Background: an optimization exercise with open tools, aiming at small area. Do not read the settings as production practice. Only simulation tests tie the RTL to the original design; equivalence was not proved. Not every run is shown, and edits may drop behaviour that the tests do not exercise.

Fig. 1: run 1, metal 2
(1.5 px per µm)
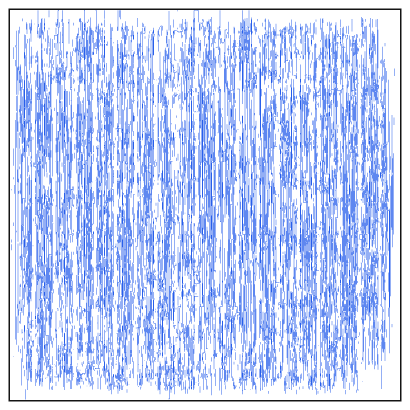
Fig. 2: run 1, final layout
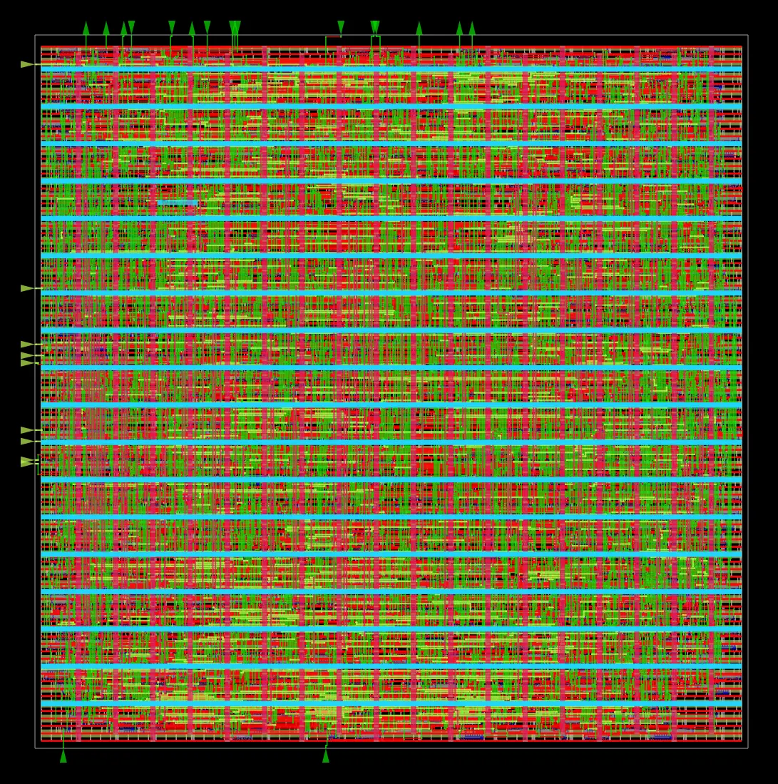
Fig. 3: run 1, metal 4
(2 px per µm) Supply wires on this layer in grey. Cells faint in the background.
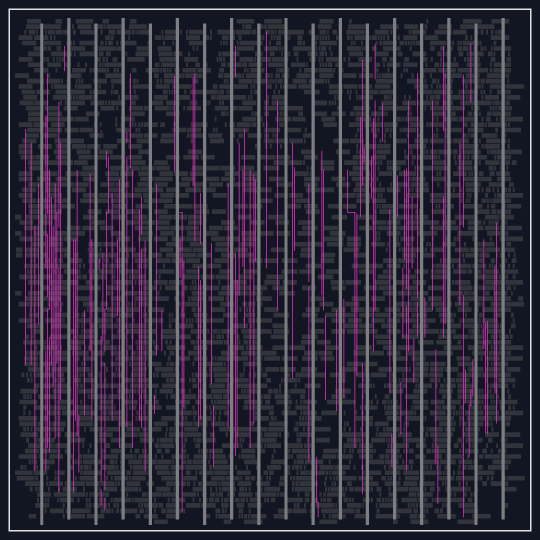
Fig. 4: run 1, wiring heat map
(1.5 px per µm) 26 x 26 tiles, from dark purple (low) to yellow (high), scaled to the fullest tile. Values are wire area over tile area, all layers added.
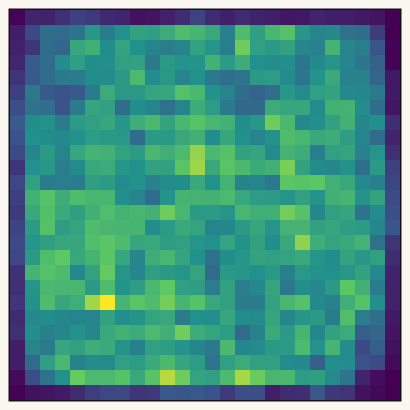
## flow/design.v in outline (module list and top-level ports)
// module fir: 3119 lines
// module fa: 4 lines
module fir (
    input        clk,
    input        rst_n,
    input        load_sw,
    input  [7:0] data_in,
    input  [7:0] coff_in,
    output [7:0] data_out
);
  // ...
==> flow/run.sh <==
#!/bin/bash
# synth_recipe.tcl (not shown) runs the flow's synth.tcl, then flattens the netlist and writes it again
# the make line also repeats each setting of config.mk as NAME=value (left out here)
make -C /OpenROAD-flow-scripts/flow DESIGN_CONFIG=/design/flow/config.mk WORK_HOME=/design/flow/orfs CLKGATE_MAP_FILE= SYNTH_SCRIPT=/design/flow/synth_recipe.tcl finish
==> flow/config.mk <==
export PLATFORM = sky130hd
export DESIGN_NAME = fir
export DESIGN_NICKNAME = fir
export VERILOG_FILES = /design/flow/design.v
export SDC_FILE = /design/flow/constraint.sdc
export NUM_CORES = 4
export LEC_CHECK = 0
export ABC_AREA = 1
export CAP_MARGIN = 20
export CORE_MARGIN = 2
export CORE_UTILIZATION = 50
export SLEW_MARGIN = 20
export SYNTH_HIERARCHICAL = 1
==> flow/constraint.sdc <==
create_clock -name core_clock -period 7.0 [get_ports {clk}]
set_input_delay 1.4000 -clock core_clock [delete_from_list [all_inputs] [get_ports {clk}]]
set_output_delay 1.4000 -clock core_clock [all_outputs]
set_load 0.01 [all_outputs]
==> results by group, run 1 <==
Yosys
  • Synth top area cells: fa_1 61%, nand2_1 13%, dfrtp_1 9.8%, dfxtp_1 8.9%, clkbuf_1 2.9%
  • Complex-gate fraction of the synthesized area: 1.956%
  • Synthesized-area fraction occupied by xor and xnor cells: 0%
  • #FFs+latches synth: 274
  • Area share of the largest cell type after synthesis: 61.36%
  • Post-synth EDFFs: 0
  • Synth warn: 9
  • Post-synth top cells: 1107 x nand2_1, 1004 x fa_1, 257 x clkbuf_1, 146 x dfxtp_1, 128 x dfrtp_1
  • Largest family of logic cells by synthesized area: adder cells
  • Post-synth ARST share: 46.72%
  • Syn Area/Cell: 11.12 µm²
  • Post-synthesis mux area share: 0%
  • Seq/Total Area, Yosys: 18.70%
  • Post-Synth Simple-Gate Area: 13.34%
  • Post-synthesis cell type count: 14
  • Mapped Area: 32750 µm²
  • Top FF cell, synth: dfxtp_1
  • Post-Synth Adder-Cell Area: 61.40%

Run status
  • Outcome: failed layout checks
  • Failed Checks: negative setup slack

Min path
  • Hold depth: 0

Placed design
  • Placed Cells: 3953
  • Place WS: -0.6555 ns
  • GP Congestion: 1.038
  • PortBufs: 26

Final layout
  • Area Growth Syn to Fin: 17.49%
  • Nets: 4206
  • Final design utilization: 59.59%
  • Most common cell after layout, fill and taps aside: nand2_1
  • Layout clock buffers: 59
  • Layout non-clock buf frac: 10.46%
  • Invs w/o clock: 92
  • Multi-input combinational area share: 66.51%
  • Multi-input gates: 2296
  • Seq/total area: 16.28%
  • Ant. Diodes: 0
  • Clock buf/inv share: 3.069%
  • Storage cell area: 6266 µm²
  • FFs & Latches: 274
  • Multi-input gate area: 25600 µm²
  • Largest cell class by area: multi-input combinational cells
  • Layout cell share with drive strength beyond 1: 24.95%

Clock tree
  • CTS sink cnt: 274
  • CTS Buffer Depth: 3
  • Postcts setup bufs: 31
  • Resize count post-CTS: 201
  • CTS tree: built
  • Hold_buf cts: 0
  • Htree depth: 2

Floorplanning
  • N_taps: 855
  • Core Region: 64580 µm²
  • IO Pins: 27
  • Die ar.: 67570 µm²
  • Std-Cell Rows: 93

Timing
  • Final Hold Fails: 0
  • Clk_skew: 0.02078 ns
  • Max Clk Rate: 0.1391 GHz
  • # setup viols final: 2
  • Max-slew violations: 0
  • Slew @ Worst Pin: 0.9772 ns
  • Setup Total Neg Slack: -0.2432 ns
  • Post-route clock period utilization: 102.7%
  • PnR worst setup slack: -0.1873 ns

Global route
  • Busiest layer in global routing: met2
  • M2 GR Usage: 60.39%
  • Number of global-route vias before repair: 25840
  • Largest net degree at the start of global routing: 122
  • Initial antenna violation count: 1
  • Met3 Track Usage GR: 10.23%

Routing
  • Drt pass-1 iters: 5
  • Met3 routed WL: 13020 µm
  • Via density per instance: 5.708
  • Met2 Routed Length: 57510 µm
  • 1st-iter DRT viols: 2610
  • ANT nets after route: 0
  • Routed metal-1 wirelength: 50690 µm

Worst setup path
  • R2R Setup Slk: -0.19 ns
  • Crit path cell chain: buf_4 -> buf_4 -> buf_4 -> nand2_1 -> fa_1 -> fa_1 -> fa_1 -> fa_1 -> fa_1 -> fa_1 -> fa_1 -> fa_1 -> fa_1 -> fa_2 -> fa_2 -> fa_2 -> fa_2
  • Reg2Reg Depth: 17
  • Critical path endpoint category: register
  • Crit path depth: 17
  • Critical path class: register to register
  • CP max FO: 4

Flow run
  • Max Cap Viol: 0
Notes on Fig. 1 above:
nets with wire on the layer = 3790
main direction = vertical
share of all routed wire = 44%

Notes on Fig. 2 above:
Die Ht: 259.9 µm
fin area: 38480 µm²

Notes on Fig. 3 above:
nets with wire on the layer = 104
longest straight run = 139 µm
share of all routed wire = 6.5%
wire length on this layer = 8400 µm
Routed WL: 129600 µm
Vias: 23210

Notes on Fig. 4 above:
mean over tiles = 0.33
nearly empty tiles = 1.2%
tiles over half the peak = 55%
GRT Total Usage: 40.78%
wire per inst: 31.88 µm

Fig. 5: run 1, placed standard cells
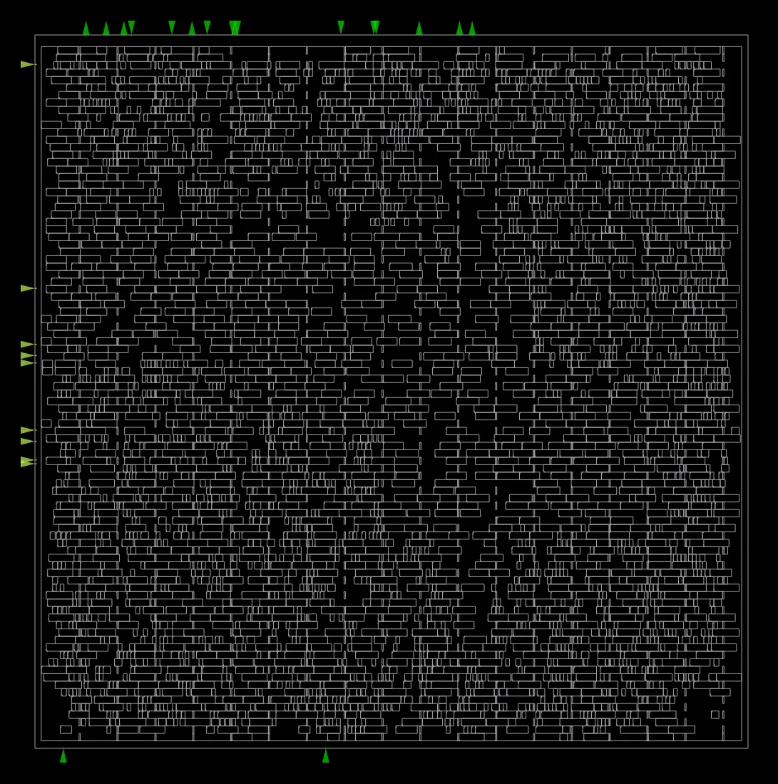

## Run 2: large edit since run 1, in outline
flow/design.v: 3123 -> 3227 lines; modules unchanged: 1
  fir: edited, 3119 -> 3223 lines
--- a/flow/config.mk
+++ b/flow/config.mk
@@ -10,4 +10,5 @@
 export CORE_MARGIN = 2
 export CORE_UTILIZATION = 50
+export GPL_TIMING_DRIVEN = 0
 export SLEW_MARGIN = 20
 export SYNTH_HIERARCHICAL = 1
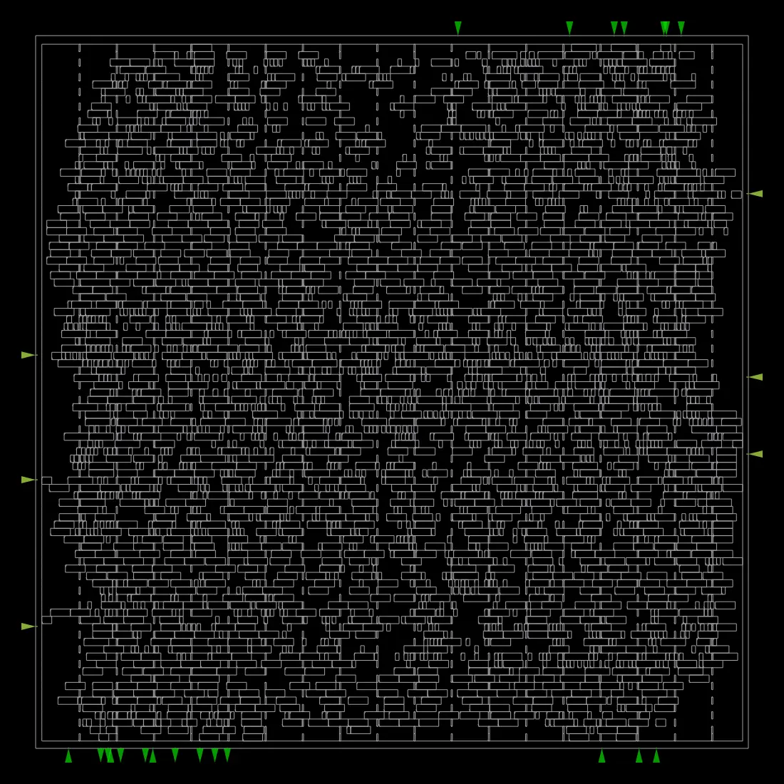
Fig. 6. Placed standard cells (run 2).
n_taps: 873
Core Region: 67160 µm²
Std-Cell Rows: 95
final design utilization: 54.40%

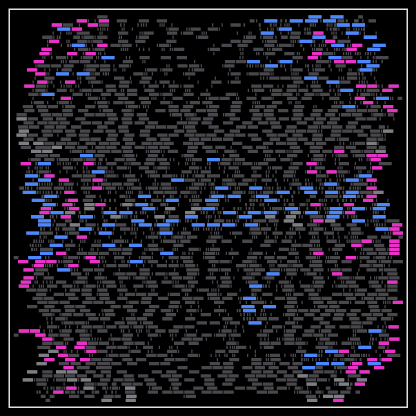
Fig. 7. Register map, names as in the netlist (run 2).
(1.5 px per µm)
blue -> coff  # sequential cells 128, where widely spread
magenta -> smp  # sequential cells 120, where widely spread

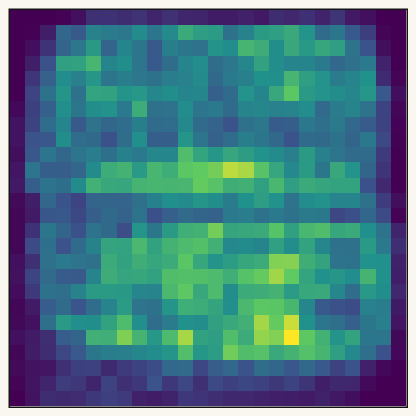
Fig. 8. Wiring heat map (run 2).
(1.5 px per µm) 26 x 26 tiles, from dark purple (low) to yellow (high), scaled to the fullest tile. Values are wire area over tile area, all layers added.
mean over tiles = 0.27
densest ninth of the die = centre
tiles over half the peak = 30%
Vias: 23200
GRT Total Usage: 34.10%
wire per inst: 27.60 µm
Routed WL: 112100 µm

==> results by group, run 2 <==
Placed design
  • GP Congestion: 0.9764 (-5.9%)
  • Placed Cells: 3993 (+1.0%)
  • PortBufs: 25 (-3.8%)
  • Place WS: 0.7998 ns (+1.455 ns)

Worst setup path
  • Crit path cell chain: clkbuf_1 -> buf_2 -> nand2_1 -> fa_1 -> fa_1 -> fa_1 -> fa_1 -> fa_1 -> fa_1 -> fa_1 -> fa_1 -> fa_1 -> inv_1 -> ha_1 -> inv_1
  • Worst Path Buf+Inv: 4
  • Slowest CP cell: fa_1
  • Delay-heaviest family, CP: adder cells
  • Reg2Reg Depth: 15 (-2)
  • Critical path endpoint category: register
  • R2R Setup Slk: 0.69 ns (+0.88 ns)
  • CP max FO: 10 (+6)
  • Critical path class: register to register
  • Crit path depth: 15 (-2)

Clock tree
  • Resize count post-CTS: 0 (-100%)
  • CTS tree: built
  • Htree depth: 2 (unchanged)
  • CTS Buffer Depth: 3 (unchanged)
  • Worst-skew pair later-pin latency: 0.58 ns
  • CTS sink cnt: 298 (+8.8%)
  • CTS buffer count: 38
  • Postcts setup bufs: 0 (-100%)
  • Root Driver: clkbuf_16
  • Hold_buf cts: 0 (unchanged)

Global route
  • Total gr overflow: 0
  • Met3 Track Usage GR: 8.082% (-2.2 points)
  • Initial antenna violation count: 2 (+1)
  • Number of global-route vias before repair: 26540 (+2.7%)
  • Busiest layer in global routing: met1
  • Largest net degree at the start of global routing: 76 (-38%)
  • M2 GR Usage: 50.22% (-10 points)

Yosys
  • Synth top area cells: fa_1 60%, nand2_1 13%, dfxtp_1 10%, dfrtp_1 9.5%, clkbuf_1 2.7%
  • Complex-gate fraction of the synthesized area: 1.994% (+0.038 points)
  • Synthesized-area fraction occupied by xor and xnor cells: 0.02585% (+0.026 points)
  • Synth warn: 9 (unchanged)
  • Post-synthesis cell type count: 15 (+1)
  • Syn Area/Cell: 10.95 µm² (-1.5%)
  • Mapped Area: 33880 µm² (+3.4%)
  • Seq/Total Area, Yosys: 19.50% (+0.79 points)
  • Area share of the largest cell type after synthesis: 59.61% (-1.8 points)
  • Post-Synth Adder-Cell Area: 60.20% (-1.2 points)
  • Top FF cell, synth: dfxtp_1
  • #FFs+latches synth: 298 (+8.8%)
  • Post-Synth Simple-Gate Area: 12.91% (-0.44 points)
  • Post-synth EDFFs: 0 (unchanged)
  • Post-synth ARST share: 42.95% (-3.8 points)
  • Largest family of logic cells by synthesized area: adder cells
  • Post-synth top cells: 1159 x nand2_1, 1009 x fa_1, 245 x clkbuf_1, 186 x inv_1, 170 x dfxtp_1
  • Most common cell in the synthesized netlist: nand2_1
  • Post-synthesis mux area share: 0% (unchanged)
  • Post-Synthesis Cells: 3094

Final layout
  • Multi-input gate area: 25460 µm² (-0.54%)
  • Multi-input combinational area share: 69.68% (+3.2 points)
  • Fin area: 36540 µm² (-5.1%)
  • Layout clock buffers: 58 (-1.7%)
  • Layout cell share with drive strength beyond 1: 3.042% (-22 points)
  • Storage cell area: 6606 µm² (+5.4%)
  • Ant. Diodes: 0 (unchanged)
  • Most common cell after layout, fill and taps aside: nand2_1
  • Multi-input gates: 2325 (+1.3%)
  • Invs w/o clock: 186 (+100%)
  • Nets: 4204 (-0.048%)
  • Seq/total area: 18.08% (+1.8 points)
  • Layout non-clock buf frac: 3.846% (-6.6 points)
  • Area Growth Syn to Fin: 7.825%
  • Largest cell class by area: multi-input combinational cells
  • Fillers: 5878
  • Non-clock buffer count: 311
  • Highest-count cells in the layout ignoring fill and taps: 1159 x nand2_1, 1009 x fa_1, 255 x clkbuf_1
  • FFs & Latches: 298 (+8.8%)
  • Clock buf/inv share: 3.493% (+0.42 points)

Routing
  • 1st-iter DRT viols: 2657 (+1.8%)
  • ANT nets after route: 0 (unchanged)
  • DRC: 0
  • Via density per instance: 5.712 (about the same)
  • Routed metal-1 wirelength: 45920 µm (-9.4%)
  • Met2 Routed Length: 49930 µm (-13%)
  • Met3 routed WL: 12090 µm (-7.2%)
  • Drt pass-1 iters: 6 (+1)

Timing
  • # setup viols final: 0 (-2)
  • Slew @ Worst Pin: 1.104 ns (+0.1269 ns)
  • Max-slew violations: 0 (unchanged)
  • Worst hold slack: 0.3420 ns
  • Max Clk Rate: 0.1585 GHz (+14%)
  • Final Hold Fails: 0 (unchanged)
  • Clk_skew: 0.02684 ns (+0.006060 ns)
  • Setup Total Neg Slack: 0 ns (+0.2432 ns)
  • Post-route clock period utilization: 90.13% (-13 points)
  • PnR worst setup slack: 0.6908 ns (+0.8781 ns)
  • Slew Limit Headroom: 26.39%

Floorplanning
  • Die Ht: 264.3 µm (+1.7%)
  • IO Pins: 27 (unchanged)
  • Die ar.: 69870 µm² (+3.4%)

Min path
  • Hold depth: 0 (unchanged)

Run status
  • Outcome: no timing/DRC/antenna violations

Flow run
  • Max Cap Viol: 0 (unchanged)
Fig. 9: run 2, cells by drive strength
(2 px per µm)
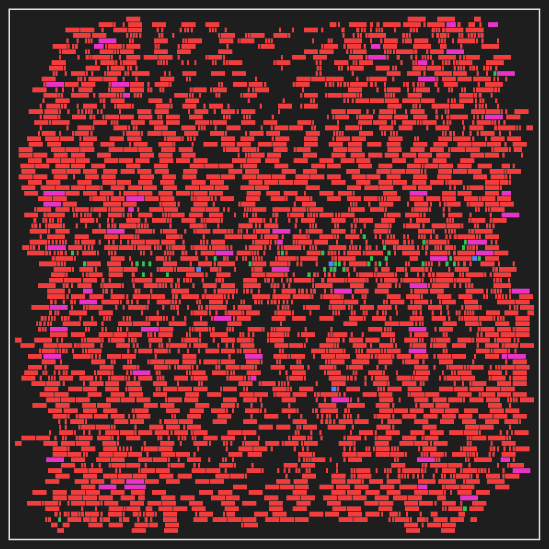

==> inputs of run 3 (changes only) <==
--- a/flow/config.mk
+++ b/flow/config.mk
@@ -8,7 +8,7 @@
 export ABC_AREA = 1
 export CAP_MARGIN = 20
 export CORE_MARGIN = 2
-export CORE_UTILIZATION = 50
+export CORE_UTILIZATION = 65
 export GPL_TIMING_DRIVEN = 0
 export SLEW_MARGIN = 20
 export SYNTH_HIERARCHICAL = 1
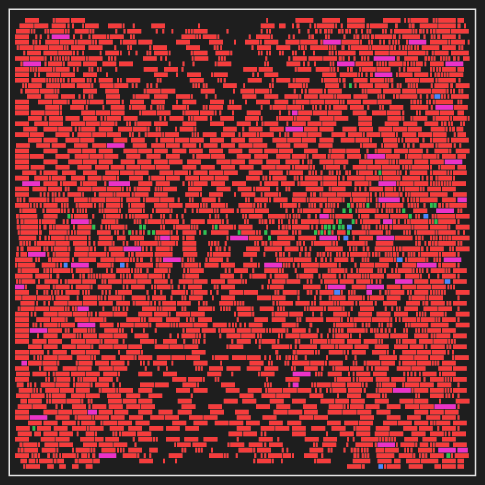
Fig. 10. Cells by drive strength (run 3).
(2 px per µm)
magenta -> drive 6 and up  # cells 53, share 1.7%, most used clkbuf_16
green -> drive 2  # cells 36, share 1.1%, most used buf_2
red -> drive 1 or less  # cells 3085, share 97%, most used nand2_1
blue -> drive 3 to 4  # cells 10, share 0.31%, most used clkinv_4
non-clock buffer count: 311
fin area: 36260 µm²

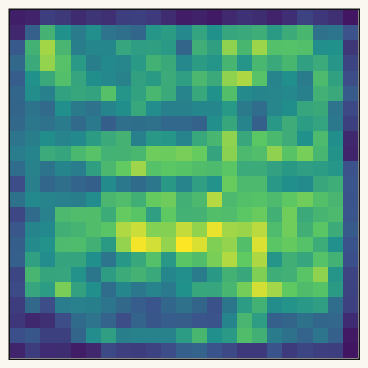
Fig. 11. Wiring heat map (run 3).
(1.5 px per µm) 23 x 23 tiles, from dark purple (low) to yellow (high), scaled to the fullest tile. Values are wire area over tile area, all layers added.
densest ninth of the die = centre
emptiest ninth of the die = lower left
tiles over half the peak = 52%
fullest tile = 0.73
mean over tiles = 0.37

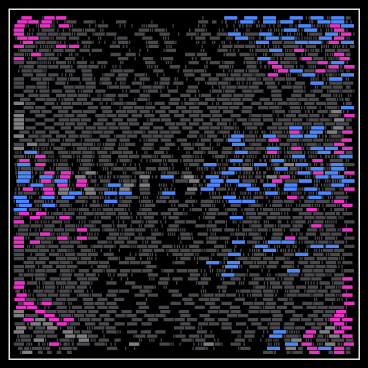
Fig. 12. Register map, names as in the netlist (run 3).
(1.5 px per µm)
blue -> coff  # sequential cells 128, where widely spread
magenta -> smp  # sequential cells 120, where widely spread
not coloured = 50

==> results by group, run 3 <==
Run status
  • Outcome: no timing/DRC/antenna violations

Timing
  • Slew @ Worst Pin: 1.123 ns (+0.01912 ns)
  • Slew Limit Headroom: 25.12% (-1.3 points)
  • Post-route clock period utilization: 90.52% (+0.39 points)
  • Setup Total Neg Slack: 0 ns (unchanged)
  • # setup viols final: 0 (unchanged)
  • Final Hold Fails: 0 (unchanged)
  • Max Clk Rate: 0.1578 GHz (-0.43%)
  • PnR worst setup slack: 0.6638 ns (-0.02702 ns)

Worst setup path
  • Critical path class: register to register
  • Critical path endpoint category: register
  • Worst Path Buf+Inv: 2 (-2)
  • R2R Setup Slk: 0.66 ns (-0.03 ns)
  • Crit path depth: 13 (-2)
  • Delay-heaviest family, CP: adder cells
  • Crit path cell chain: clkbuf_1 -> buf_2 -> nand2_1 -> fa_1 -> fa_1 -> fa_1 -> fa_1 -> fa_1 -> fa_1 -> fa_1 -> fa_1 -> fa_1 -> fa_1
  • Reg2Reg Depth: 13 (-2)
  • Slowest CP cell: fa_1

Yosys
  • Most common cell in the synthesized netlist: nand2_1
  • Syn Area/Cell: 10.95 µm² (unchanged)
  • Seq/Total Area, Yosys: 19.50% (unchanged)
  • Post-synth ARST share: 42.95% (unchanged)
  • Post-Synth Adder-Cell Area: 60.20% (unchanged)
  • Mapped Area: 33880 µm² (unchanged)
  • Synth top area cells: fa_1 60%, nand2_1 13%, dfxtp_1 10%, dfrtp_1 9.5%, clkbuf_1 2.7%
  • Post-Synth Simple-Gate Area: 12.91% (unchanged)
  • #FFs+latches synth: 298 (unchanged)
  • Top FF cell, synth: dfxtp_1
  • Largest family of logic cells by synthesized area: adder cells
  • Post-synthesis cell type count: 15 (unchanged)
  • Complex-gate fraction of the synthesized area: 1.994% (unchanged)
  • Area share of the largest cell type after synthesis: 59.61% (unchanged)
  • Post-synth top cells: 1159 x nand2_1, 1009 x fa_1, 245 x clkbuf_1, 186 x inv_1, 170 x dfxtp_1

Routing
  • Vias: 24620 (+6.1%)
  • Via density per instance: 6.369 (+12%)
  • Drt pass-1 iters: 6 (unchanged)
  • Met2 Routed Length: 48870 µm (-2.1%)
  • Routed metal-1 wirelength: 39860 µm (-13%)
  • ANT nets after route: 0 (unchanged)
  • Routed WL: 110700 µm (-1.2%)
  • 1st-iter DRT viols: 3142 (+18%)
  • Wire per inst: 28.65 µm (+3.8%)
  • DRC: 0 (unchanged)

Final layout
  • Clock buf/inv share: 3.410% (-0.084 points)
  • Invs w/o clock: 186 (unchanged)
  • Largest cell class by area: multi-input combinational cells
  • Layout non-clock buf frac: 3.875% (+0.030 points)
  • Nets: 4201 (-0.071%)
  • Layout clock buffers: 46 (-21%)
  • Most common cell after layout, fill and taps aside: nand2_1
  • Area Growth Syn to Fin: 7.001%
  • Highest-count cells in the layout ignoring fill and taps: 1159 x nand2_1, 1009 x fa_1, 249 x clkbuf_1
  • Final design utilization: 70.53% (+16 points)
  • Ant. Diodes: 1 (+1)
  • Multi-input gate area: 25460 µm² (unchanged)
  • Fillers: 3670 (-38%)
  • Seq/total area: 18.22% (+0.14 points)
  • Layout cell share with drive strength beyond 1: 3.109% (+0.068 points)
  • Storage cell area: 6606 µm² (unchanged)

Global route
  • Initial antenna violation count: 0 (-2)
  • Largest net degree at the start of global routing: 98 (+29%)
  • Busiest layer in global routing: met2
  • Total gr overflow: 0 (unchanged)
  • Number of global-route vias before repair: 27570 (+3.9%)
  • Met3 Track Usage GR: 13.83% (+5.7 points)

Floorplanning
  • Die ar.: 53970 µm² (-23%)
  • Die Ht: 232.3 µm (-12%)
  • N_taps: 680 (-22%)
  • IO Pins: 27 (unchanged)
  • Std-Cell Rows: 83 (-13%)
  • Core Region: 51410 µm² (-23%)

Placed design
  • GP Congestion: 0.9710 (-0.55%)
  • PortBufs: 25 (unchanged)
  • Place WS: 0.8541 ns (+0.05432 ns)

Clock tree
  • Worst-skew pair later-pin latency: 0.59 ns (about the same)
  • CTS Buffer Depth: 3 (unchanged)
  • CTS buffer count: 35 (-7.9%)
  • Htree depth: 2 (unchanged)
  • CTS sink cnt: 298 (unchanged)
  • Postcts setup bufs: 0 (unchanged)
  • CTS tree: built
  • Hold_buf cts: 0 (unchanged)

Min path
  • Hold depth: 0 (unchanged)
Fig. 13: run 3, placed standard cells
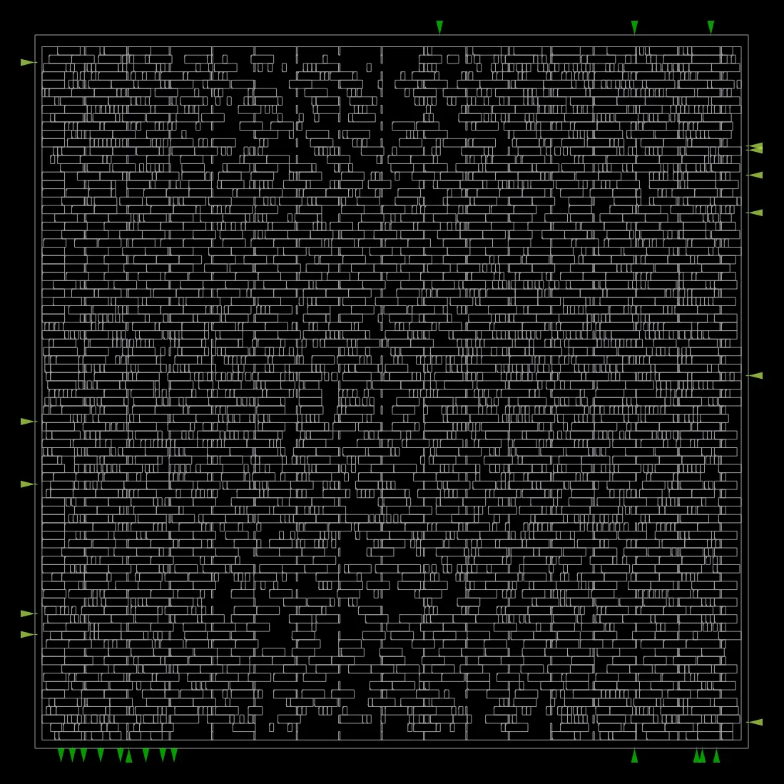

## Run 4: large edit since run 3, in outline
flow/design.v: 3227 -> 2722 lines; modules unchanged: 1
  fir: edited, 3223 -> 2707 lines
  sel3: new, 3 lines
  dec: new, 5 lines
  hold: new, 3 lines
==> module dec as of run 4 <==
module dec (input xa, input xb, output sa, output sb, output sab);
assign sa = xa & ~xb;
assign sb = ~xa & xb;
assign sab = xa & xb;
endmodule
==> module hold as of run 4 <==
module hold (input l, input q, input n, output d);
assign d = l ? q : n;
endmodule
==> module sel3 as of run 4 <==
module sel3 (input a1, input b1, input a2, input b2, input a3, input b3, output y);
assign y = ~((a1 & b1) | (a2 & b2) | (a3 & b3));
endmodule
==> flow/flow/run.sh (new file) <==
#!/bin/bash
# Own layout flow: the standard flow (standard.sh) unchanged, except that
# synthesis maps the RTL helper modules onto single cells (cells_map.v):
# sel3 -> a222oi (y = ~(a1&b1 | a2&b2 | a3&b3)), hold -> mux2, dec -> nor2b/and2,
# which ABC does not find on its own.  Registers, their names and cell types are those
# of the standard synthesis.
set -euo pipefail
W=$(pwd)

# synthesis script: synth_recipe.tcl with one techmap step inserted right
# after ORFS's synthesis (while the hierarchy is still kept)
awk -v map="$W/flow/cells_map.v" -v top="$FLOW_TOP" '
  { print }
  /^source .*synth\.tcl/ { print "techmap -map " map " " top; n++ }
  END { if (n != 1) exit 1 }' synth_recipe.tcl > own_synth.tcl

# standard.sh with that synthesis script
sed "s#SYNTH_SCRIPT=[^ ]*synth_recipe.tcl#SYNTH_SCRIPT=$W/own_synth.tcl#" standard.sh > own_standard.sh
grep -q "SYNTH_SCRIPT=$W/own_synth.tcl" own_standard.sh

bash own_standard.sh synth > synth.log 2>&1
grep -q a222oi orfs/results/*/fir/base/1_2_yosys.v
bash own_standard.sh finish > layout.log 2>&1
test -s out/final.def
==> flow/flow/cells_map.v (new file) <==
// Map the RTL's small helper modules onto single sky130 cells.

// y = ~((a1 & b1) | (a2 & b2) | (a3 & b3))
(* techmap_celltype = "sel3" *)
module _sel3_to_a222oi (a1, b1, a2, b2, a3, b3, y);
  input a1, b1, a2, b2, a3, b3;
  output y;
  sky130_fd_sc_hd__a222oi_1 _TECHMAP_REPLACE_ (
    .A1(a1), .A2(b1), .B1(a2), .B2(b2), .C1(a3), .C2(b3), .Y(y));
endmodule

// d = l ? q : n
(* techmap_celltype = "hold" *)
module _hold_to_mux2 (l, q, n, d);
  input l, q, n;
  output d;
  sky130_fd_sc_hd__mux2_1 _TECHMAP_REPLACE_ (.A0(n), .A1(q), .S(l), .X(d));
endmodule

// sa = xa & ~xb, sb = ~xa & xb, sab = xa & xb
(* techmap_celltype = "dec" *)
module _dec_to_cells (xa, xb, sa, sb, sab);
  input xa, xb;
  output sa, sb, sab;
  sky130_fd_sc_hd__nor2b_1 a (.A(xb), .B_N(xa), .Y(sa));
  sky130_fd_sc_hd__nor2b_1 b (.A(xa), .B_N(xb), .Y(sb));
  sky130_fd_sc_hd__and2_1 ab (.A(xa), .B(xb), .X(sab));
endmodule
==> flow/standard.sh (new file) <==
#!/bin/bash
# synth_recipe.tcl (not shown) runs the flow's synth.tcl, then flattens the netlist and writes it again
# the make line also repeats each setting of config.mk as NAME=value (left out here)
make -C /OpenROAD-flow-scripts/flow DESIGN_CONFIG=/design/flow/config.mk WORK_HOME=/design/flow/orfs CLKGATE_MAP_FILE= SYNTH_SCRIPT=/design/flow/synth_recipe.tcl "${@:-finish}"
--- a/flow/config.mk
+++ b/flow/config.mk
@@ -9,5 +9,5 @@
 export CAP_MARGIN = 20
 export CORE_MARGIN = 2
-export CORE_UTILIZATION = 65
+export CORE_UTILIZATION = 40
 export GPL_TIMING_DRIVEN = 0
 export SLEW_MARGIN = 20
removed: flow/run.sh
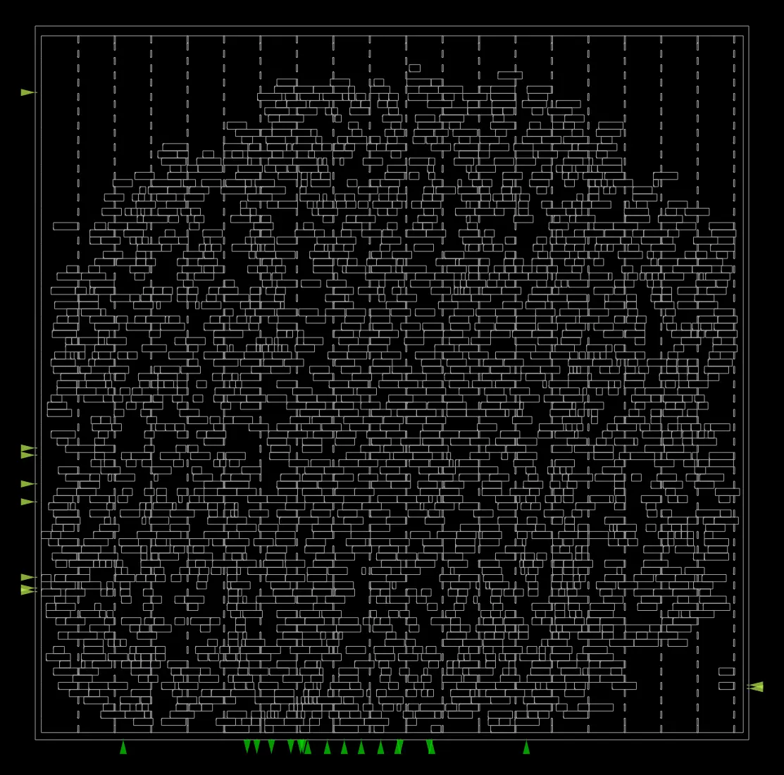
Fig. 14. Placed standard cells (run 4).
FFs & Latches: 350
Fillers: 6351
Core Region: 70150 µm²
final design utilization: 44.61%

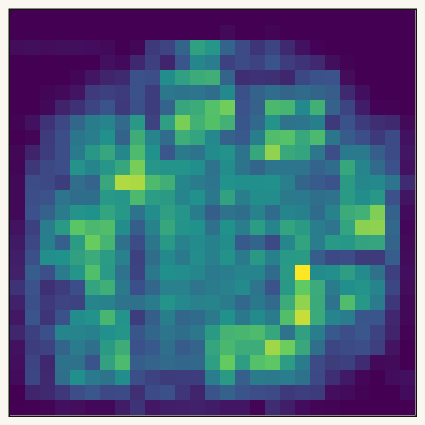
Fig. 15. Wiring heat map (run 4).
(1.5 px per µm) 27 x 27 tiles, from dark purple (low) to yellow (high), scaled to the fullest tile. Values are wire area over tile area, all layers added.
tiles over half the peak = 20%
fullest tile = 0.85
mean over tiles = 0.26
densest ninth of the die = centre
emptiest ninth of the die = upper left
nearly empty tiles = 16%
wire per inst: 36.43 µm
GRT Total Usage: 29.74%
Routed WL: 108200 µm
Vias: 21420

==> results by group, run 4 <==
Global route
  • Initial antenna violation count: 1 (+1)
  • Met1 Usage GRT: 41.63%
  • Total gr overflow: 0 (unchanged)
  • First-pass GRT wire length: 159000 µm
  • Met3 Track Usage GR: 6.579% (-7.2 points)
  • Largest net degree at the start of global routing: 67 (-32%)
  • Number of global-route vias before repair: 22030 (-20%)
  • M2 GR Usage: 45.31%
  • Busiest layer in global routing: met2

Worst setup path
  • Worst Path Buf+Inv: 0 (-2)
  • Delay-heaviest family, CP: adder cells
  • Crit path cell chain: nor2b_1 -> a222oi_1 -> fa_1 -> fa_1 -> fa_1 -> fa_1 -> fa_1 -> fa_1 -> fa_1 -> fa_1 -> fa_1 -> fa_1
  • R2R Setup Slk: 0.62 ns (-0.05 ns)
  • CP arrival: 6.84 ns
  • Reg2Reg Depth: 12 (-1)
  • Most used cell, CP: fa_1
  • Critical Path Max Stage Delay: 0.68 ns
  • Crit path depth: 12 (-1)
  • CP max FO: 8
  • Startpoint types: register
  • Critical path class: register to register
  • Critical path endpoint category: register
  • Slowest CP cell: nor2b_1
  • Critical Path RT: 7.46 ns

Clock tree
  • Worst-skew pair later-pin latency: 0.57 ns (-0.02 ns)
  • Resize count post-CTS: 0
  • CTS tree: built
  • Hold_buf cts: 0 (unchanged)
  • CTS buffer count: 43 (+23%)
  • Root Driver: clkbuf_16
  • Postcts setup bufs: 0 (unchanged)
  • CTS sink cnt: 350 (+17%)
  • Htree depth: 2 (unchanged)
  • CTS Buffer Depth: 3 (unchanged)
  • CTS clock-pin slew for the worst setup and hold paths: 0.06 ns

Placed design
  • Detailed Place HPWL: 84900 µm
  • GP Congestion: 0.9655 (-0.57%)
  • Place WS: 0.6217 ns (-0.2324 ns)
  • Placed Cells: 2893
  • PortBufs: 26 (+4.0%)
  • Placed cell area: 29860 µm²

Routing
  • Met3 routed WL: 12750 µm
  • Drt pass-1 iters: 17 (+11)
  • 1st-iter DRT viols: 6824 (+120%)
  • Routed metal-1 wirelength: 41600 µm (+4.3%)
  • Via density per instance: 7.210 (+13%)
  • ANT nets after route: 0 (unchanged)
  • DRC: 0 (unchanged)
  • Top sig layer: met4
  • Met2 Routed Length: 48840 µm (about the same)

Yosys
  • Mapped Area: 28360 µm² (-16%)
  • Syn Area/Cell: 14.73 µm² (+35%)
  • Synth warn: 11
  • Post-Synthesis Cells: 1925
  • Syn_nets: 2572

Floorplanning
  • Die X: 270.3 µm
  • N_taps: 940 (+38%)
  • Starting Density: 40.43%
  • Die ar.: 73050 µm² (+35%)
  • IO Pins: 27 (unchanged)
  • Die Ht: 270.3 µm (+16%)
  • Std-Cell Rows: 97 (+17%)

Final layout
  • Multi-input combinational area share: 65.74%
  • Nets: 2645 (-37%)
  • Layout non-clock buf frac: 1.203% (-2.7 points)
  • Multi-input gate area: 20570 µm² (-19%)
  • Fin area: 31300 µm² (-14%)
  • Layout cell share with drive strength beyond 1: 4.284% (+1.2 points)
  • Layout clock buffers: 56 (+22%)
  • Non-Filler Instances: 2971
  • Area Growth Syn to Fin: 10.34%
  • Non-clock buffer count: 37 (-88%)
  • Invs w/o clock: 24 (-87%)
  • Highest-count cells in the layout ignoring fill and taps: 615 x fa_1, 512 x a222oi_1, 222 x dfxtp_1
  • Most common cell after layout, fill and taps aside: fa_1
  • Clock buf/inv share: 4.570% (+1.2 points)
  • Multi-input gates: 1542
  • Ant. Diodes: 0 (-1)
  • Largest cell class by area: multi-input combinational cells

Min path
  • Hold depth: 0 (unchanged)
  • Hold Path Class: register to register

Timing
  • Slew Limit Headroom: 28.41% (+3.3 points)
  • Slew @ Worst Pin: 1.074 ns (-0.04929 ns)
  • PnR worst setup slack: 0.6152 ns (-0.04858 ns)
  • Setup Total Neg Slack: 0 ns (unchanged)
  • Worst hold slack: 0.3702 ns
  • Tmin final: 6.385 ns
  • Post-route clock period utilization: 91.21% (+0.69 points)
  • # setup viols final: 0 (unchanged)
  • Max Clk Rate: 0.1566 GHz (-0.76%)
  • Clk_skew: 0.01958 ns
  • Final Hold Fails: 0 (unchanged)
  • RSZ-0062 raised after global routing: false
  • Max-slew violations: 0

Flow run
  • Max Cap Viol: 0

Run status
  • Outcome: no timing/DRC/antenna violations
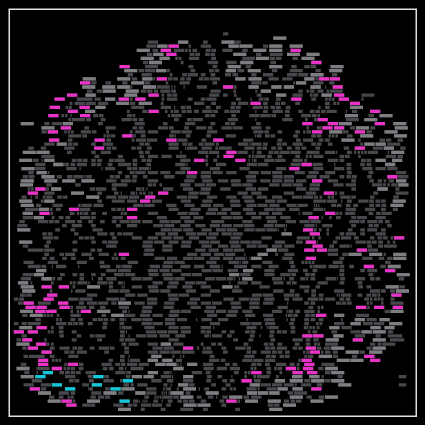
Fig. 16. Register map, names as in the netlist (run 4).
(1.5 px per µm)
magenta -> smp  # sequential cells 128, where widely spread
cyan -> ps0  # sequential cells 9, where lower left
not coloured = 213
Storage cell area: 7647 µm²
Seq/total area: 24.44%

Fig. 17: run 4, final layout
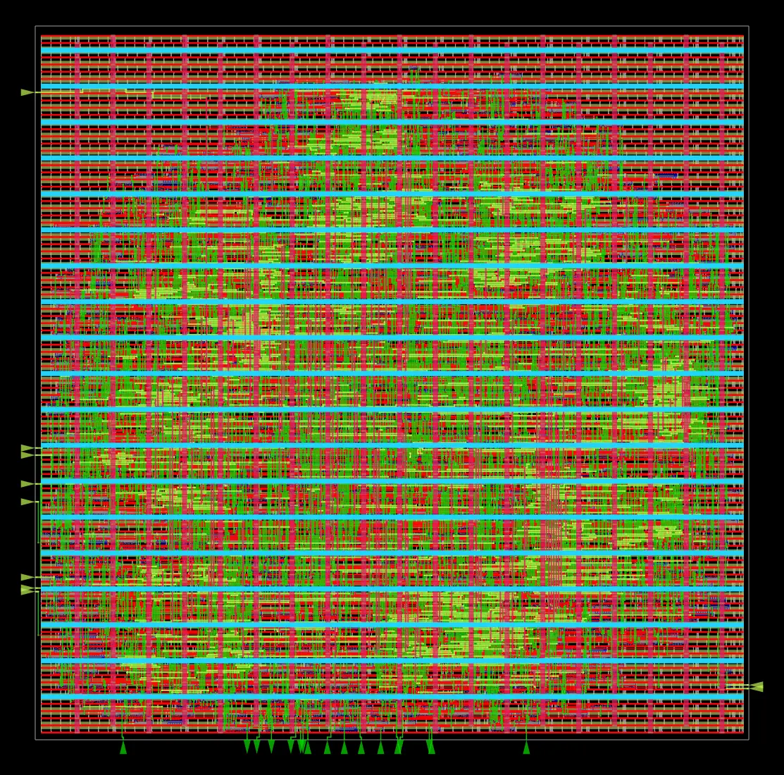

==> inputs of run 5 (changes only) <==
--- a/flow/config.mk
+++ b/flow/config.mk
@@ -8,7 +8,9 @@
 export ABC_AREA = 1
 export CAP_MARGIN = 20
 export CORE_MARGIN = 2
-export CORE_UTILIZATION = 40
+export CORE_UTILIZATION = 35
+export CTS_BUF_LIST = sky130_fd_sc_hd__clkbuf_4 sky130_fd_sc_hd__clkbuf_8
 export GPL_TIMING_DRIVEN = 0
+export PLACE_DENSITY = 0.45
 export SLEW_MARGIN = 20
 export SYNTH_HIERARCHICAL = 1
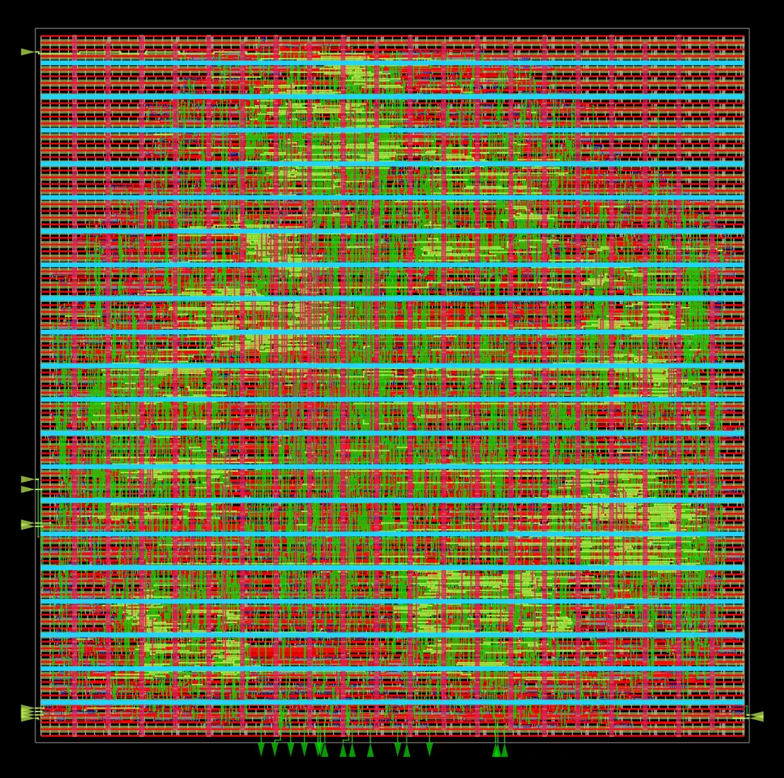
Fig. 18. Final layout (run 5).
final design utilization: 39.25%
Die X: 288.7 µm
fin area: 31560 µm²
IO Pins: 27

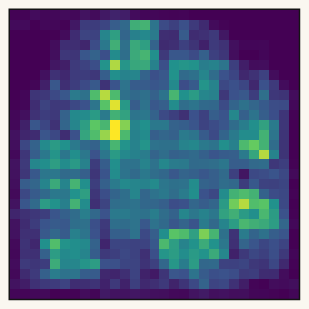
Fig. 19. Wiring heat map (run 5).
(1 px per µm) 29 x 29 tiles, from dark purple (low) to yellow (high), scaled to the fullest tile. Values are wire area over tile area, all layers added.
fullest tile = 0.87
mean over tiles = 0.24
tiles over half the peak = 13%
nearly empty tiles = 13%
densest ninth of the die = centre
GRT Total Usage: 28.43%
wire per inst: 37.38 µm
Routed WL: 117400 µm
Vias: 21510

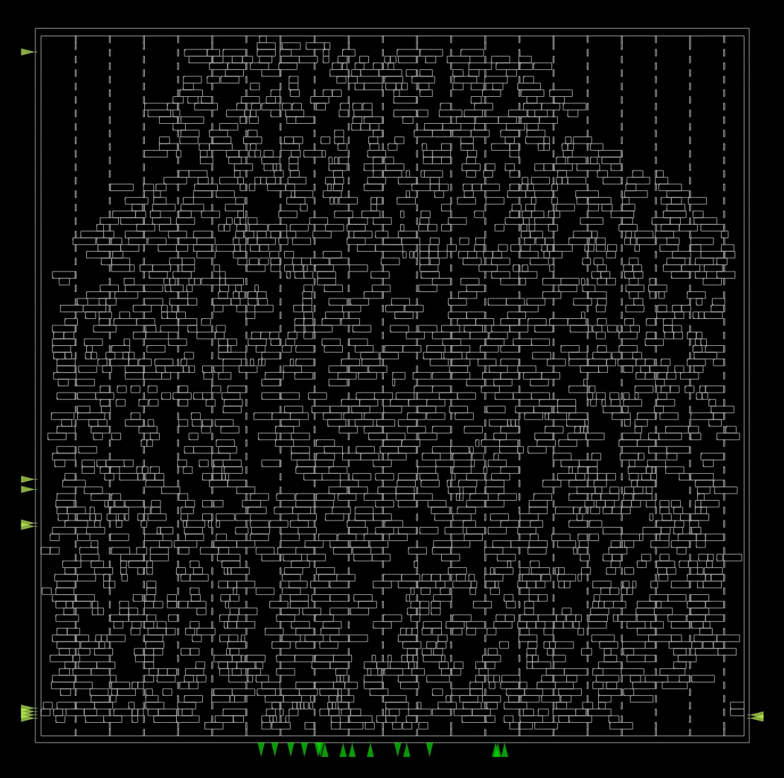
Fig. 20. Placed standard cells (run 5).
Seq/total area: 24.23%
Core Region: 80420 µm²

==> results by group, run 5 <==
Global route
  • Met3 Track Usage GR: 5.790% (-0.79 points)
  • Total gr overflow: 0 (unchanged)
  • Met1 Usage GRT: 39.69% (-1.9 points)
  • Number of global-route vias before repair: 22120 (+0.38%)
  • Busiest layer in global routing: met2
  • First-pass GRT wire length: 168200 µm (+5.8%)
  • M2 GR Usage: 44.23% (-1.1 points)
  • Largest net degree at the start of global routing: 76 (+13%)
  • Initial antenna violation count: 4 (+3)

Clock tree
  • Htree depth: 3 (+1)
  • Postcts setup bufs: 0 (unchanged)
  • CTS tree: built
  • Resize count post-CTS: 0 (unchanged)
  • Worst-skew pair later-pin latency: 0.67 ns (+0.10 ns)
  • CTS clock-pin slew for the worst setup and hold paths: 0.07 ns (about the same)
  • CTS sink cnt: 350 (unchanged)
  • CTS Buffer Depth: 3 (unchanged)
  • Root Driver: clkbuf_8
  • Hold_buf cts: 0 (unchanged)
  • CTS buffer count: 68 (+58%)

Final layout
  • Storage cell area: 7647 µm² (unchanged)
  • Largest cell class by area: multi-input combinational cells
  • Multi-input combinational area share: 65.19% (-0.56 points)
  • Nets: 2671 (+0.98%)
  • Layout clock buffers: 110 (+96%)
  • Multi-input gates: 1542 (unchanged)
  • Non-Filler Instances: 3141 (+5.7%)
  • Ant. Diodes: 1 (+1)
  • Invs w/o clock: 24 (unchanged)
  • Layout cell share with drive strength beyond 1: 6.923% (+2.6 points)
  • Layout non-clock buf frac: 1.217% (+0.014 points)
  • Clock buf/inv share: 4.872% (+0.30 points)
  • Fillers: 7565 (+19%)
  • Highest-count cells in the layout ignoring fill and taps: 615 x fa_1, 512 x a222oi_1, 222 x dfxtp_1
  • Multi-input gate area: 20570 µm² (unchanged)
  • Most common cell after layout, fill and taps aside: fa_1
  • FFs & Latches: 350 (unchanged)
  • Non-clock buffer count: 38 (+2.7%)
  • Area Growth Syn to Fin: 11.28%

Floorplanning
  • N_taps: 1060 (+13%)
  • Std-Cell Rows: 104 (+7.2%)
  • Die ar.: 83330 µm² (+14%)
  • Starting Density: 35.27% (-5.2 points)

Worst setup path
  • CP max FO: 8 (unchanged)
  • Critical Path Max Stage Delay: 0.65 ns (-0.03 ns)
  • Critical path class: register to register
  • Delay-heaviest family, CP: adder cells
  • Critical Path RT: 7.54 ns (+0.08 ns)
  • Worst Path Buf+Inv: 0 (unchanged)
  • Startpoint types: register
  • Reg2Reg Depth: 12 (unchanged)
  • R2R Setup Slk: 0.59 ns (-0.03 ns)
  • Critical path endpoint category: register
  • CP arrival: 6.95 ns (+0.11 ns)
  • Most used cell, CP: fa_1
  • Crit path cell chain: nor2b_1 -> a222oi_1 -> fa_1 -> fa_1 -> fa_1 -> fa_1 -> fa_1 -> fa_1 -> fa_1 -> fa_1 -> fa_1 -> fa_1
  • Slowest CP cell: nor2b_1
  • Crit path depth: 12 (unchanged)

Timing
  • Max-slew violations: 0 (unchanged)
  • Tmin final: 6.411 ns (+0.02574 ns)
  • Final Hold Fails: 0 (unchanged)
  • # setup viols final: 0 (unchanged)
  • Slew @ Worst Pin: 0.9889 ns (-0.08501 ns)
  • Worst hold slack: 0.3570 ns (-0.01323 ns)
  • Clk_skew: 0.04523 ns (+0.02565 ns)
  • Max Clk Rate: 0.1560 GHz (-0.40%)
  • Setup Total Neg Slack: 0 ns (unchanged)
  • PnR worst setup slack: 0.5895 ns (-0.02574 ns)
  • RSZ-0062 raised after global routing: false
  • Post-route clock period utilization: 91.58% (+0.37 points)
  • Slew Limit Headroom: 34.07% (+5.7 points)

Placed design
  • Detailed Place HPWL: 92260 µm (+8.7%)
  • PortBufs: 26 (unchanged)
  • GP Congestion: 0.9662 (about the same)
  • Place WS: 0.6776 ns (+0.05588 ns)
  • Placed Cells: 3013 (+4.1%)
  • Placed cell area: 30020 µm² (+0.50%)

Min path
  • Hold Path Class: register to register
  • Hold depth: 0 (unchanged)

Routing
  • DRC: 0 (unchanged)
  • Via density per instance: 6.849 (-5.0%)
  • Met2 Routed Length: 53850 µm (+10%)
  • Met3 routed WL: 11350 µm (-11%)
  • Drt pass-1 iters: 17 (unchanged)
  • ANT nets after route: 0 (unchanged)
  • Top sig layer: met4
  • 1st-iter DRT viols: 6568 (-3.8%)
  • Routed metal-1 wirelength: 47260 µm (+14%)

Yosys
  • Syn_nets: 2572 (unchanged)
  • Synth warn: 11 (unchanged)
  • Mapped Area: 28360 µm² (unchanged)
  • Post-Synthesis Cells: 1925 (unchanged)
  • Syn Area/Cell: 14.73 µm² (unchanged)

Run status
  • Outcome: no timing/DRC/antenna violations

Flow run
  • Max Cap Viol: 0 (unchanged)
Fig. 21: run 5, metal 4
(2 px per µm) Supply wires on this layer in grey. Cells faint in the background.
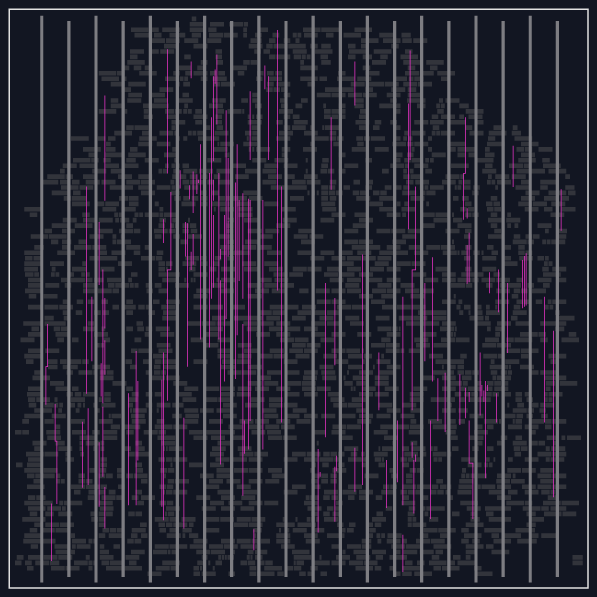

==> run 6: too many edits to list; what changed since run 5 <==
flow/design.v: 2722 -> 2738 lines; modules unchanged: 4
  fir: edited, 2707 -> 2723 lines
--- a/flow/flow/run.sh
+++ b/flow/flow/run.sh
@@ -21,4 +21,5 @@
 bash own_standard.sh synth > synth.log 2>&1
 grep -q a222oi orfs/results/*/fir/base/1_2_yosys.v
-bash own_standard.sh finish > layout.log 2>&1
+# port buffers: the smallest buffer instead of ORFS's pick (clkdlybuf4s50_1)
+bash own_standard.sh "BUFFER_PORTS_ARGS=-buffer_cell sky130_fd_sc_hd__buf_1" finish > layout.log 2>&1
 test -s out/final.def
--- a/flow/config.mk
+++ b/flow/config.mk
@@ -9,8 +9,8 @@
 export CAP_MARGIN = 20
 export CORE_MARGIN = 2
-export CORE_UTILIZATION = 35
-export CTS_BUF_LIST = sky130_fd_sc_hd__clkbuf_4 sky130_fd_sc_hd__clkbuf_8
+export CORE_UTILIZATION = 40
+export CTS_CLUSTER_DIAMETER = 100
+export CTS_CLUSTER_SIZE = 16
 export GPL_TIMING_DRIVEN = 0
-export PLACE_DENSITY = 0.45
 export SLEW_MARGIN = 20
 export SYNTH_HIERARCHICAL = 1
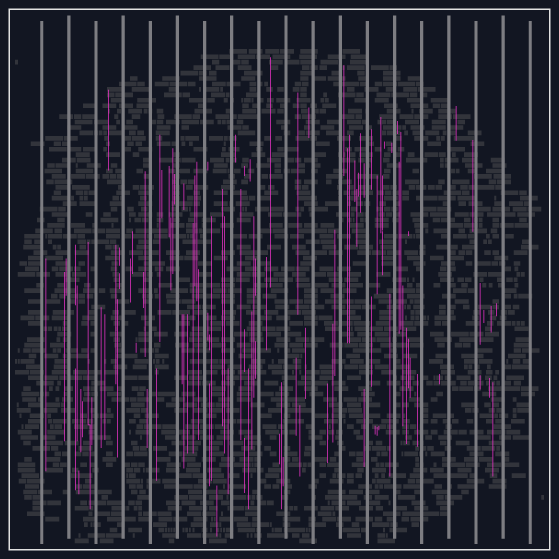
Fig. 22. Metal 4 (run 6).
(2 px per µm) Supply wires on this layer in grey. Cells faint in the background.
longest straight run = 132 µm
wire length on this layer = 4980 µm
Vias: 21580
Routed WL: 110600 µm

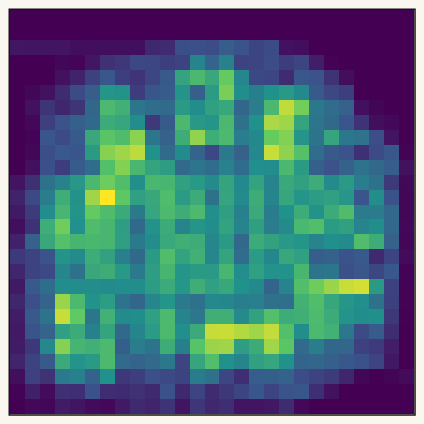
Fig. 23. Wiring heat map (run 6).
(1.5 px per µm) 27 x 27 tiles, from dark purple (low) to yellow (high), scaled to the fullest tile. Values are wire area over tile area, all layers added.
fullest tile = 0.77
densest ninth of the die = centre
tiles over half the peak = 31%
nearly empty tiles = 17%

==> results by group, run 6 <==
Final layout
  • Non-Filler Instances: 2943 (-6.3%)
  • Clock buf/inv share: 3.021% (-1.9 points)
  • Layout non-clock buf frac: 1.019% (-0.20 points)
  • Multi-input combinational area share: 67.32% (+2.1 points)
  • FFs & Latches: 342 (-2.3%)
  • Nets: 2628 (-1.6%)
  • Non-clock buffer count: 43 (+13%)
  • Layout clock buffers: 44 (-60%)
  • Invs w/o clock: 24 (unchanged)
  • Multi-input gates: 1542 (unchanged)
  • Fillers: 6419 (-15%)
  • Multi-input gate area: 20570 µm² (unchanged)
  • Highest-count cells in the layout ignoring fill and taps: 615 x fa_1, 512 x a222oi_1, 214 x dfxtp_1
  • Largest cell class by area: multi-input combinational cells
  • Area Growth Syn to Fin: 8.367%
  • Ant. Diodes: 0 (-1)
  • Most common cell after layout, fill and taps aside: fa_1
  • Fin area: 30560 µm² (-3.2%)
  • Layout cell share with drive strength beyond 1: 3.045% (-3.9 points)
  • Seq/total area: 24.50% (+0.27 points)
  • Storage cell area: 7487 µm² (-2.1%)
  • Final design utilization: 43.72% (+4.5 points)

Routing
  • 1st-iter DRT viols: 7023 (+6.9%)
  • Drt pass-1 iters: 23 (+6)
  • Routed metal-1 wirelength: 41980 µm (-11%)
  • Met3 routed WL: 13420 µm (+18%)
  • ANT nets after route: 0 (unchanged)
  • DRC: 0 (unchanged)
  • Via density per instance: 7.334 (+7.1%)
  • Wire per inst: 37.59 µm (+0.57%)
  • Top sig layer: met4
  • Met2 Routed Length: 50240 µm (-6.7%)

Flow run
  • Max Cap Viol: 0 (unchanged)

Worst setup path
  • Delay-heaviest family, CP: adder cells
  • Critical path endpoint category: register
  • CP max FO: 11 (+3)
  • Most used cell, CP: fa_1
  • Crit path depth: 12 (unchanged)
  • Crit path cell chain: ha_1 -> a222oi_1 -> fa_1 -> fa_1 -> fa_1 -> fa_1 -> fa_1 -> fa_1 -> fa_1 -> fa_1 -> fa_1 -> fa_1
  • R2R Setup Slk: 0.29 ns (-0.30 ns)
  • Startpoint types: register
  • Slowest CP cell: a222oi_1
  • Critical path class: register to register
  • Reg2Reg Depth: 12 (unchanged)
  • Critical Path Max Stage Delay: 0.85 ns (+0.20 ns)
  • Worst Path Buf+Inv: 0 (unchanged)
  • Critical Path RT: 7.49 ns (-0.05 ns)
  • CP arrival: 7.20 ns (+0.25 ns)

Floorplanning
  • Die X: 269.5 µm (-6.6%)
  • Die ar.: 72650 µm² (-13%)
  • Starting Density: 40.34% (+5.1 points)
  • Core Region: 69910 µm² (-13%)
  • IO Pins: 27 (unchanged)
  • N_taps: 940 (-11%)
  • Die Ht: 269.5 µm
  • Std-Cell Rows: 97 (-6.7%)

Timing
  • Tmin final: 6.715 ns (+0.3042 ns)
  • Worst hold slack: 0.3721 ns (+0.01509 ns)
  • Max-slew violations: 0 (unchanged)
  • PnR worst setup slack: 0.2852 ns (-0.3042 ns)
  • Final Hold Fails: 0 (unchanged)
  • Post-route clock period utilization: 95.93% (+4.3 points)
  • Max Clk Rate: 0.1489 GHz (-4.5%)
  • Setup Total Neg Slack: 0 ns (unchanged)
  • Clk_skew: 0.01518 ns (-0.03004 ns)
  • # setup viols final: 0 (unchanged)
  • RSZ-0062 raised after global routing: false
  • Slew @ Worst Pin: 1.066 ns (+0.07744 ns)
  • Slew Limit Headroom: 28.91% (-5.2 points)

Global route
  • Number of global-route vias before repair: 22120 (+0.0090%)
  • Met3 Track Usage GR: 6.234% (+0.44 points)
  • First-pass GRT wire length: 160600 µm (-4.5%)
  • M2 GR Usage: 46.81% (+2.6 points)
  • Total gr overflow: 0 (unchanged)
  • Largest net degree at the start of global routing: 32 (-58%)
  • Initial antenna violation count: 0 (-4)
  • Busiest layer in global routing: met2
  • GRT Total Usage: 30.23% (+1.8 points)
  • Met1 Usage GRT: 42.23% (+2.5 points)

Clock tree
  • Postcts setup bufs: 0 (unchanged)
  • CTS clock-pin slew for the worst setup and hold paths: 0.08 ns (about the same)
  • CTS buffer count: 28 (-59%)
  • Root Driver: clkbuf_16
  • Resize count post-CTS: 0 (unchanged)
  • CTS sink cnt: 342 (-2.3%)
  • Hold_buf cts: 0 (unchanged)
  • CTS tree: built
  • Htree depth: 1 (-2)
  • CTS Buffer Depth: 3 (unchanged)
  • Worst-skew pair later-pin latency: 0.62 ns (-0.05 ns)

Placed design
  • GP Congestion: 0.9988 (+3.4%)
  • PortBufs: 26 (unchanged)
  • Detailed Place HPWL: 87170 µm (-5.5%)
  • Place WS: 0.4762 ns (-0.2014 ns)
  • Placed cell area: 29640 µm² (-1.3%)
  • Placed Cells: 2891 (-4.0%)

Min path
  • Hold depth: 0 (unchanged)
  • Hold Path Class: register to register

Yosys
  • Syn_nets: 2564 (-0.31%)
  • Mapped Area: 28200 µm² (-0.56%)
  • Syn Area/Cell: 14.71 µm² (-0.15%)
  • Post-Synthesis Cells: 1917 (-0.42%)
  • Synth warn: 11 (unchanged)

Run status
  • Outcome: no timing/DRC/antenna violations
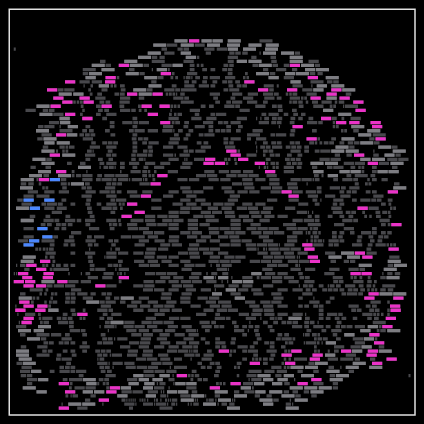
Fig. 24. Register map, names as in the netlist (run 6).
(1.5 px per µm)
blue -> pr1  # sequential cells 8, where middle left
magenta -> smp  # sequential cells 128, where widely spread

Fig. 25: run 6, placed standard cells
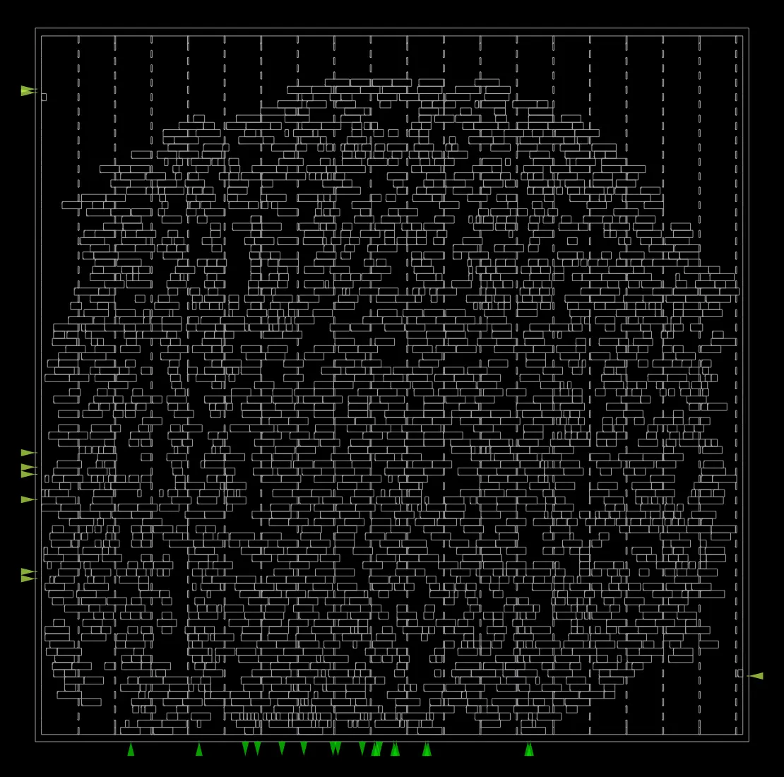

==> inputs of run 7 (changes only) <==
--- a/flow/config.mk
+++ b/flow/config.mk
@@ -9,8 +9,6 @@
 export CAP_MARGIN = 20
 export CORE_MARGIN = 2
 export CORE_UTILIZATION = 40
-export CTS_CLUSTER_DIAMETER = 100
-export CTS_CLUSTER_SIZE = 16
 export GPL_TIMING_DRIVEN = 0
 export SLEW_MARGIN = 20
 export SYNTH_HIERARCHICAL = 1
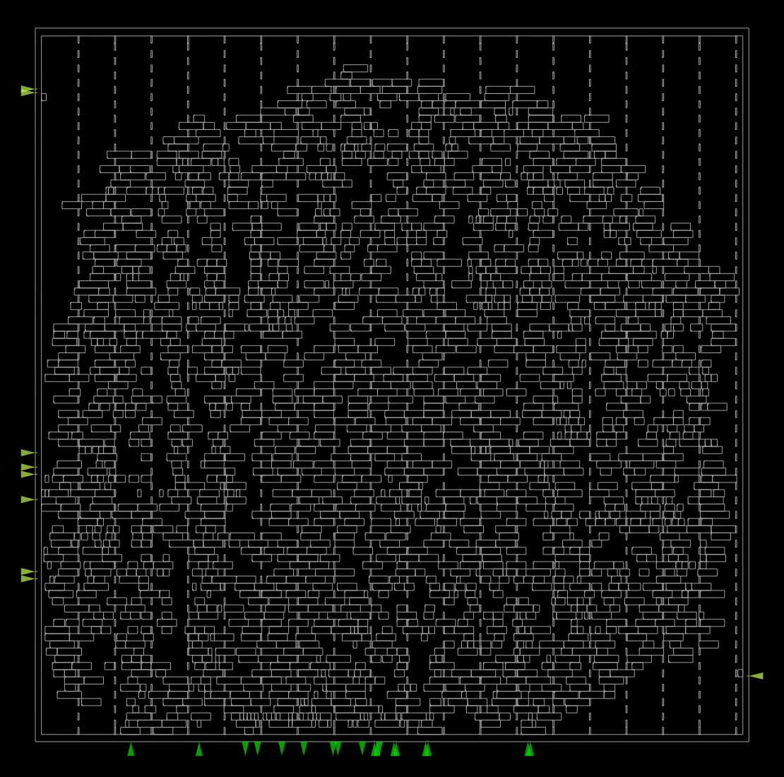
Fig. 26. Placed standard cells (run 7).
final design utilization: 44.46%
Seq/total area: 24.09%
FFs & Latches: 342

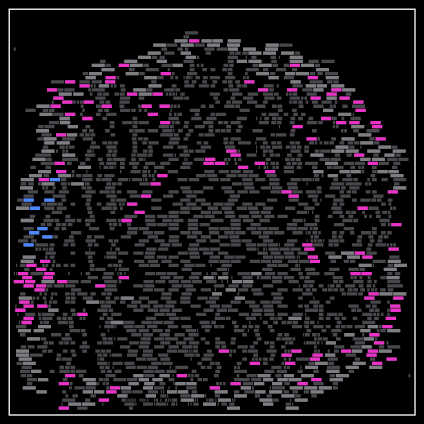
Fig. 27. Register map, names as in the netlist (run 7).
(1.5 px per µm)
blue -> pr1  # sequential cells 8, where middle left
magenta -> smp  # sequential cells 128, where widely spread
not coloured = 206

==> results by group, run 7 <==
Worst setup path
  • Delay-heaviest family, CP: adder cells
  • CP max FO: 11 (unchanged)
  • CP arrival: 7.07 ns (-0.13 ns)
  • Critical Path Max Stage Delay: 0.81 ns (-0.04 ns)
  • Crit path cell chain: ha_1 -> a222oi_1 -> fa_1 -> fa_1 -> fa_1 -> fa_1 -> fa_1 -> fa_1 -> fa_1 -> fa_1 -> fa_1 -> fa_1
  • Crit path depth: 12 (unchanged)
  • R2R Setup Slk: 0.38 ns (+0.10 ns)
  • Worst Path Buf+Inv: 0 (unchanged)
  • Startpoint types: register
  • Slowest CP cell: a222oi_1
  • Critical path endpoint category: register

Routing
  • Met2 Routed Length: 50450 µm (+0.43%)
  • Top sig layer: met5
  • Drt pass-1 iters: 19 (-17%)
  • 1st-iter DRT viols: 6360 (-9.4%)
  • DRC: 0 (unchanged)

Final layout
  • Area Growth Syn to Fin: 10.21%
  • Non-clock buffer count: 43 (unchanged)
  • Layout cell share with drive strength beyond 1: 4.539% (+1.5 points)
  • Ant. Diodes: 1 (+1)
  • Largest cell class by area: multi-input combinational cells
  • Fin area: 31080 µm² (+1.7%)
  • Layout non-clock buf frac: 1.002% (-0.017 points)
  • Multi-input gate area: 20570 µm² (unchanged)
  • Layout clock buffers: 54 (+23%)
  • Nets: 2641 (+0.49%)
  • Fillers: 6373 (-0.72%)

Placed design
  • Detailed Place HPWL: 87170 µm (unchanged)
  • Placed cell area: 29640 µm² (unchanged)
  • Place WS: 0.4762 ns (unchanged)
  • Placed Cells: 2891 (unchanged)
  • GP Congestion: 0.9988 (unchanged)

Timing
  • Post-route clock period utilization: 94.56% (-1.4 points)
  • Slew @ Worst Pin: 1.121 ns (+0.05430 ns)
  • PnR worst setup slack: 0.3808 ns (+0.09562 ns)
  • Tmin final: 6.619 ns (-0.09562 ns)
  • Clk_skew: 0.03082 ns (+0.01564 ns)
  • Final Hold Fails: 0 (unchanged)

Yosys
  • Synth warn: 11 (unchanged)
  • Syn Area/Cell: 14.71 µm² (unchanged)

Floorplanning
  • Std-Cell Rows: 97 (unchanged)
  • Starting Density: 40.34% (unchanged)
  • N_taps: 940 (unchanged)
  • Die Ht: 269.5 µm (unchanged)
  • Die X: 269.5 µm (unchanged)
  • Die ar.: 72650 µm² (unchanged)

Global route
  • Initial antenna violation count: 1 (+1)
  • M2 GR Usage: 47.17% (+0.37 points)
  • Number of global-route vias before repair: 22230 (+0.51%)
  • Busiest layer in global routing: met2
  • Met1 Usage GRT: 42.36% (+0.13 points)

Clock tree
  • Resize count post-CTS: 0 (unchanged)
  • Postcts setup bufs: 0 (unchanged)
  • CTS clock-pin slew for the worst setup and hold paths: 0.07 ns (about the same)
  • CTS Buffer Depth: 3 (unchanged)
  • Root Driver: clkbuf_16
  • CTS sink cnt: 342 (unchanged)

Min path
  • Hold depth: 0 (unchanged)
  • Hold Path Class: register to register

Run status
  • Outcome: no timing/DRC/antenna violations
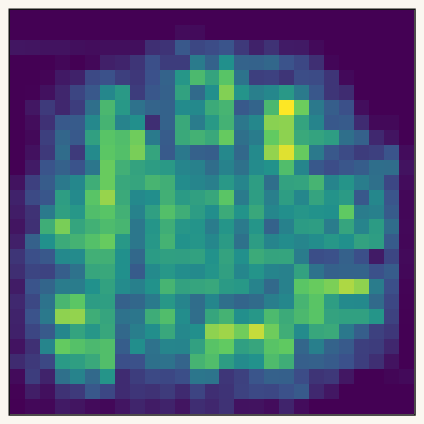
Fig. 28. Wiring heat map (run 7).
(1.5 px per µm) 27 x 27 tiles, from dark purple (low) to yellow (high), scaled to the fullest tile. Values are wire area over tile area, all layers added.
mean over tiles = 0.26
nearly empty tiles = 16%
densest ninth of the die = centre
Vias: 21750
wire per inst: 37.35 µm
GRT Total Usage: 30.38%
Routed WL: 110900 µm

Fig. 29: run 7, cells by drive strength
(2 px per µm)
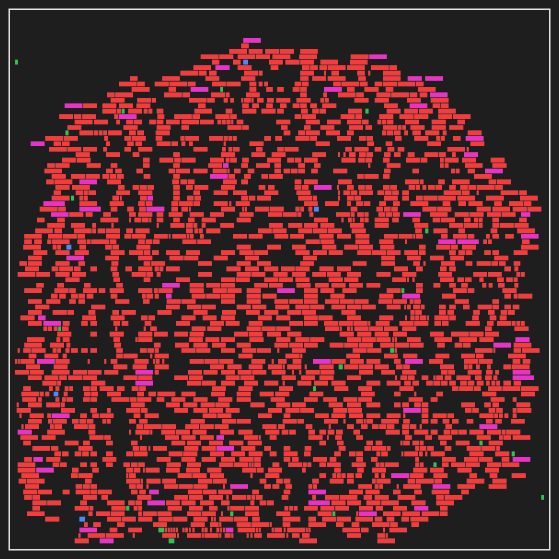

==> inputs of run 8 (changes only) <==
--- a/flow/config.mk
+++ b/flow/config.mk
@@ -9,6 +9,8 @@
 export CAP_MARGIN = 20
 export CORE_MARGIN = 2
 export CORE_UTILIZATION = 40
+export CTS_CLUSTER_DIAMETER = 100
+export CTS_CLUSTER_SIZE = 22
 export GPL_TIMING_DRIVEN = 0
 export SLEW_MARGIN = 20
 export SYNTH_HIERARCHICAL = 1
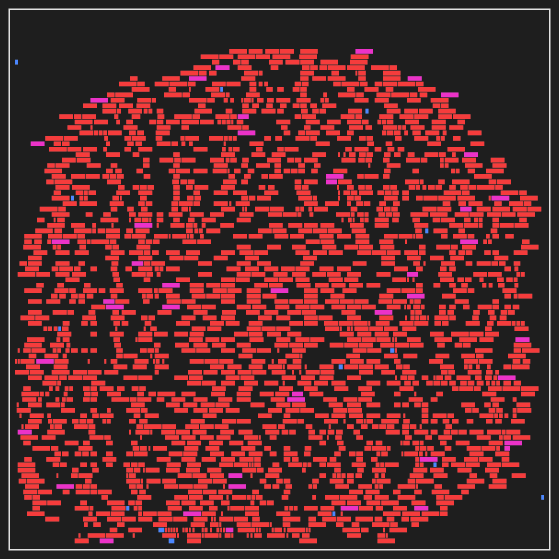
Fig. 30. Cells by drive strength (run 8).
(2 px per µm)
magenta -> drive 6 and up  # cells 43, share 2.2%, most used clkbuf_16
blue -> drive 2  # cells 14, share 0.70%, most used buf_2
red -> drive 1 or less  # cells 1936, share 97%, most used fa_1
fin area: 30440 µm²
PnR worst setup slack: 0.3021 ns
Area Growth Syn to Fin: 7.932%
non-clock buffer count: 43

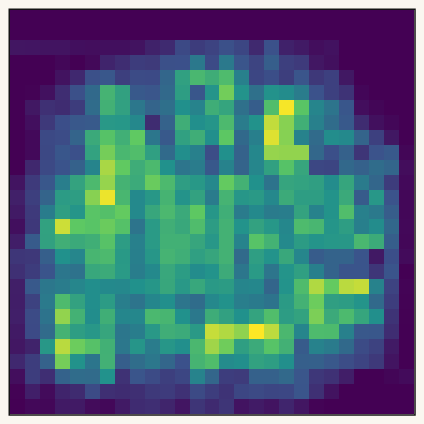
Fig. 31. Wiring heat map (run 8).
(1.5 px per µm) 27 x 27 tiles, from dark purple (low) to yellow (high), scaled to the fullest tile. Values are wire area over tile area, all layers added.
mean over tiles = 0.26
tiles over half the peak = 32%
nearly empty tiles = 17%

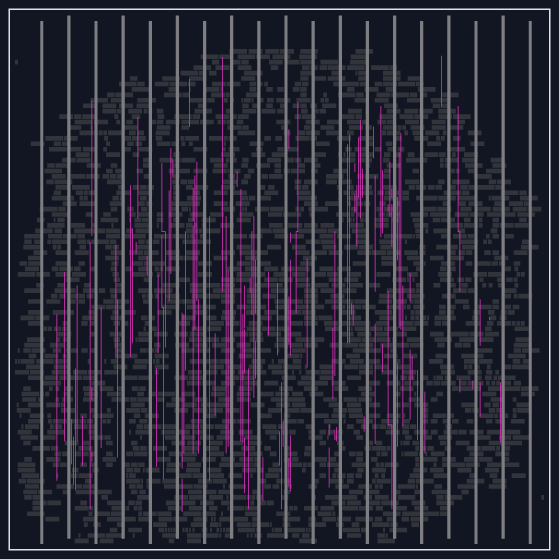
Fig. 32. Metal 4 (run 8).
(2 px per µm) Supply wires on this layer in grey. Cells faint in the background.
longest straight run = 133 µm
wire length on this layer = 5100 µm
main direction = vertical
Routed WL: 110200 µm
Vias: 21540

==> results by group, run 8 <==
Global route
  • Busiest layer in global routing: met2
  • Initial antenna violation count: 3 (+2)
  • Number of global-route vias before repair: 22080 (-0.70%)

Clock tree
  • CTS sink cnt: 342 (unchanged)
  • CTS clock-pin slew for the worst setup and hold paths: 0.10 ns (+0.03 ns)
  • CTS Buffer Depth: 3 (unchanged)
  • Postcts setup bufs: 0 (unchanged)
  • Root Driver: clkbuf_16
  • Resize count post-CTS: 0 (unchanged)

Floorplanning
  • N_taps: 940 (unchanged)
  • Die ar.: 72650 µm² (unchanged)
  • Starting Density: 40.34% (unchanged)
  • Die Ht: 269.5 µm (unchanged)
  • Std-Cell Rows: 97 (unchanged)

Routing
  • 1st-iter DRT viols: 6544 (+2.9%)
  • Top sig layer: met5
  • Met2 Routed Length: 49830 µm (-1.2%)
  • DRC: 0 (unchanged)
  • Drt pass-1 iters: 17 (-2)
  • Wire per inst: 37.55 µm (+0.53%)

Worst setup path
  • Delay-heaviest family, CP: adder cells
  • Most used cell, CP: fa_1
  • Startpoint types: register
  • Critical path endpoint category: register
  • Critical path class: register to register
  • Crit path depth: 12 (unchanged)
  • Slowest CP cell: a222oi_1
  • CP max FO: 11 (unchanged)
  • Worst Path Buf+Inv: 0 (unchanged)
  • CP arrival: 7.17 ns (+0.10 ns)
  • Critical Path Max Stage Delay: 0.82 ns (about the same)
  • Crit path cell chain: ha_1 -> a222oi_1 -> fa_1 -> fa_1 -> fa_1 -> fa_1 -> fa_1 -> fa_1 -> fa_1 -> fa_1 -> fa_1 -> fa_1

Final layout
  • Fillers: 6425 (+0.82%)
  • Layout cell share with drive strength beyond 1: 2.860% (-1.7 points)
  • Largest cell class by area: multi-input combinational cells
  • Multi-input gate area: 20570 µm² (unchanged)
  • Layout non-clock buf frac: 1.023% (+0.021 points)
  • Layout clock buffers: 33 (-39%)
  • FFs & Latches: 342 (unchanged)
  • Final design utilization: 43.54% (-0.92 points)
  • Nets: 2624 (-0.64%)
  • Ant. Diodes: 1 (unchanged)

Min path
  • Hold Path Class: register to register
  • Hold depth: 0 (unchanged)

Timing
  • Slew Limit Headroom: 28.35%
  • Final Hold Fails: 0 (unchanged)
  • Tmin final: 6.698 ns (+0.07870 ns)
  • Post-route clock period utilization: 95.68% (+1.1 points)
  • Clk_skew: 0.02176 ns (-0.009065 ns)
  • Slew @ Worst Pin: 1.075 ns (-0.04591 ns)
  • # setup viols final: 0

Placed design
  • Placed cell area: 29640 µm² (unchanged)
  • Place WS: 0.4762 ns (unchanged)
  • Placed Cells: 2891 (unchanged)
  • Detailed Place HPWL: 87170 µm (unchanged)

Yosys
  • Syn Area/Cell: 14.71 µm² (unchanged)
  • Synth warn: 11 (unchanged)

Run status
  • Outcome: no timing/DRC/antenna violations
Fig. 33: run 8, placed standard cells
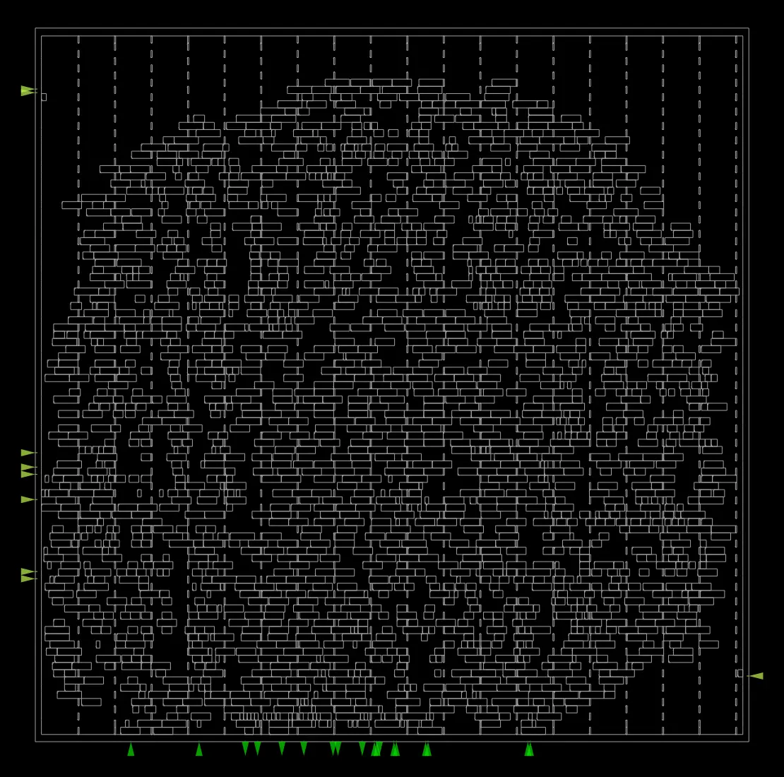

==> inputs of run 9 (changes only) <==
--- a/flow/config.mk
+++ b/flow/config.mk
@@ -10,7 +10,7 @@
 export CORE_MARGIN = 2
 export CORE_UTILIZATION = 40
 export CTS_CLUSTER_DIAMETER = 100
-export CTS_CLUSTER_SIZE = 22
+export CTS_CLUSTER_SIZE = 28
 export GPL_TIMING_DRIVEN = 0
 export SLEW_MARGIN = 20
 export SYNTH_HIERARCHICAL = 1
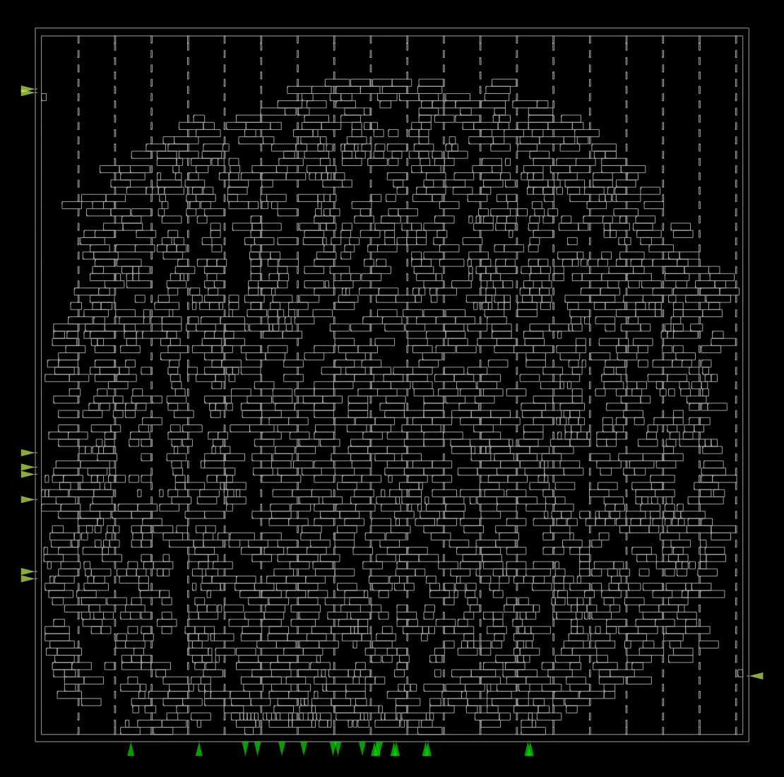
Fig. 34. Placed standard cells (run 9).
Seq/total area: 24.65%
n_taps: 940
Non-Filler Instances: 2927
Std-Cell Rows: 97
final design utilization: 43.46%

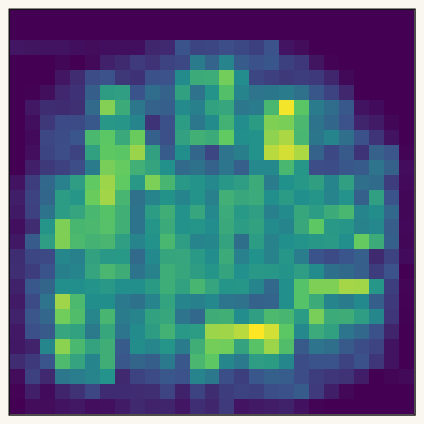
Fig. 35. Wiring heat map (run 9).
(1.5 px per µm) 27 x 27 tiles, from dark purple (low) to yellow (high), scaled to the fullest tile. Values are wire area over tile area, all layers added.
nearly empty tiles = 17%
fullest tile = 0.78
tiles over half the peak = 30%
Vias: 21530
wire per inst: 37.56 µm
GRT Total Usage: 30.08%
Routed WL: 109900 µm

==> results by group, run 9 <==
Clock tree
  • Postcts setup bufs: 0 (unchanged)
  • Resize count post-CTS: 0 (unchanged)
  • CTS buffer count: 20
  • Worst-skew pair later-pin latency: 0.59 ns
  • CTS sink cnt: 342 (unchanged)
  • CTS Buffer Depth: 3 (unchanged)
  • Root Driver: clkbuf_16
  • CTS clock-pin slew for the worst setup and hold paths: 0.11 ns (about the same)

Worst setup path
  • Critical path class: register to register
  • Most used cell, CP: fa_1
  • CP arrival: 7.23 ns (+0.06 ns)
  • Worst Path Buf+Inv: 0 (unchanged)
  • Critical path endpoint category: register
  • Critical Path RT: 7.45 ns
  • Slowest CP cell: a222oi_1
  • Crit path depth: 12 (unchanged)
  • CP max FO: 11 (unchanged)
  • Critical Path Max Stage Delay: 0.89 ns (+0.07 ns)
  • Crit path cell chain: ha_1 -> a222oi_1 -> fa_1 -> fa_1 -> fa_1 -> fa_1 -> fa_1 -> fa_1 -> fa_1 -> fa_1 -> fa_1 -> fa_1
  • Delay-heaviest family, CP: adder cells
  • Startpoint types: register

Final layout
  • Layout clock buffers: 25 (-24%)
  • Non-clock buffer count: 43 (unchanged)
  • Multi-input combinational area share: 67.73%
  • Storage cell area: 7487 µm²
  • Nets: 2620 (-0.15%)
  • FFs & Latches: 342 (unchanged)
  • Layout non-clock buf frac: 1.026% (+0.0021 points)
  • Layout cell share with drive strength beyond 1: 2.818% (-0.042 points)
  • Fin area: 30380 µm² (-0.20%)
  • Ant. Diodes: 0 (-1)
  • Multi-input gate area: 20570 µm² (unchanged)
  • Area Growth Syn to Fin: 7.715%
  • Largest cell class by area: multi-input combinational cells
  • Fillers: 6415 (-0.16%)

Global route
  • Initial antenna violation count: 1 (-2)
  • Number of global-route vias before repair: 21990 (-0.41%)
  • Busiest layer in global routing: met2

Placed design
  • Place WS: 0.4762 ns (unchanged)
  • Detailed Place HPWL: 87170 µm (unchanged)
  • Placed Cells: 2891 (unchanged)
  • Placed cell area: 29640 µm² (unchanged)

Timing
  • Clk_skew: 0.02896 ns (+0.007205 ns)
  • # setup viols final: 0 (unchanged)
  • Tmin final: 6.772 ns (+0.07444 ns)
  • Slew @ Worst Pin: 1.085 ns (+0.009814 ns)
  • PnR worst setup slack: 0.2277 ns (-0.07444 ns)
  • Final Hold Fails: 0 (unchanged)
  • Post-route clock period utilization: 96.75% (+1.1 points)
  • Slew Limit Headroom: 27.70% (-0.65 points)

Min path
  • Hold depth: 0 (unchanged)
  • Hold Path Class: register to register

Routing
  • DRC: 0 (unchanged)
  • Met2 Routed Length: 49290 µm (-1.1%)
  • Top sig layer: met5
  • 1st-iter DRT viols: 6493 (-0.78%)

Run status
  • Outcome: no timing/DRC/antenna violations

Yosys
  • Mapped Area: 28200 µm²
  • Syn Area/Cell: 14.71 µm² (unchanged)

Floorplanning
  • Die ar.: 72650 µm² (unchanged)
  • Starting Density: 40.34% (unchanged)
  • Die Ht: 269.5 µm (unchanged)
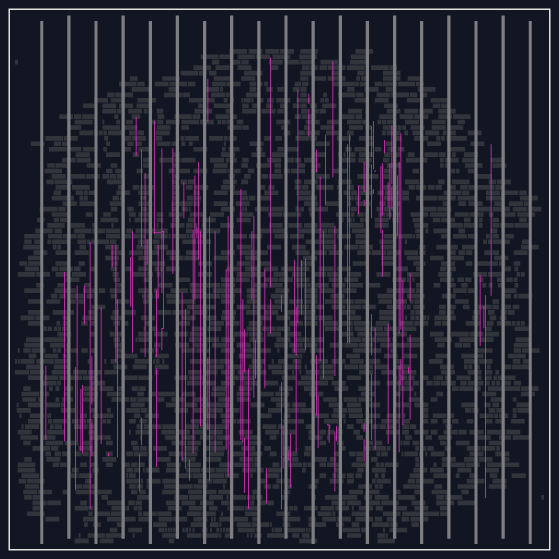
Fig. 36. Metal 4 (run 9).
(2 px per µm) Supply wires on this layer in grey. Cells faint in the background.
wire length on this layer = 5260 µm
share of all routed wire = 4.8%
main direction = vertical

Fig. 37: run 9, cells by drive strength
(2 px per µm)
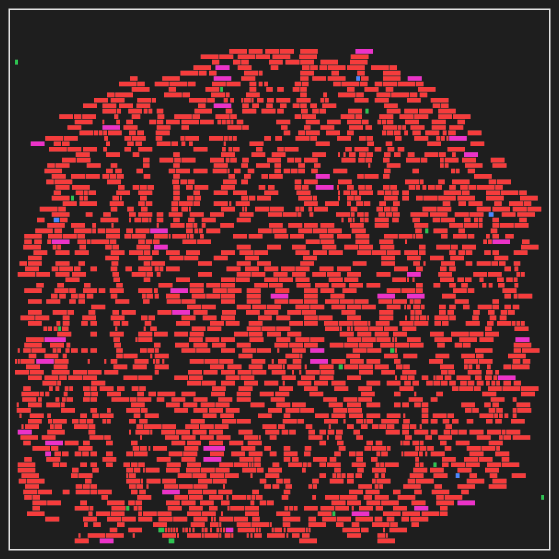

==> inputs of run 10 (changes only) <==
--- a/flow/flow/run.sh
+++ b/flow/flow/run.sh
@@ -21,5 +21,8 @@
 bash own_standard.sh synth > synth.log 2>&1
 grep -q a222oi orfs/results/*/fir/base/1_2_yosys.v
 # port buffers: the smallest buffer instead of ORFS's pick (clkdlybuf4s50_1)
-bash own_standard.sh "BUFFER_PORTS_ARGS=-buffer_cell sky130_fd_sc_hd__buf_1" finish > layout.log 2>&1
+# clock tree: ORFS's own CTS arguments (sink clustering from CTS_CLUSTER_SIZE
+# and CTS_CLUSTER_DIAMETER in config.mk) without CTS's dummy balancing loads
+CTS="-sink_clustering_enable -repair_clock_nets -sink_clustering_size 16 -sink_clustering_max_diameter 100 -dont_use_dummy_load"
+bash own_standard.sh "BUFFER_PORTS_ARGS=-buffer_cell sky130_fd_sc_hd__buf_1" "CTS_ARGS=$CTS" finish > layout.log 2>&1
 test -s out/final.def
--- a/flow/config.mk
+++ b/flow/config.mk
@@ -10,7 +10,7 @@
 export CORE_MARGIN = 2
 export CORE_UTILIZATION = 40
 export CTS_CLUSTER_DIAMETER = 100
-export CTS_CLUSTER_SIZE = 28
+export CTS_CLUSTER_SIZE = 16
 export GPL_TIMING_DRIVEN = 0
 export SLEW_MARGIN = 20
 export SYNTH_HIERARCHICAL = 1
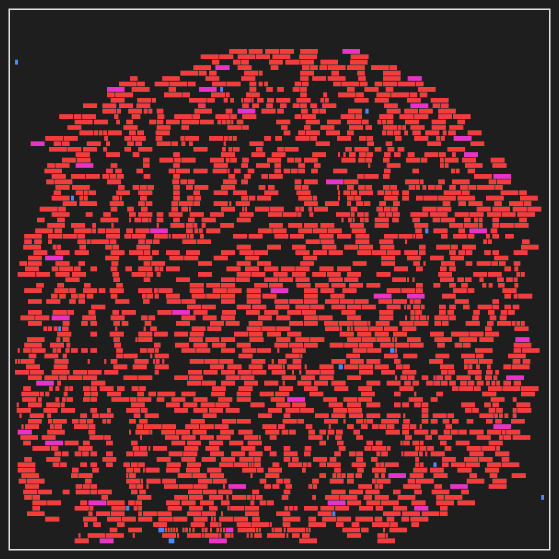
Fig. 38. Cells by drive strength (run 10).
(2 px per µm)
magenta -> drive 6 and up  # cells 37, share 1.9%, most used clkbuf_16
red -> drive 1 or less  # cells 1928, share 97%, most used fa_1
blue -> drive 2  # cells 14, share 0.71%, most used buf_2

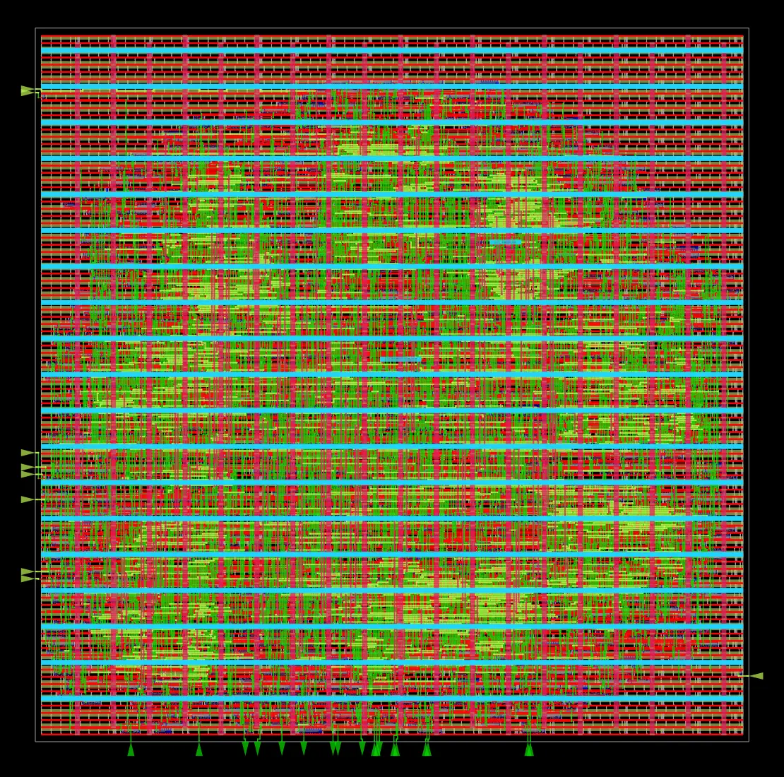
Fig. 39. Final layout (run 10).
final design utilization: 43.40%
Die X: 269.5 µm
Die ar.: 72650 µm²
Routed WL: 110300 µm
Die Ht: 269.5 µm

==> results by group, run 10 <==
Run status
  • Outcome: no timing/DRC/antenna violations

Worst setup path
  • Crit path cell chain: ha_1 -> a222oi_1 -> fa_1 -> fa_1 -> fa_1 -> fa_1 -> fa_1 -> fa_1 -> fa_1 -> fa_1 -> fa_1 -> fa_1
  • Startpoint types: register
  • Critical Path Max Stage Delay: 0.80 ns (-0.09 ns)
  • Slowest CP cell: a222oi_1
  • CP arrival: 7.14 ns (-0.09 ns)
  • Critical path endpoint category: register
  • Worst Path Buf+Inv: 0 (unchanged)
  • Critical Path RT: 7.48 ns (+0.03 ns)
  • Critical path class: register to register
  • Crit path depth: 12 (unchanged)
  • R2R Setup Slk: 0.34 ns
  • Reg2Reg Depth: 12
  • Most used cell, CP: fa_1
  • CP max FO: 11 (unchanged)
  • Delay-heaviest family, CP: adder cells

Routing
  • ANT nets after route: 0
  • DRC: 0 (unchanged)
  • Routed metal-1 wirelength: 41630 µm
  • Wire per inst: 37.77 µm (+0.57%)
  • Top sig layer: met5
  • Via density per instance: 7.366
  • Drt pass-1 iters: 17
  • 1st-iter DRT viols: 6797 (+4.7%)
  • Met3 routed WL: 13520 µm
  • Vias: 21510 (-0.088%)
  • Met2 Routed Length: 49920 µm (+1.3%)

Clock tree
  • Resize count post-CTS: 0 (unchanged)
  • Worst-skew pair later-pin latency: 0.62 ns (+0.03 ns)
  • Hold_buf cts: 0
  • CTS tree: built
  • CTS clock-pin slew for the worst setup and hold paths: 0.07 ns (-0.04 ns)
  • Root Driver: clkbuf_16
  • Htree depth: 1
  • CTS buffer count: 28 (+40%)
  • CTS Buffer Depth: 3 (unchanged)
  • CTS sink cnt: 342 (unchanged)
  • Postcts setup bufs: 0 (unchanged)

Final layout
  • Non-clock buffer count: 43 (unchanged)
  • Seq/total area: 24.68% (+0.029 points)
  • Clock buf/inv share: 2.309%
  • Area Growth Syn to Fin: 7.586%
  • Layout non-clock buf frac: 1.027% (+0.0012 points)
  • FFs & Latches: 342 (unchanged)
  • Invs w/o clock: 24
  • Ant. Diodes: 1 (+1)
  • Highest-count cells in the layout ignoring fill and taps: 615 x fa_1, 512 x a222oi_1, 214 x dfxtp_1
  • Fin area: 30340 µm² (-0.12%)
  • Non-Filler Instances: 2920 (-0.24%)
  • Layout clock buffers: 28 (+12%)
  • Fillers: 6431 (+0.25%)
  • Most common cell after layout, fill and taps aside: fa_1
  • Multi-input combinational area share: 67.81% (+0.081 points)
  • Multi-input gate area: 20570 µm² (unchanged)
  • Largest cell class by area: multi-input combinational cells
  • Storage cell area: 7487 µm² (unchanged)
  • Multi-input gates: 1542
  • Nets: 2628 (+0.31%)
  • Layout cell share with drive strength beyond 1: 2.577% (-0.24 points)

Floorplanning
  • N_taps: 940 (unchanged)
  • Core Region: 69910 µm²
  • Starting Density: 40.34% (unchanged)
  • Std-Cell Rows: 97 (unchanged)
  • IO Pins: 27

Yosys
  • Syn_nets: 2564
  • Mapped Area: 28200 µm² (unchanged)
  • Post-Synthesis Cells: 1917
  • Syn Area/Cell: 14.71 µm² (unchanged)
  • Synth warn: 11

Timing
  • Max Clk Rate: 0.1501 GHz
  • Max-slew violations: 0
  • Slew Limit Headroom: 27.36% (-0.34 points)
  • Setup Total Neg Slack: 0 ns
  • Worst hold slack: 0.3713 ns
  • Slew @ Worst Pin: 1.090 ns (+0.005057 ns)
  • Post-route clock period utilization: 95.18% (-1.6 points)
  • Final Hold Fails: 0 (unchanged)
  • Tmin final: 6.663 ns (-0.1095 ns)
  • # setup viols final: 0 (unchanged)
  • PnR worst setup slack: 0.3372 ns (+0.1095 ns)
  • Clk_skew: 0.04471 ns (+0.01574 ns)
  • RSZ-0062 raised after global routing: false

Global route
  • M2 GR Usage: 46.70%
  • Busiest layer in global routing: met2
  • Number of global-route vias before repair: 22080 (+0.41%)
  • Met1 Usage GRT: 42.43%
  • First-pass GRT wire length: 160300 µm
  • Largest net degree at the start of global routing: 32
  • GRT Total Usage: 30.20% (+0.11 points)
  • Met3 Track Usage GR: 5.869%
  • Initial antenna violation count: 2 (+1)
  • Total gr overflow: 0

Min path
  • Hold Path Class: register to register
  • Hold depth: 0 (unchanged)

Placed design
  • Placed cell area: 29640 µm² (unchanged)
  • Placed Cells: 2891 (unchanged)
  • Detailed Place HPWL: 87170 µm (unchanged)
  • Place WS: 0.4762 ns (unchanged)
  • PortBufs: 26
  • GP Congestion: 0.9988

Flow run
  • Max Cap Viol: 0
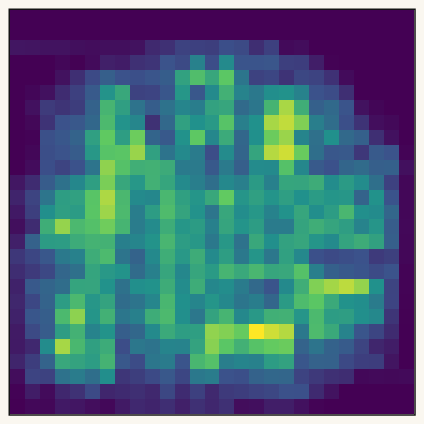
Fig. 40. Wiring heat map (run 10).
(1.5 px per µm) 27 x 27 tiles, from dark purple (low) to yellow (high), scaled to the fullest tile. Values are wire area over tile area, all layers added.
fullest tile = 0.79
nearly empty tiles = 17%
mean over tiles = 0.26

Fig. 41: run 10, register map, names as in the netlist
(1.5 px per µm)
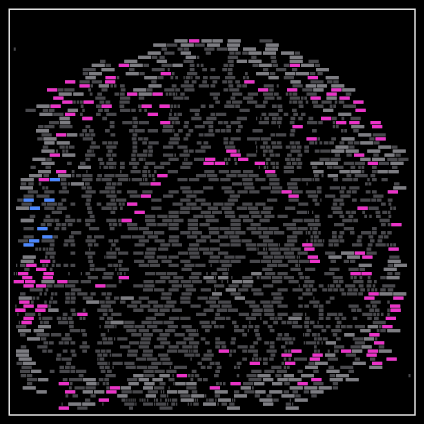

==> inputs of run 11 (changes only) <==
--- a/flow/config.mk
+++ b/flow/config.mk
@@ -6,11 +6,11 @@
 export NUM_CORES = 4
 export LEC_CHECK = 0
 export ABC_AREA = 1
-export CAP_MARGIN = 20
+export CAP_MARGIN = 10
 export CORE_MARGIN = 2
 export CORE_UTILIZATION = 40
 export CTS_CLUSTER_DIAMETER = 100
 export CTS_CLUSTER_SIZE = 16
 export GPL_TIMING_DRIVEN = 0
-export SLEW_MARGIN = 20
+export SLEW_MARGIN = 10
 export SYNTH_HIERARCHICAL = 1
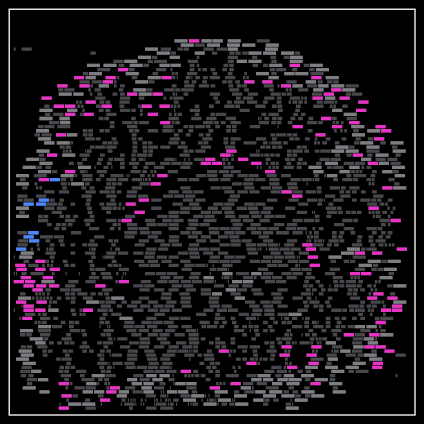
Fig. 42. Register map, names as in the netlist (run 11).
(1.5 px per µm)
blue -> pr1  # sequential cells 8, where middle left
magenta -> smp  # sequential cells 128, where widely spread

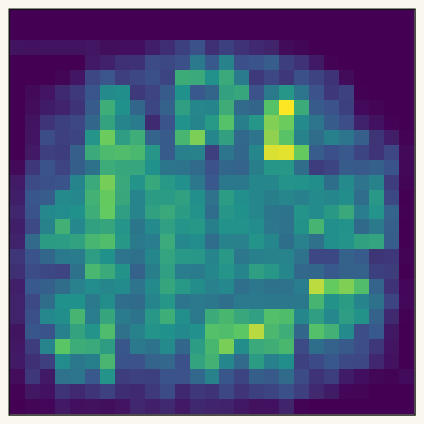
Fig. 43. Wiring heat map (run 11).
(1.5 px per µm) 27 x 27 tiles, from dark purple (low) to yellow (high), scaled to the fullest tile. Values are wire area over tile area, all layers added.
tiles over half the peak = 22%
densest ninth of the die = centre
nearly empty tiles = 17%
fullest tile = 0.85

==> results by group, run 11 <==
Clock tree
  • CTS buffer count: 28 (unchanged)
  • Htree depth: 1 (unchanged)
  • Root Driver: clkbuf_16
  • Hold_buf cts: 0 (unchanged)
  • CTS clock-pin slew for the worst setup and hold paths: 0.08 ns (about the same)

Run status
  • Outcome: no timing/DRC/antenna violations

Timing
  • Setup Total Neg Slack: 0 ns (unchanged)
  • Tmin final: 6.693 ns (+0.02977 ns)
  • Post-route clock period utilization: 95.61% (+0.43 points)
  • Worst hold slack: 0.3615 ns (-0.009730 ns)
  • Final Hold Fails: 0 (unchanged)
  • Slew @ Worst Pin: 1.077 ns (-0.01291 ns)
  • Max Clk Rate: 0.1494 GHz (-0.44%)
  • Clk_skew: 0.04468 ns (-0.00002970 ns)
  • Slew Limit Headroom: 28.22% (+0.86 points)

Global route
  • Met3 Track Usage GR: 5.557% (-0.31 points)
  • Largest net degree at the start of global routing: 36 (+13%)
  • Total gr overflow: 0 (unchanged)
  • First-pass GRT wire length: 160200 µm (about the same)
  • Met1 Usage GRT: 42.36% (-0.068 points)
  • Number of global-route vias before repair: 21980 (-0.43%)

Final layout
  • Multi-input combinational area share: 67.81% (unchanged)
  • Ant. Diodes: 1 (unchanged)
  • Layout clock buffers: 28 (unchanged)
  • Seq/total area: 24.68% (unchanged)
  • FFs & Latches: 342 (unchanged)
  • Non-Filler Instances: 2920 (unchanged)
  • Storage cell area: 7487 µm² (unchanged)
  • Multi-input gate area: 20570 µm² (unchanged)
  • Layout cell share with drive strength beyond 1: 2.577% (unchanged)
  • Clock buf/inv share: 2.309% (unchanged)
  • Final design utilization: 43.40% (unchanged)
  • Fin area: 30340 µm² (unchanged)
  • Fillers: 6390 (-0.64%)
  • Non-clock buffer count: 43 (unchanged)
  • Invs w/o clock: 24 (unchanged)

Flow run
  • Max Cap Viol: 0 (unchanged)

Placed design
  • Place WS: 0.4298 ns (-0.04643 ns)
  • GP Congestion: 0.9988 (unchanged)

Yosys
  • Synth warn: 11 (unchanged)
  • Syn Area/Cell: 14.71 µm² (unchanged)
  • Mapped Area: 28200 µm² (unchanged)
  • Syn_nets: 2564 (unchanged)
  • Post-Synthesis Cells: 1917 (unchanged)

Worst setup path
  • R2R Setup Slk: 0.31 ns (-0.03 ns)
  • Crit path cell chain: ha_1 -> a222oi_1 -> fa_1 -> fa_1 -> fa_1 -> fa_1 -> fa_1 -> fa_1 -> fa_1 -> fa_1 -> fa_1 -> fa_1
  • Most used cell, CP: fa_1
  • Crit path depth: 12 (unchanged)
  • Startpoint types: register
  • Critical Path Max Stage Delay: 0.82 ns (+0.02 ns)
  • Critical path class: register to register

Routing
  • Drt pass-1 iters: 20 (+3)
  • Top sig layer: met4
  • DRC: 0 (unchanged)
  • Routed metal-1 wirelength: 42400 µm (+1.8%)

Floorplanning
  • N_taps: 940 (unchanged)
  • Starting Density: 40.34% (unchanged)
  • Die ar.: 72650 µm² (unchanged)

Min path
  • Hold depth: 0 (unchanged)
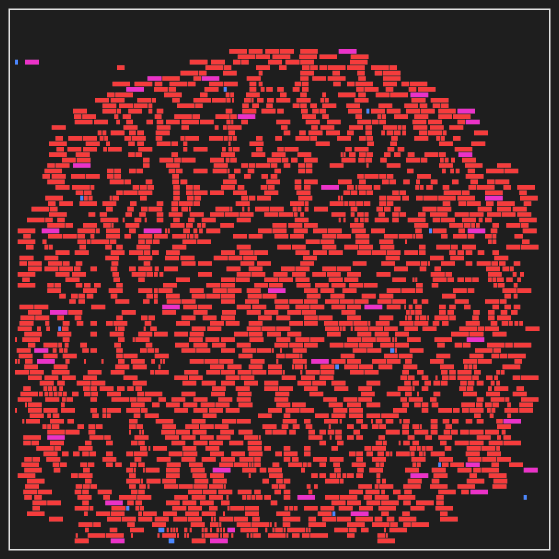
Fig. 44. Cells by drive strength (run 11).
(2 px per µm)
red -> drive 1 or less  # cells 1928, share 97%, most used fa_1
magenta -> drive 6 and up  # cells 37, share 1.9%, most used clkbuf_16
blue -> drive 2  # cells 14, share 0.71%, most used buf_2

Fig. 45: run 11, metal 4
(2 px per µm) Supply wires on this layer in grey. Cells faint in the background.
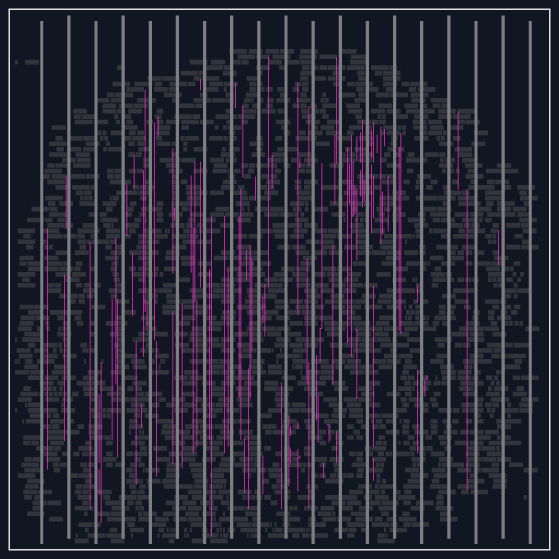

==> inputs of run 12 (changes only) <==
--- a/flow/flow/run.sh
+++ b/flow/flow/run.sh
@@ -23,6 +23,6 @@
 # port buffers: the smallest buffer instead of ORFS's pick (clkdlybuf4s50_1)
 # clock tree: ORFS's own CTS arguments (sink clustering from CTS_CLUSTER_SIZE
 # and CTS_CLUSTER_DIAMETER in config.mk) without CTS's dummy balancing loads
-CTS="-sink_clustering_enable -repair_clock_nets -sink_clustering_size 16 -sink_clustering_max_diameter 100 -dont_use_dummy_load"
+CTS="-sink_clustering_enable -repair_clock_nets -sink_clustering_size 26 -sink_clustering_max_diameter 100 -dont_use_dummy_load"
 bash own_standard.sh "BUFFER_PORTS_ARGS=-buffer_cell sky130_fd_sc_hd__buf_1" "CTS_ARGS=$CTS" finish > layout.log 2>&1
 test -s out/final.def
--- a/flow/config.mk
+++ b/flow/config.mk
@@ -6,11 +6,11 @@
 export NUM_CORES = 4
 export LEC_CHECK = 0
 export ABC_AREA = 1
-export CAP_MARGIN = 10
+export CAP_MARGIN = 20
 export CORE_MARGIN = 2
 export CORE_UTILIZATION = 40
 export CTS_CLUSTER_DIAMETER = 100
-export CTS_CLUSTER_SIZE = 16
+export CTS_CLUSTER_SIZE = 26
 export GPL_TIMING_DRIVEN = 0
-export SLEW_MARGIN = 10
+export SLEW_MARGIN = 20
 export SYNTH_HIERARCHICAL = 1
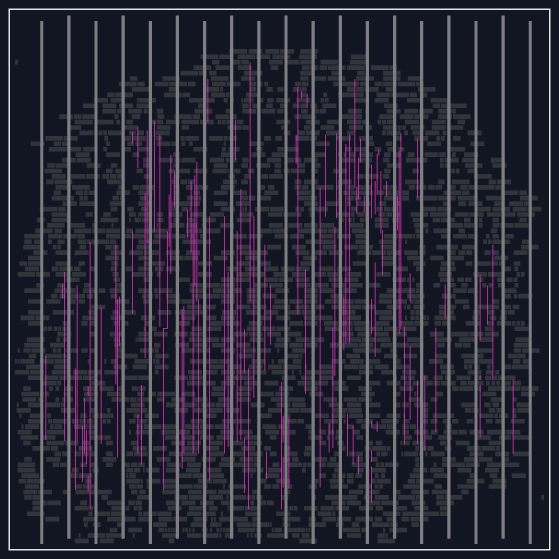
Fig. 46. Metal 4 (run 12).
(2 px per µm) Supply wires on this layer in grey. Cells faint in the background.
share of all routed wire = 4.5%
wire length on this layer = 4920 µm
longest straight run = 150 µm
main direction = vertical
nets with wire on the layer = 99
Vias: 21400
Routed WL: 109800 µm

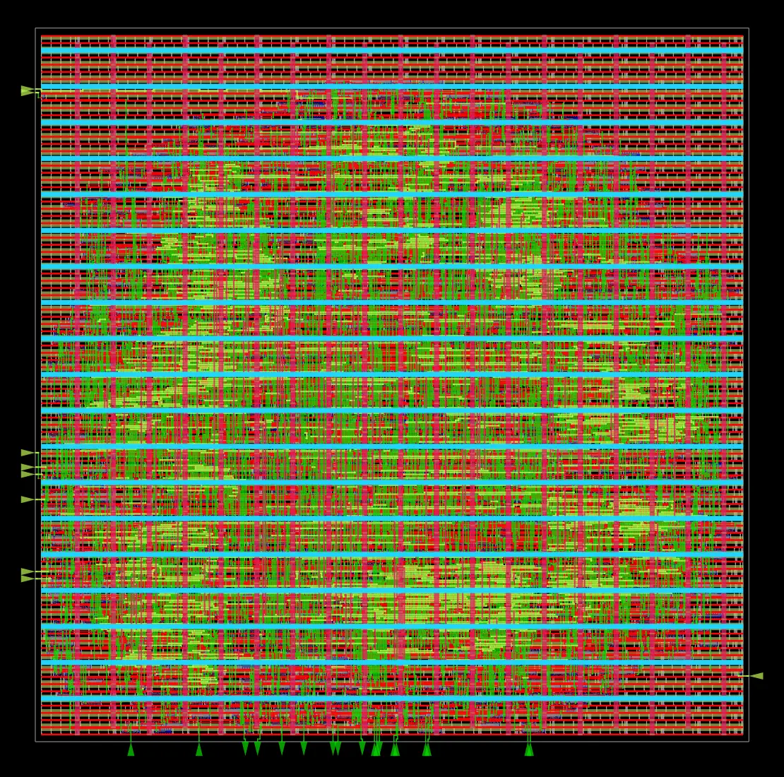
Fig. 47. Final layout (run 12).
Non-Filler Instances: 2912
final design utilization: 43.15%
fin area: 30170 µm²

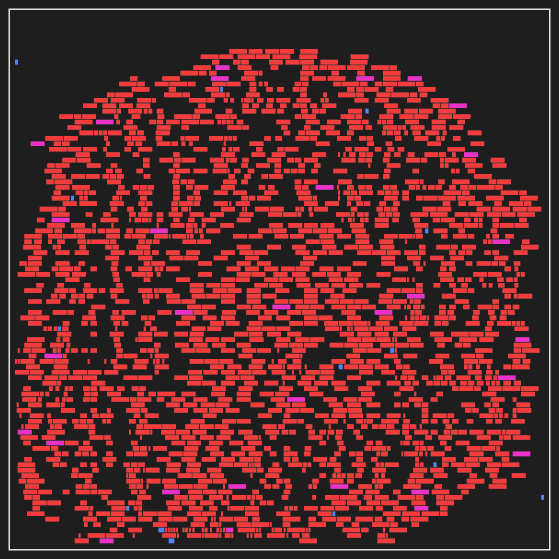
Fig. 48. Cells by drive strength (run 12).
(2 px per µm)
red -> drive 1 or less  # cells 1928, share 98%, most used fa_1
magenta -> drive 6 and up  # cells 30, share 1.5%, most used clkbuf_16
blue -> drive 2  # cells 14, share 0.71%, most used buf_2

==> results by group, run 12 <==
Worst setup path
  • Crit path cell chain: ha_1 -> a222oi_1 -> fa_1 -> fa_1 -> fa_1 -> fa_1 -> fa_1 -> fa_1 -> fa_1 -> fa_1 -> fa_1 -> fa_1
  • Most used cell, CP: fa_1
  • Reg2Reg Depth: 12
  • Critical path class: register to register
  • Startpoint types: register
  • R2R Setup Slk: 0.27 ns (-0.03 ns)
  • Delay-heaviest family, CP: adder cells
  • Critical Path Max Stage Delay: 0.86 ns (+0.04 ns)
  • Crit path depth: 12 (unchanged)
  • Slowest CP cell: a222oi_1

Final layout
  • Non-clock buffer count: 43 (unchanged)
  • Invs w/o clock: 24 (unchanged)
  • FFs & Latches: 342 (unchanged)
  • Multi-input combinational area share: 68.21% (+0.40 points)
  • Layout clock buffers: 21 (-25%)
  • Fillers: 6437 (+0.74%)
  • Storage cell area: 7487 µm² (unchanged)
  • Highest-count cells in the layout ignoring fill and taps: 615 x fa_1, 512 x a222oi_1, 214 x dfxtp_1
  • Layout cell share with drive strength beyond 1: 2.231% (-0.35 points)
  • Clock buf/inv share: 1.742% (-0.57 points)
  • Largest cell class by area: multi-input combinational cells
  • Multi-input gate area: 20570 µm² (unchanged)
  • Area Growth Syn to Fin: 6.956%
  • Seq/total area: 24.82% (+0.15 points)
  • Ant. Diodes: 0 (-1)
  • Nets: 2621

Placed design
  • PortBufs: 26
  • Place WS: 0.4762 ns (+0.04643 ns)
  • Placed Cells: 2891
  • GP Congestion: 0.9988 (unchanged)
  • Placed cell area: 29640 µm²

Flow run
  • Max Cap Viol: 0 (unchanged)

Timing
  • # setup viols final: 0
  • RSZ-0062 raised after global routing: false
  • Post-route clock period utilization: 96.07% (+0.47 points)
  • Slew Limit Headroom: 24.08% (-4.1 points)
  • PnR worst setup slack: 0.2749 ns
  • Max Clk Rate: 0.1487 GHz (-0.48%)
  • Clk_skew: 0.07569 ns (+0.03101 ns)
  • Final Hold Fails: 0 (unchanged)
  • Worst hold slack: 0.3341 ns (-0.02745 ns)
  • Slew @ Worst Pin: 1.139 ns (+0.06211 ns)
  • Tmin final: 6.725 ns (+0.03256 ns)
  • Setup Total Neg Slack: 0 ns (unchanged)

Floorplanning
  • Starting Density: 40.34% (unchanged)
  • N_taps: 940 (unchanged)
  • Core Region: 69910 µm²
  • Die ar.: 72650 µm² (unchanged)
  • Die X: 269.5 µm
  • Die Ht: 269.5 µm

Global route
  • First-pass GRT wire length: 159400 µm (-0.52%)
  • M2 GR Usage: 46.59%
  • Total gr overflow: 0 (unchanged)
  • Met3 Track Usage GR: 6.172% (+0.61 points)
  • Number of global-route vias before repair: 21970 (-0.055%)
  • Largest net degree at the start of global routing: 32 (-11%)
  • Met1 Usage GRT: 42.13% (-0.23 points)

Yosys
  • Syn_nets: 2564 (unchanged)
  • Syn Area/Cell: 14.71 µm² (unchanged)
  • Mapped Area: 28200 µm² (unchanged)
  • Synth warn: 11 (unchanged)
  • Post-Synthesis Cells: 1917 (unchanged)

Routing
  • Wire per inst: 37.72 µm
  • Drt pass-1 iters: 20 (unchanged)
  • Via density per instance: 7.350
  • ANT nets after route: 0
  • Top sig layer: met4
  • DRC: 0 (unchanged)
  • 1st-iter DRT viols: 6572
  • Routed metal-1 wirelength: 42110 µm (-0.67%)
  • Met2 Routed Length: 49830 µm

Clock tree
  • CTS buffer count: 21 (-25%)
  • Root Driver: clkbuf_16
  • CTS sink cnt: 342
  • Htree depth: 1 (unchanged)
  • Hold_buf cts: 0 (unchanged)
  • CTS tree: built
  • CTS Buffer Depth: 3
  • CTS clock-pin slew for the worst setup and hold paths: 0.10 ns (+0.02 ns)

Run status
  • Outcome: no timing/DRC/antenna violations

Min path
  • Hold depth: 0 (unchanged)

[port drivers added, routing unchanged]
The flow's constraints put no driver on any port. The routed layouts listed below were extracted and timed again, unchanged, in two steps.
Step 1 assumes that a clkbuf_16 drives the clock port and a buf_2 every other input.
Step 2 times the ports against the registers' clock, not the clock port: input delays grow and output delays shrink by t, the midpoint of the rising clock arrivals with the driver on.
Slacks: ideal ports / drivers / drivers and shift; pairs: ideal ports / drivers.
| run | shift t [ns] | slack for setup (ns) | worst data-port slew with drivers (ns) |
|---|---|---|---|
| run 1 | 0.642 | -0.187 / -0.187 / -0.187 | 0.05 |
| run 2 | 0.621 | 0.691 / 0.691 / 0.691 | 0.14 |
| run 3 | 0.639 | 0.664 / 0.664 / 0.664 | 0.13 |
| run 4 | 0.631 | 0.615 / 0.615 / 0.615 | 0.05 |
| run 5 | 0.718 | 0.589 / 0.589 / 0.589 | 0.05 |
| run 6 | 0.675 | 0.285 / 0.285 / 0.285 | 0.03 |
| run 7 | 0.642 | 0.381 / 0.381 / 0.381 | 0.03 |
| run 8 | 0.657 | 0.302 / 0.302 / 0.302 | 0.03 |
| run 9 | 0.639 | 0.228 / 0.228 / 0.228 | 0.03 |
| run 10 | 0.657 | 0.337 / 0.337 / 0.337 | 0.03 |
| run 11 | 0.651 | 0.307 / 0.307 / 0.307 | 0.04 |
| run 12 | 0.621 | 0.275 / 0.275 / 0.275 | 0.03 |
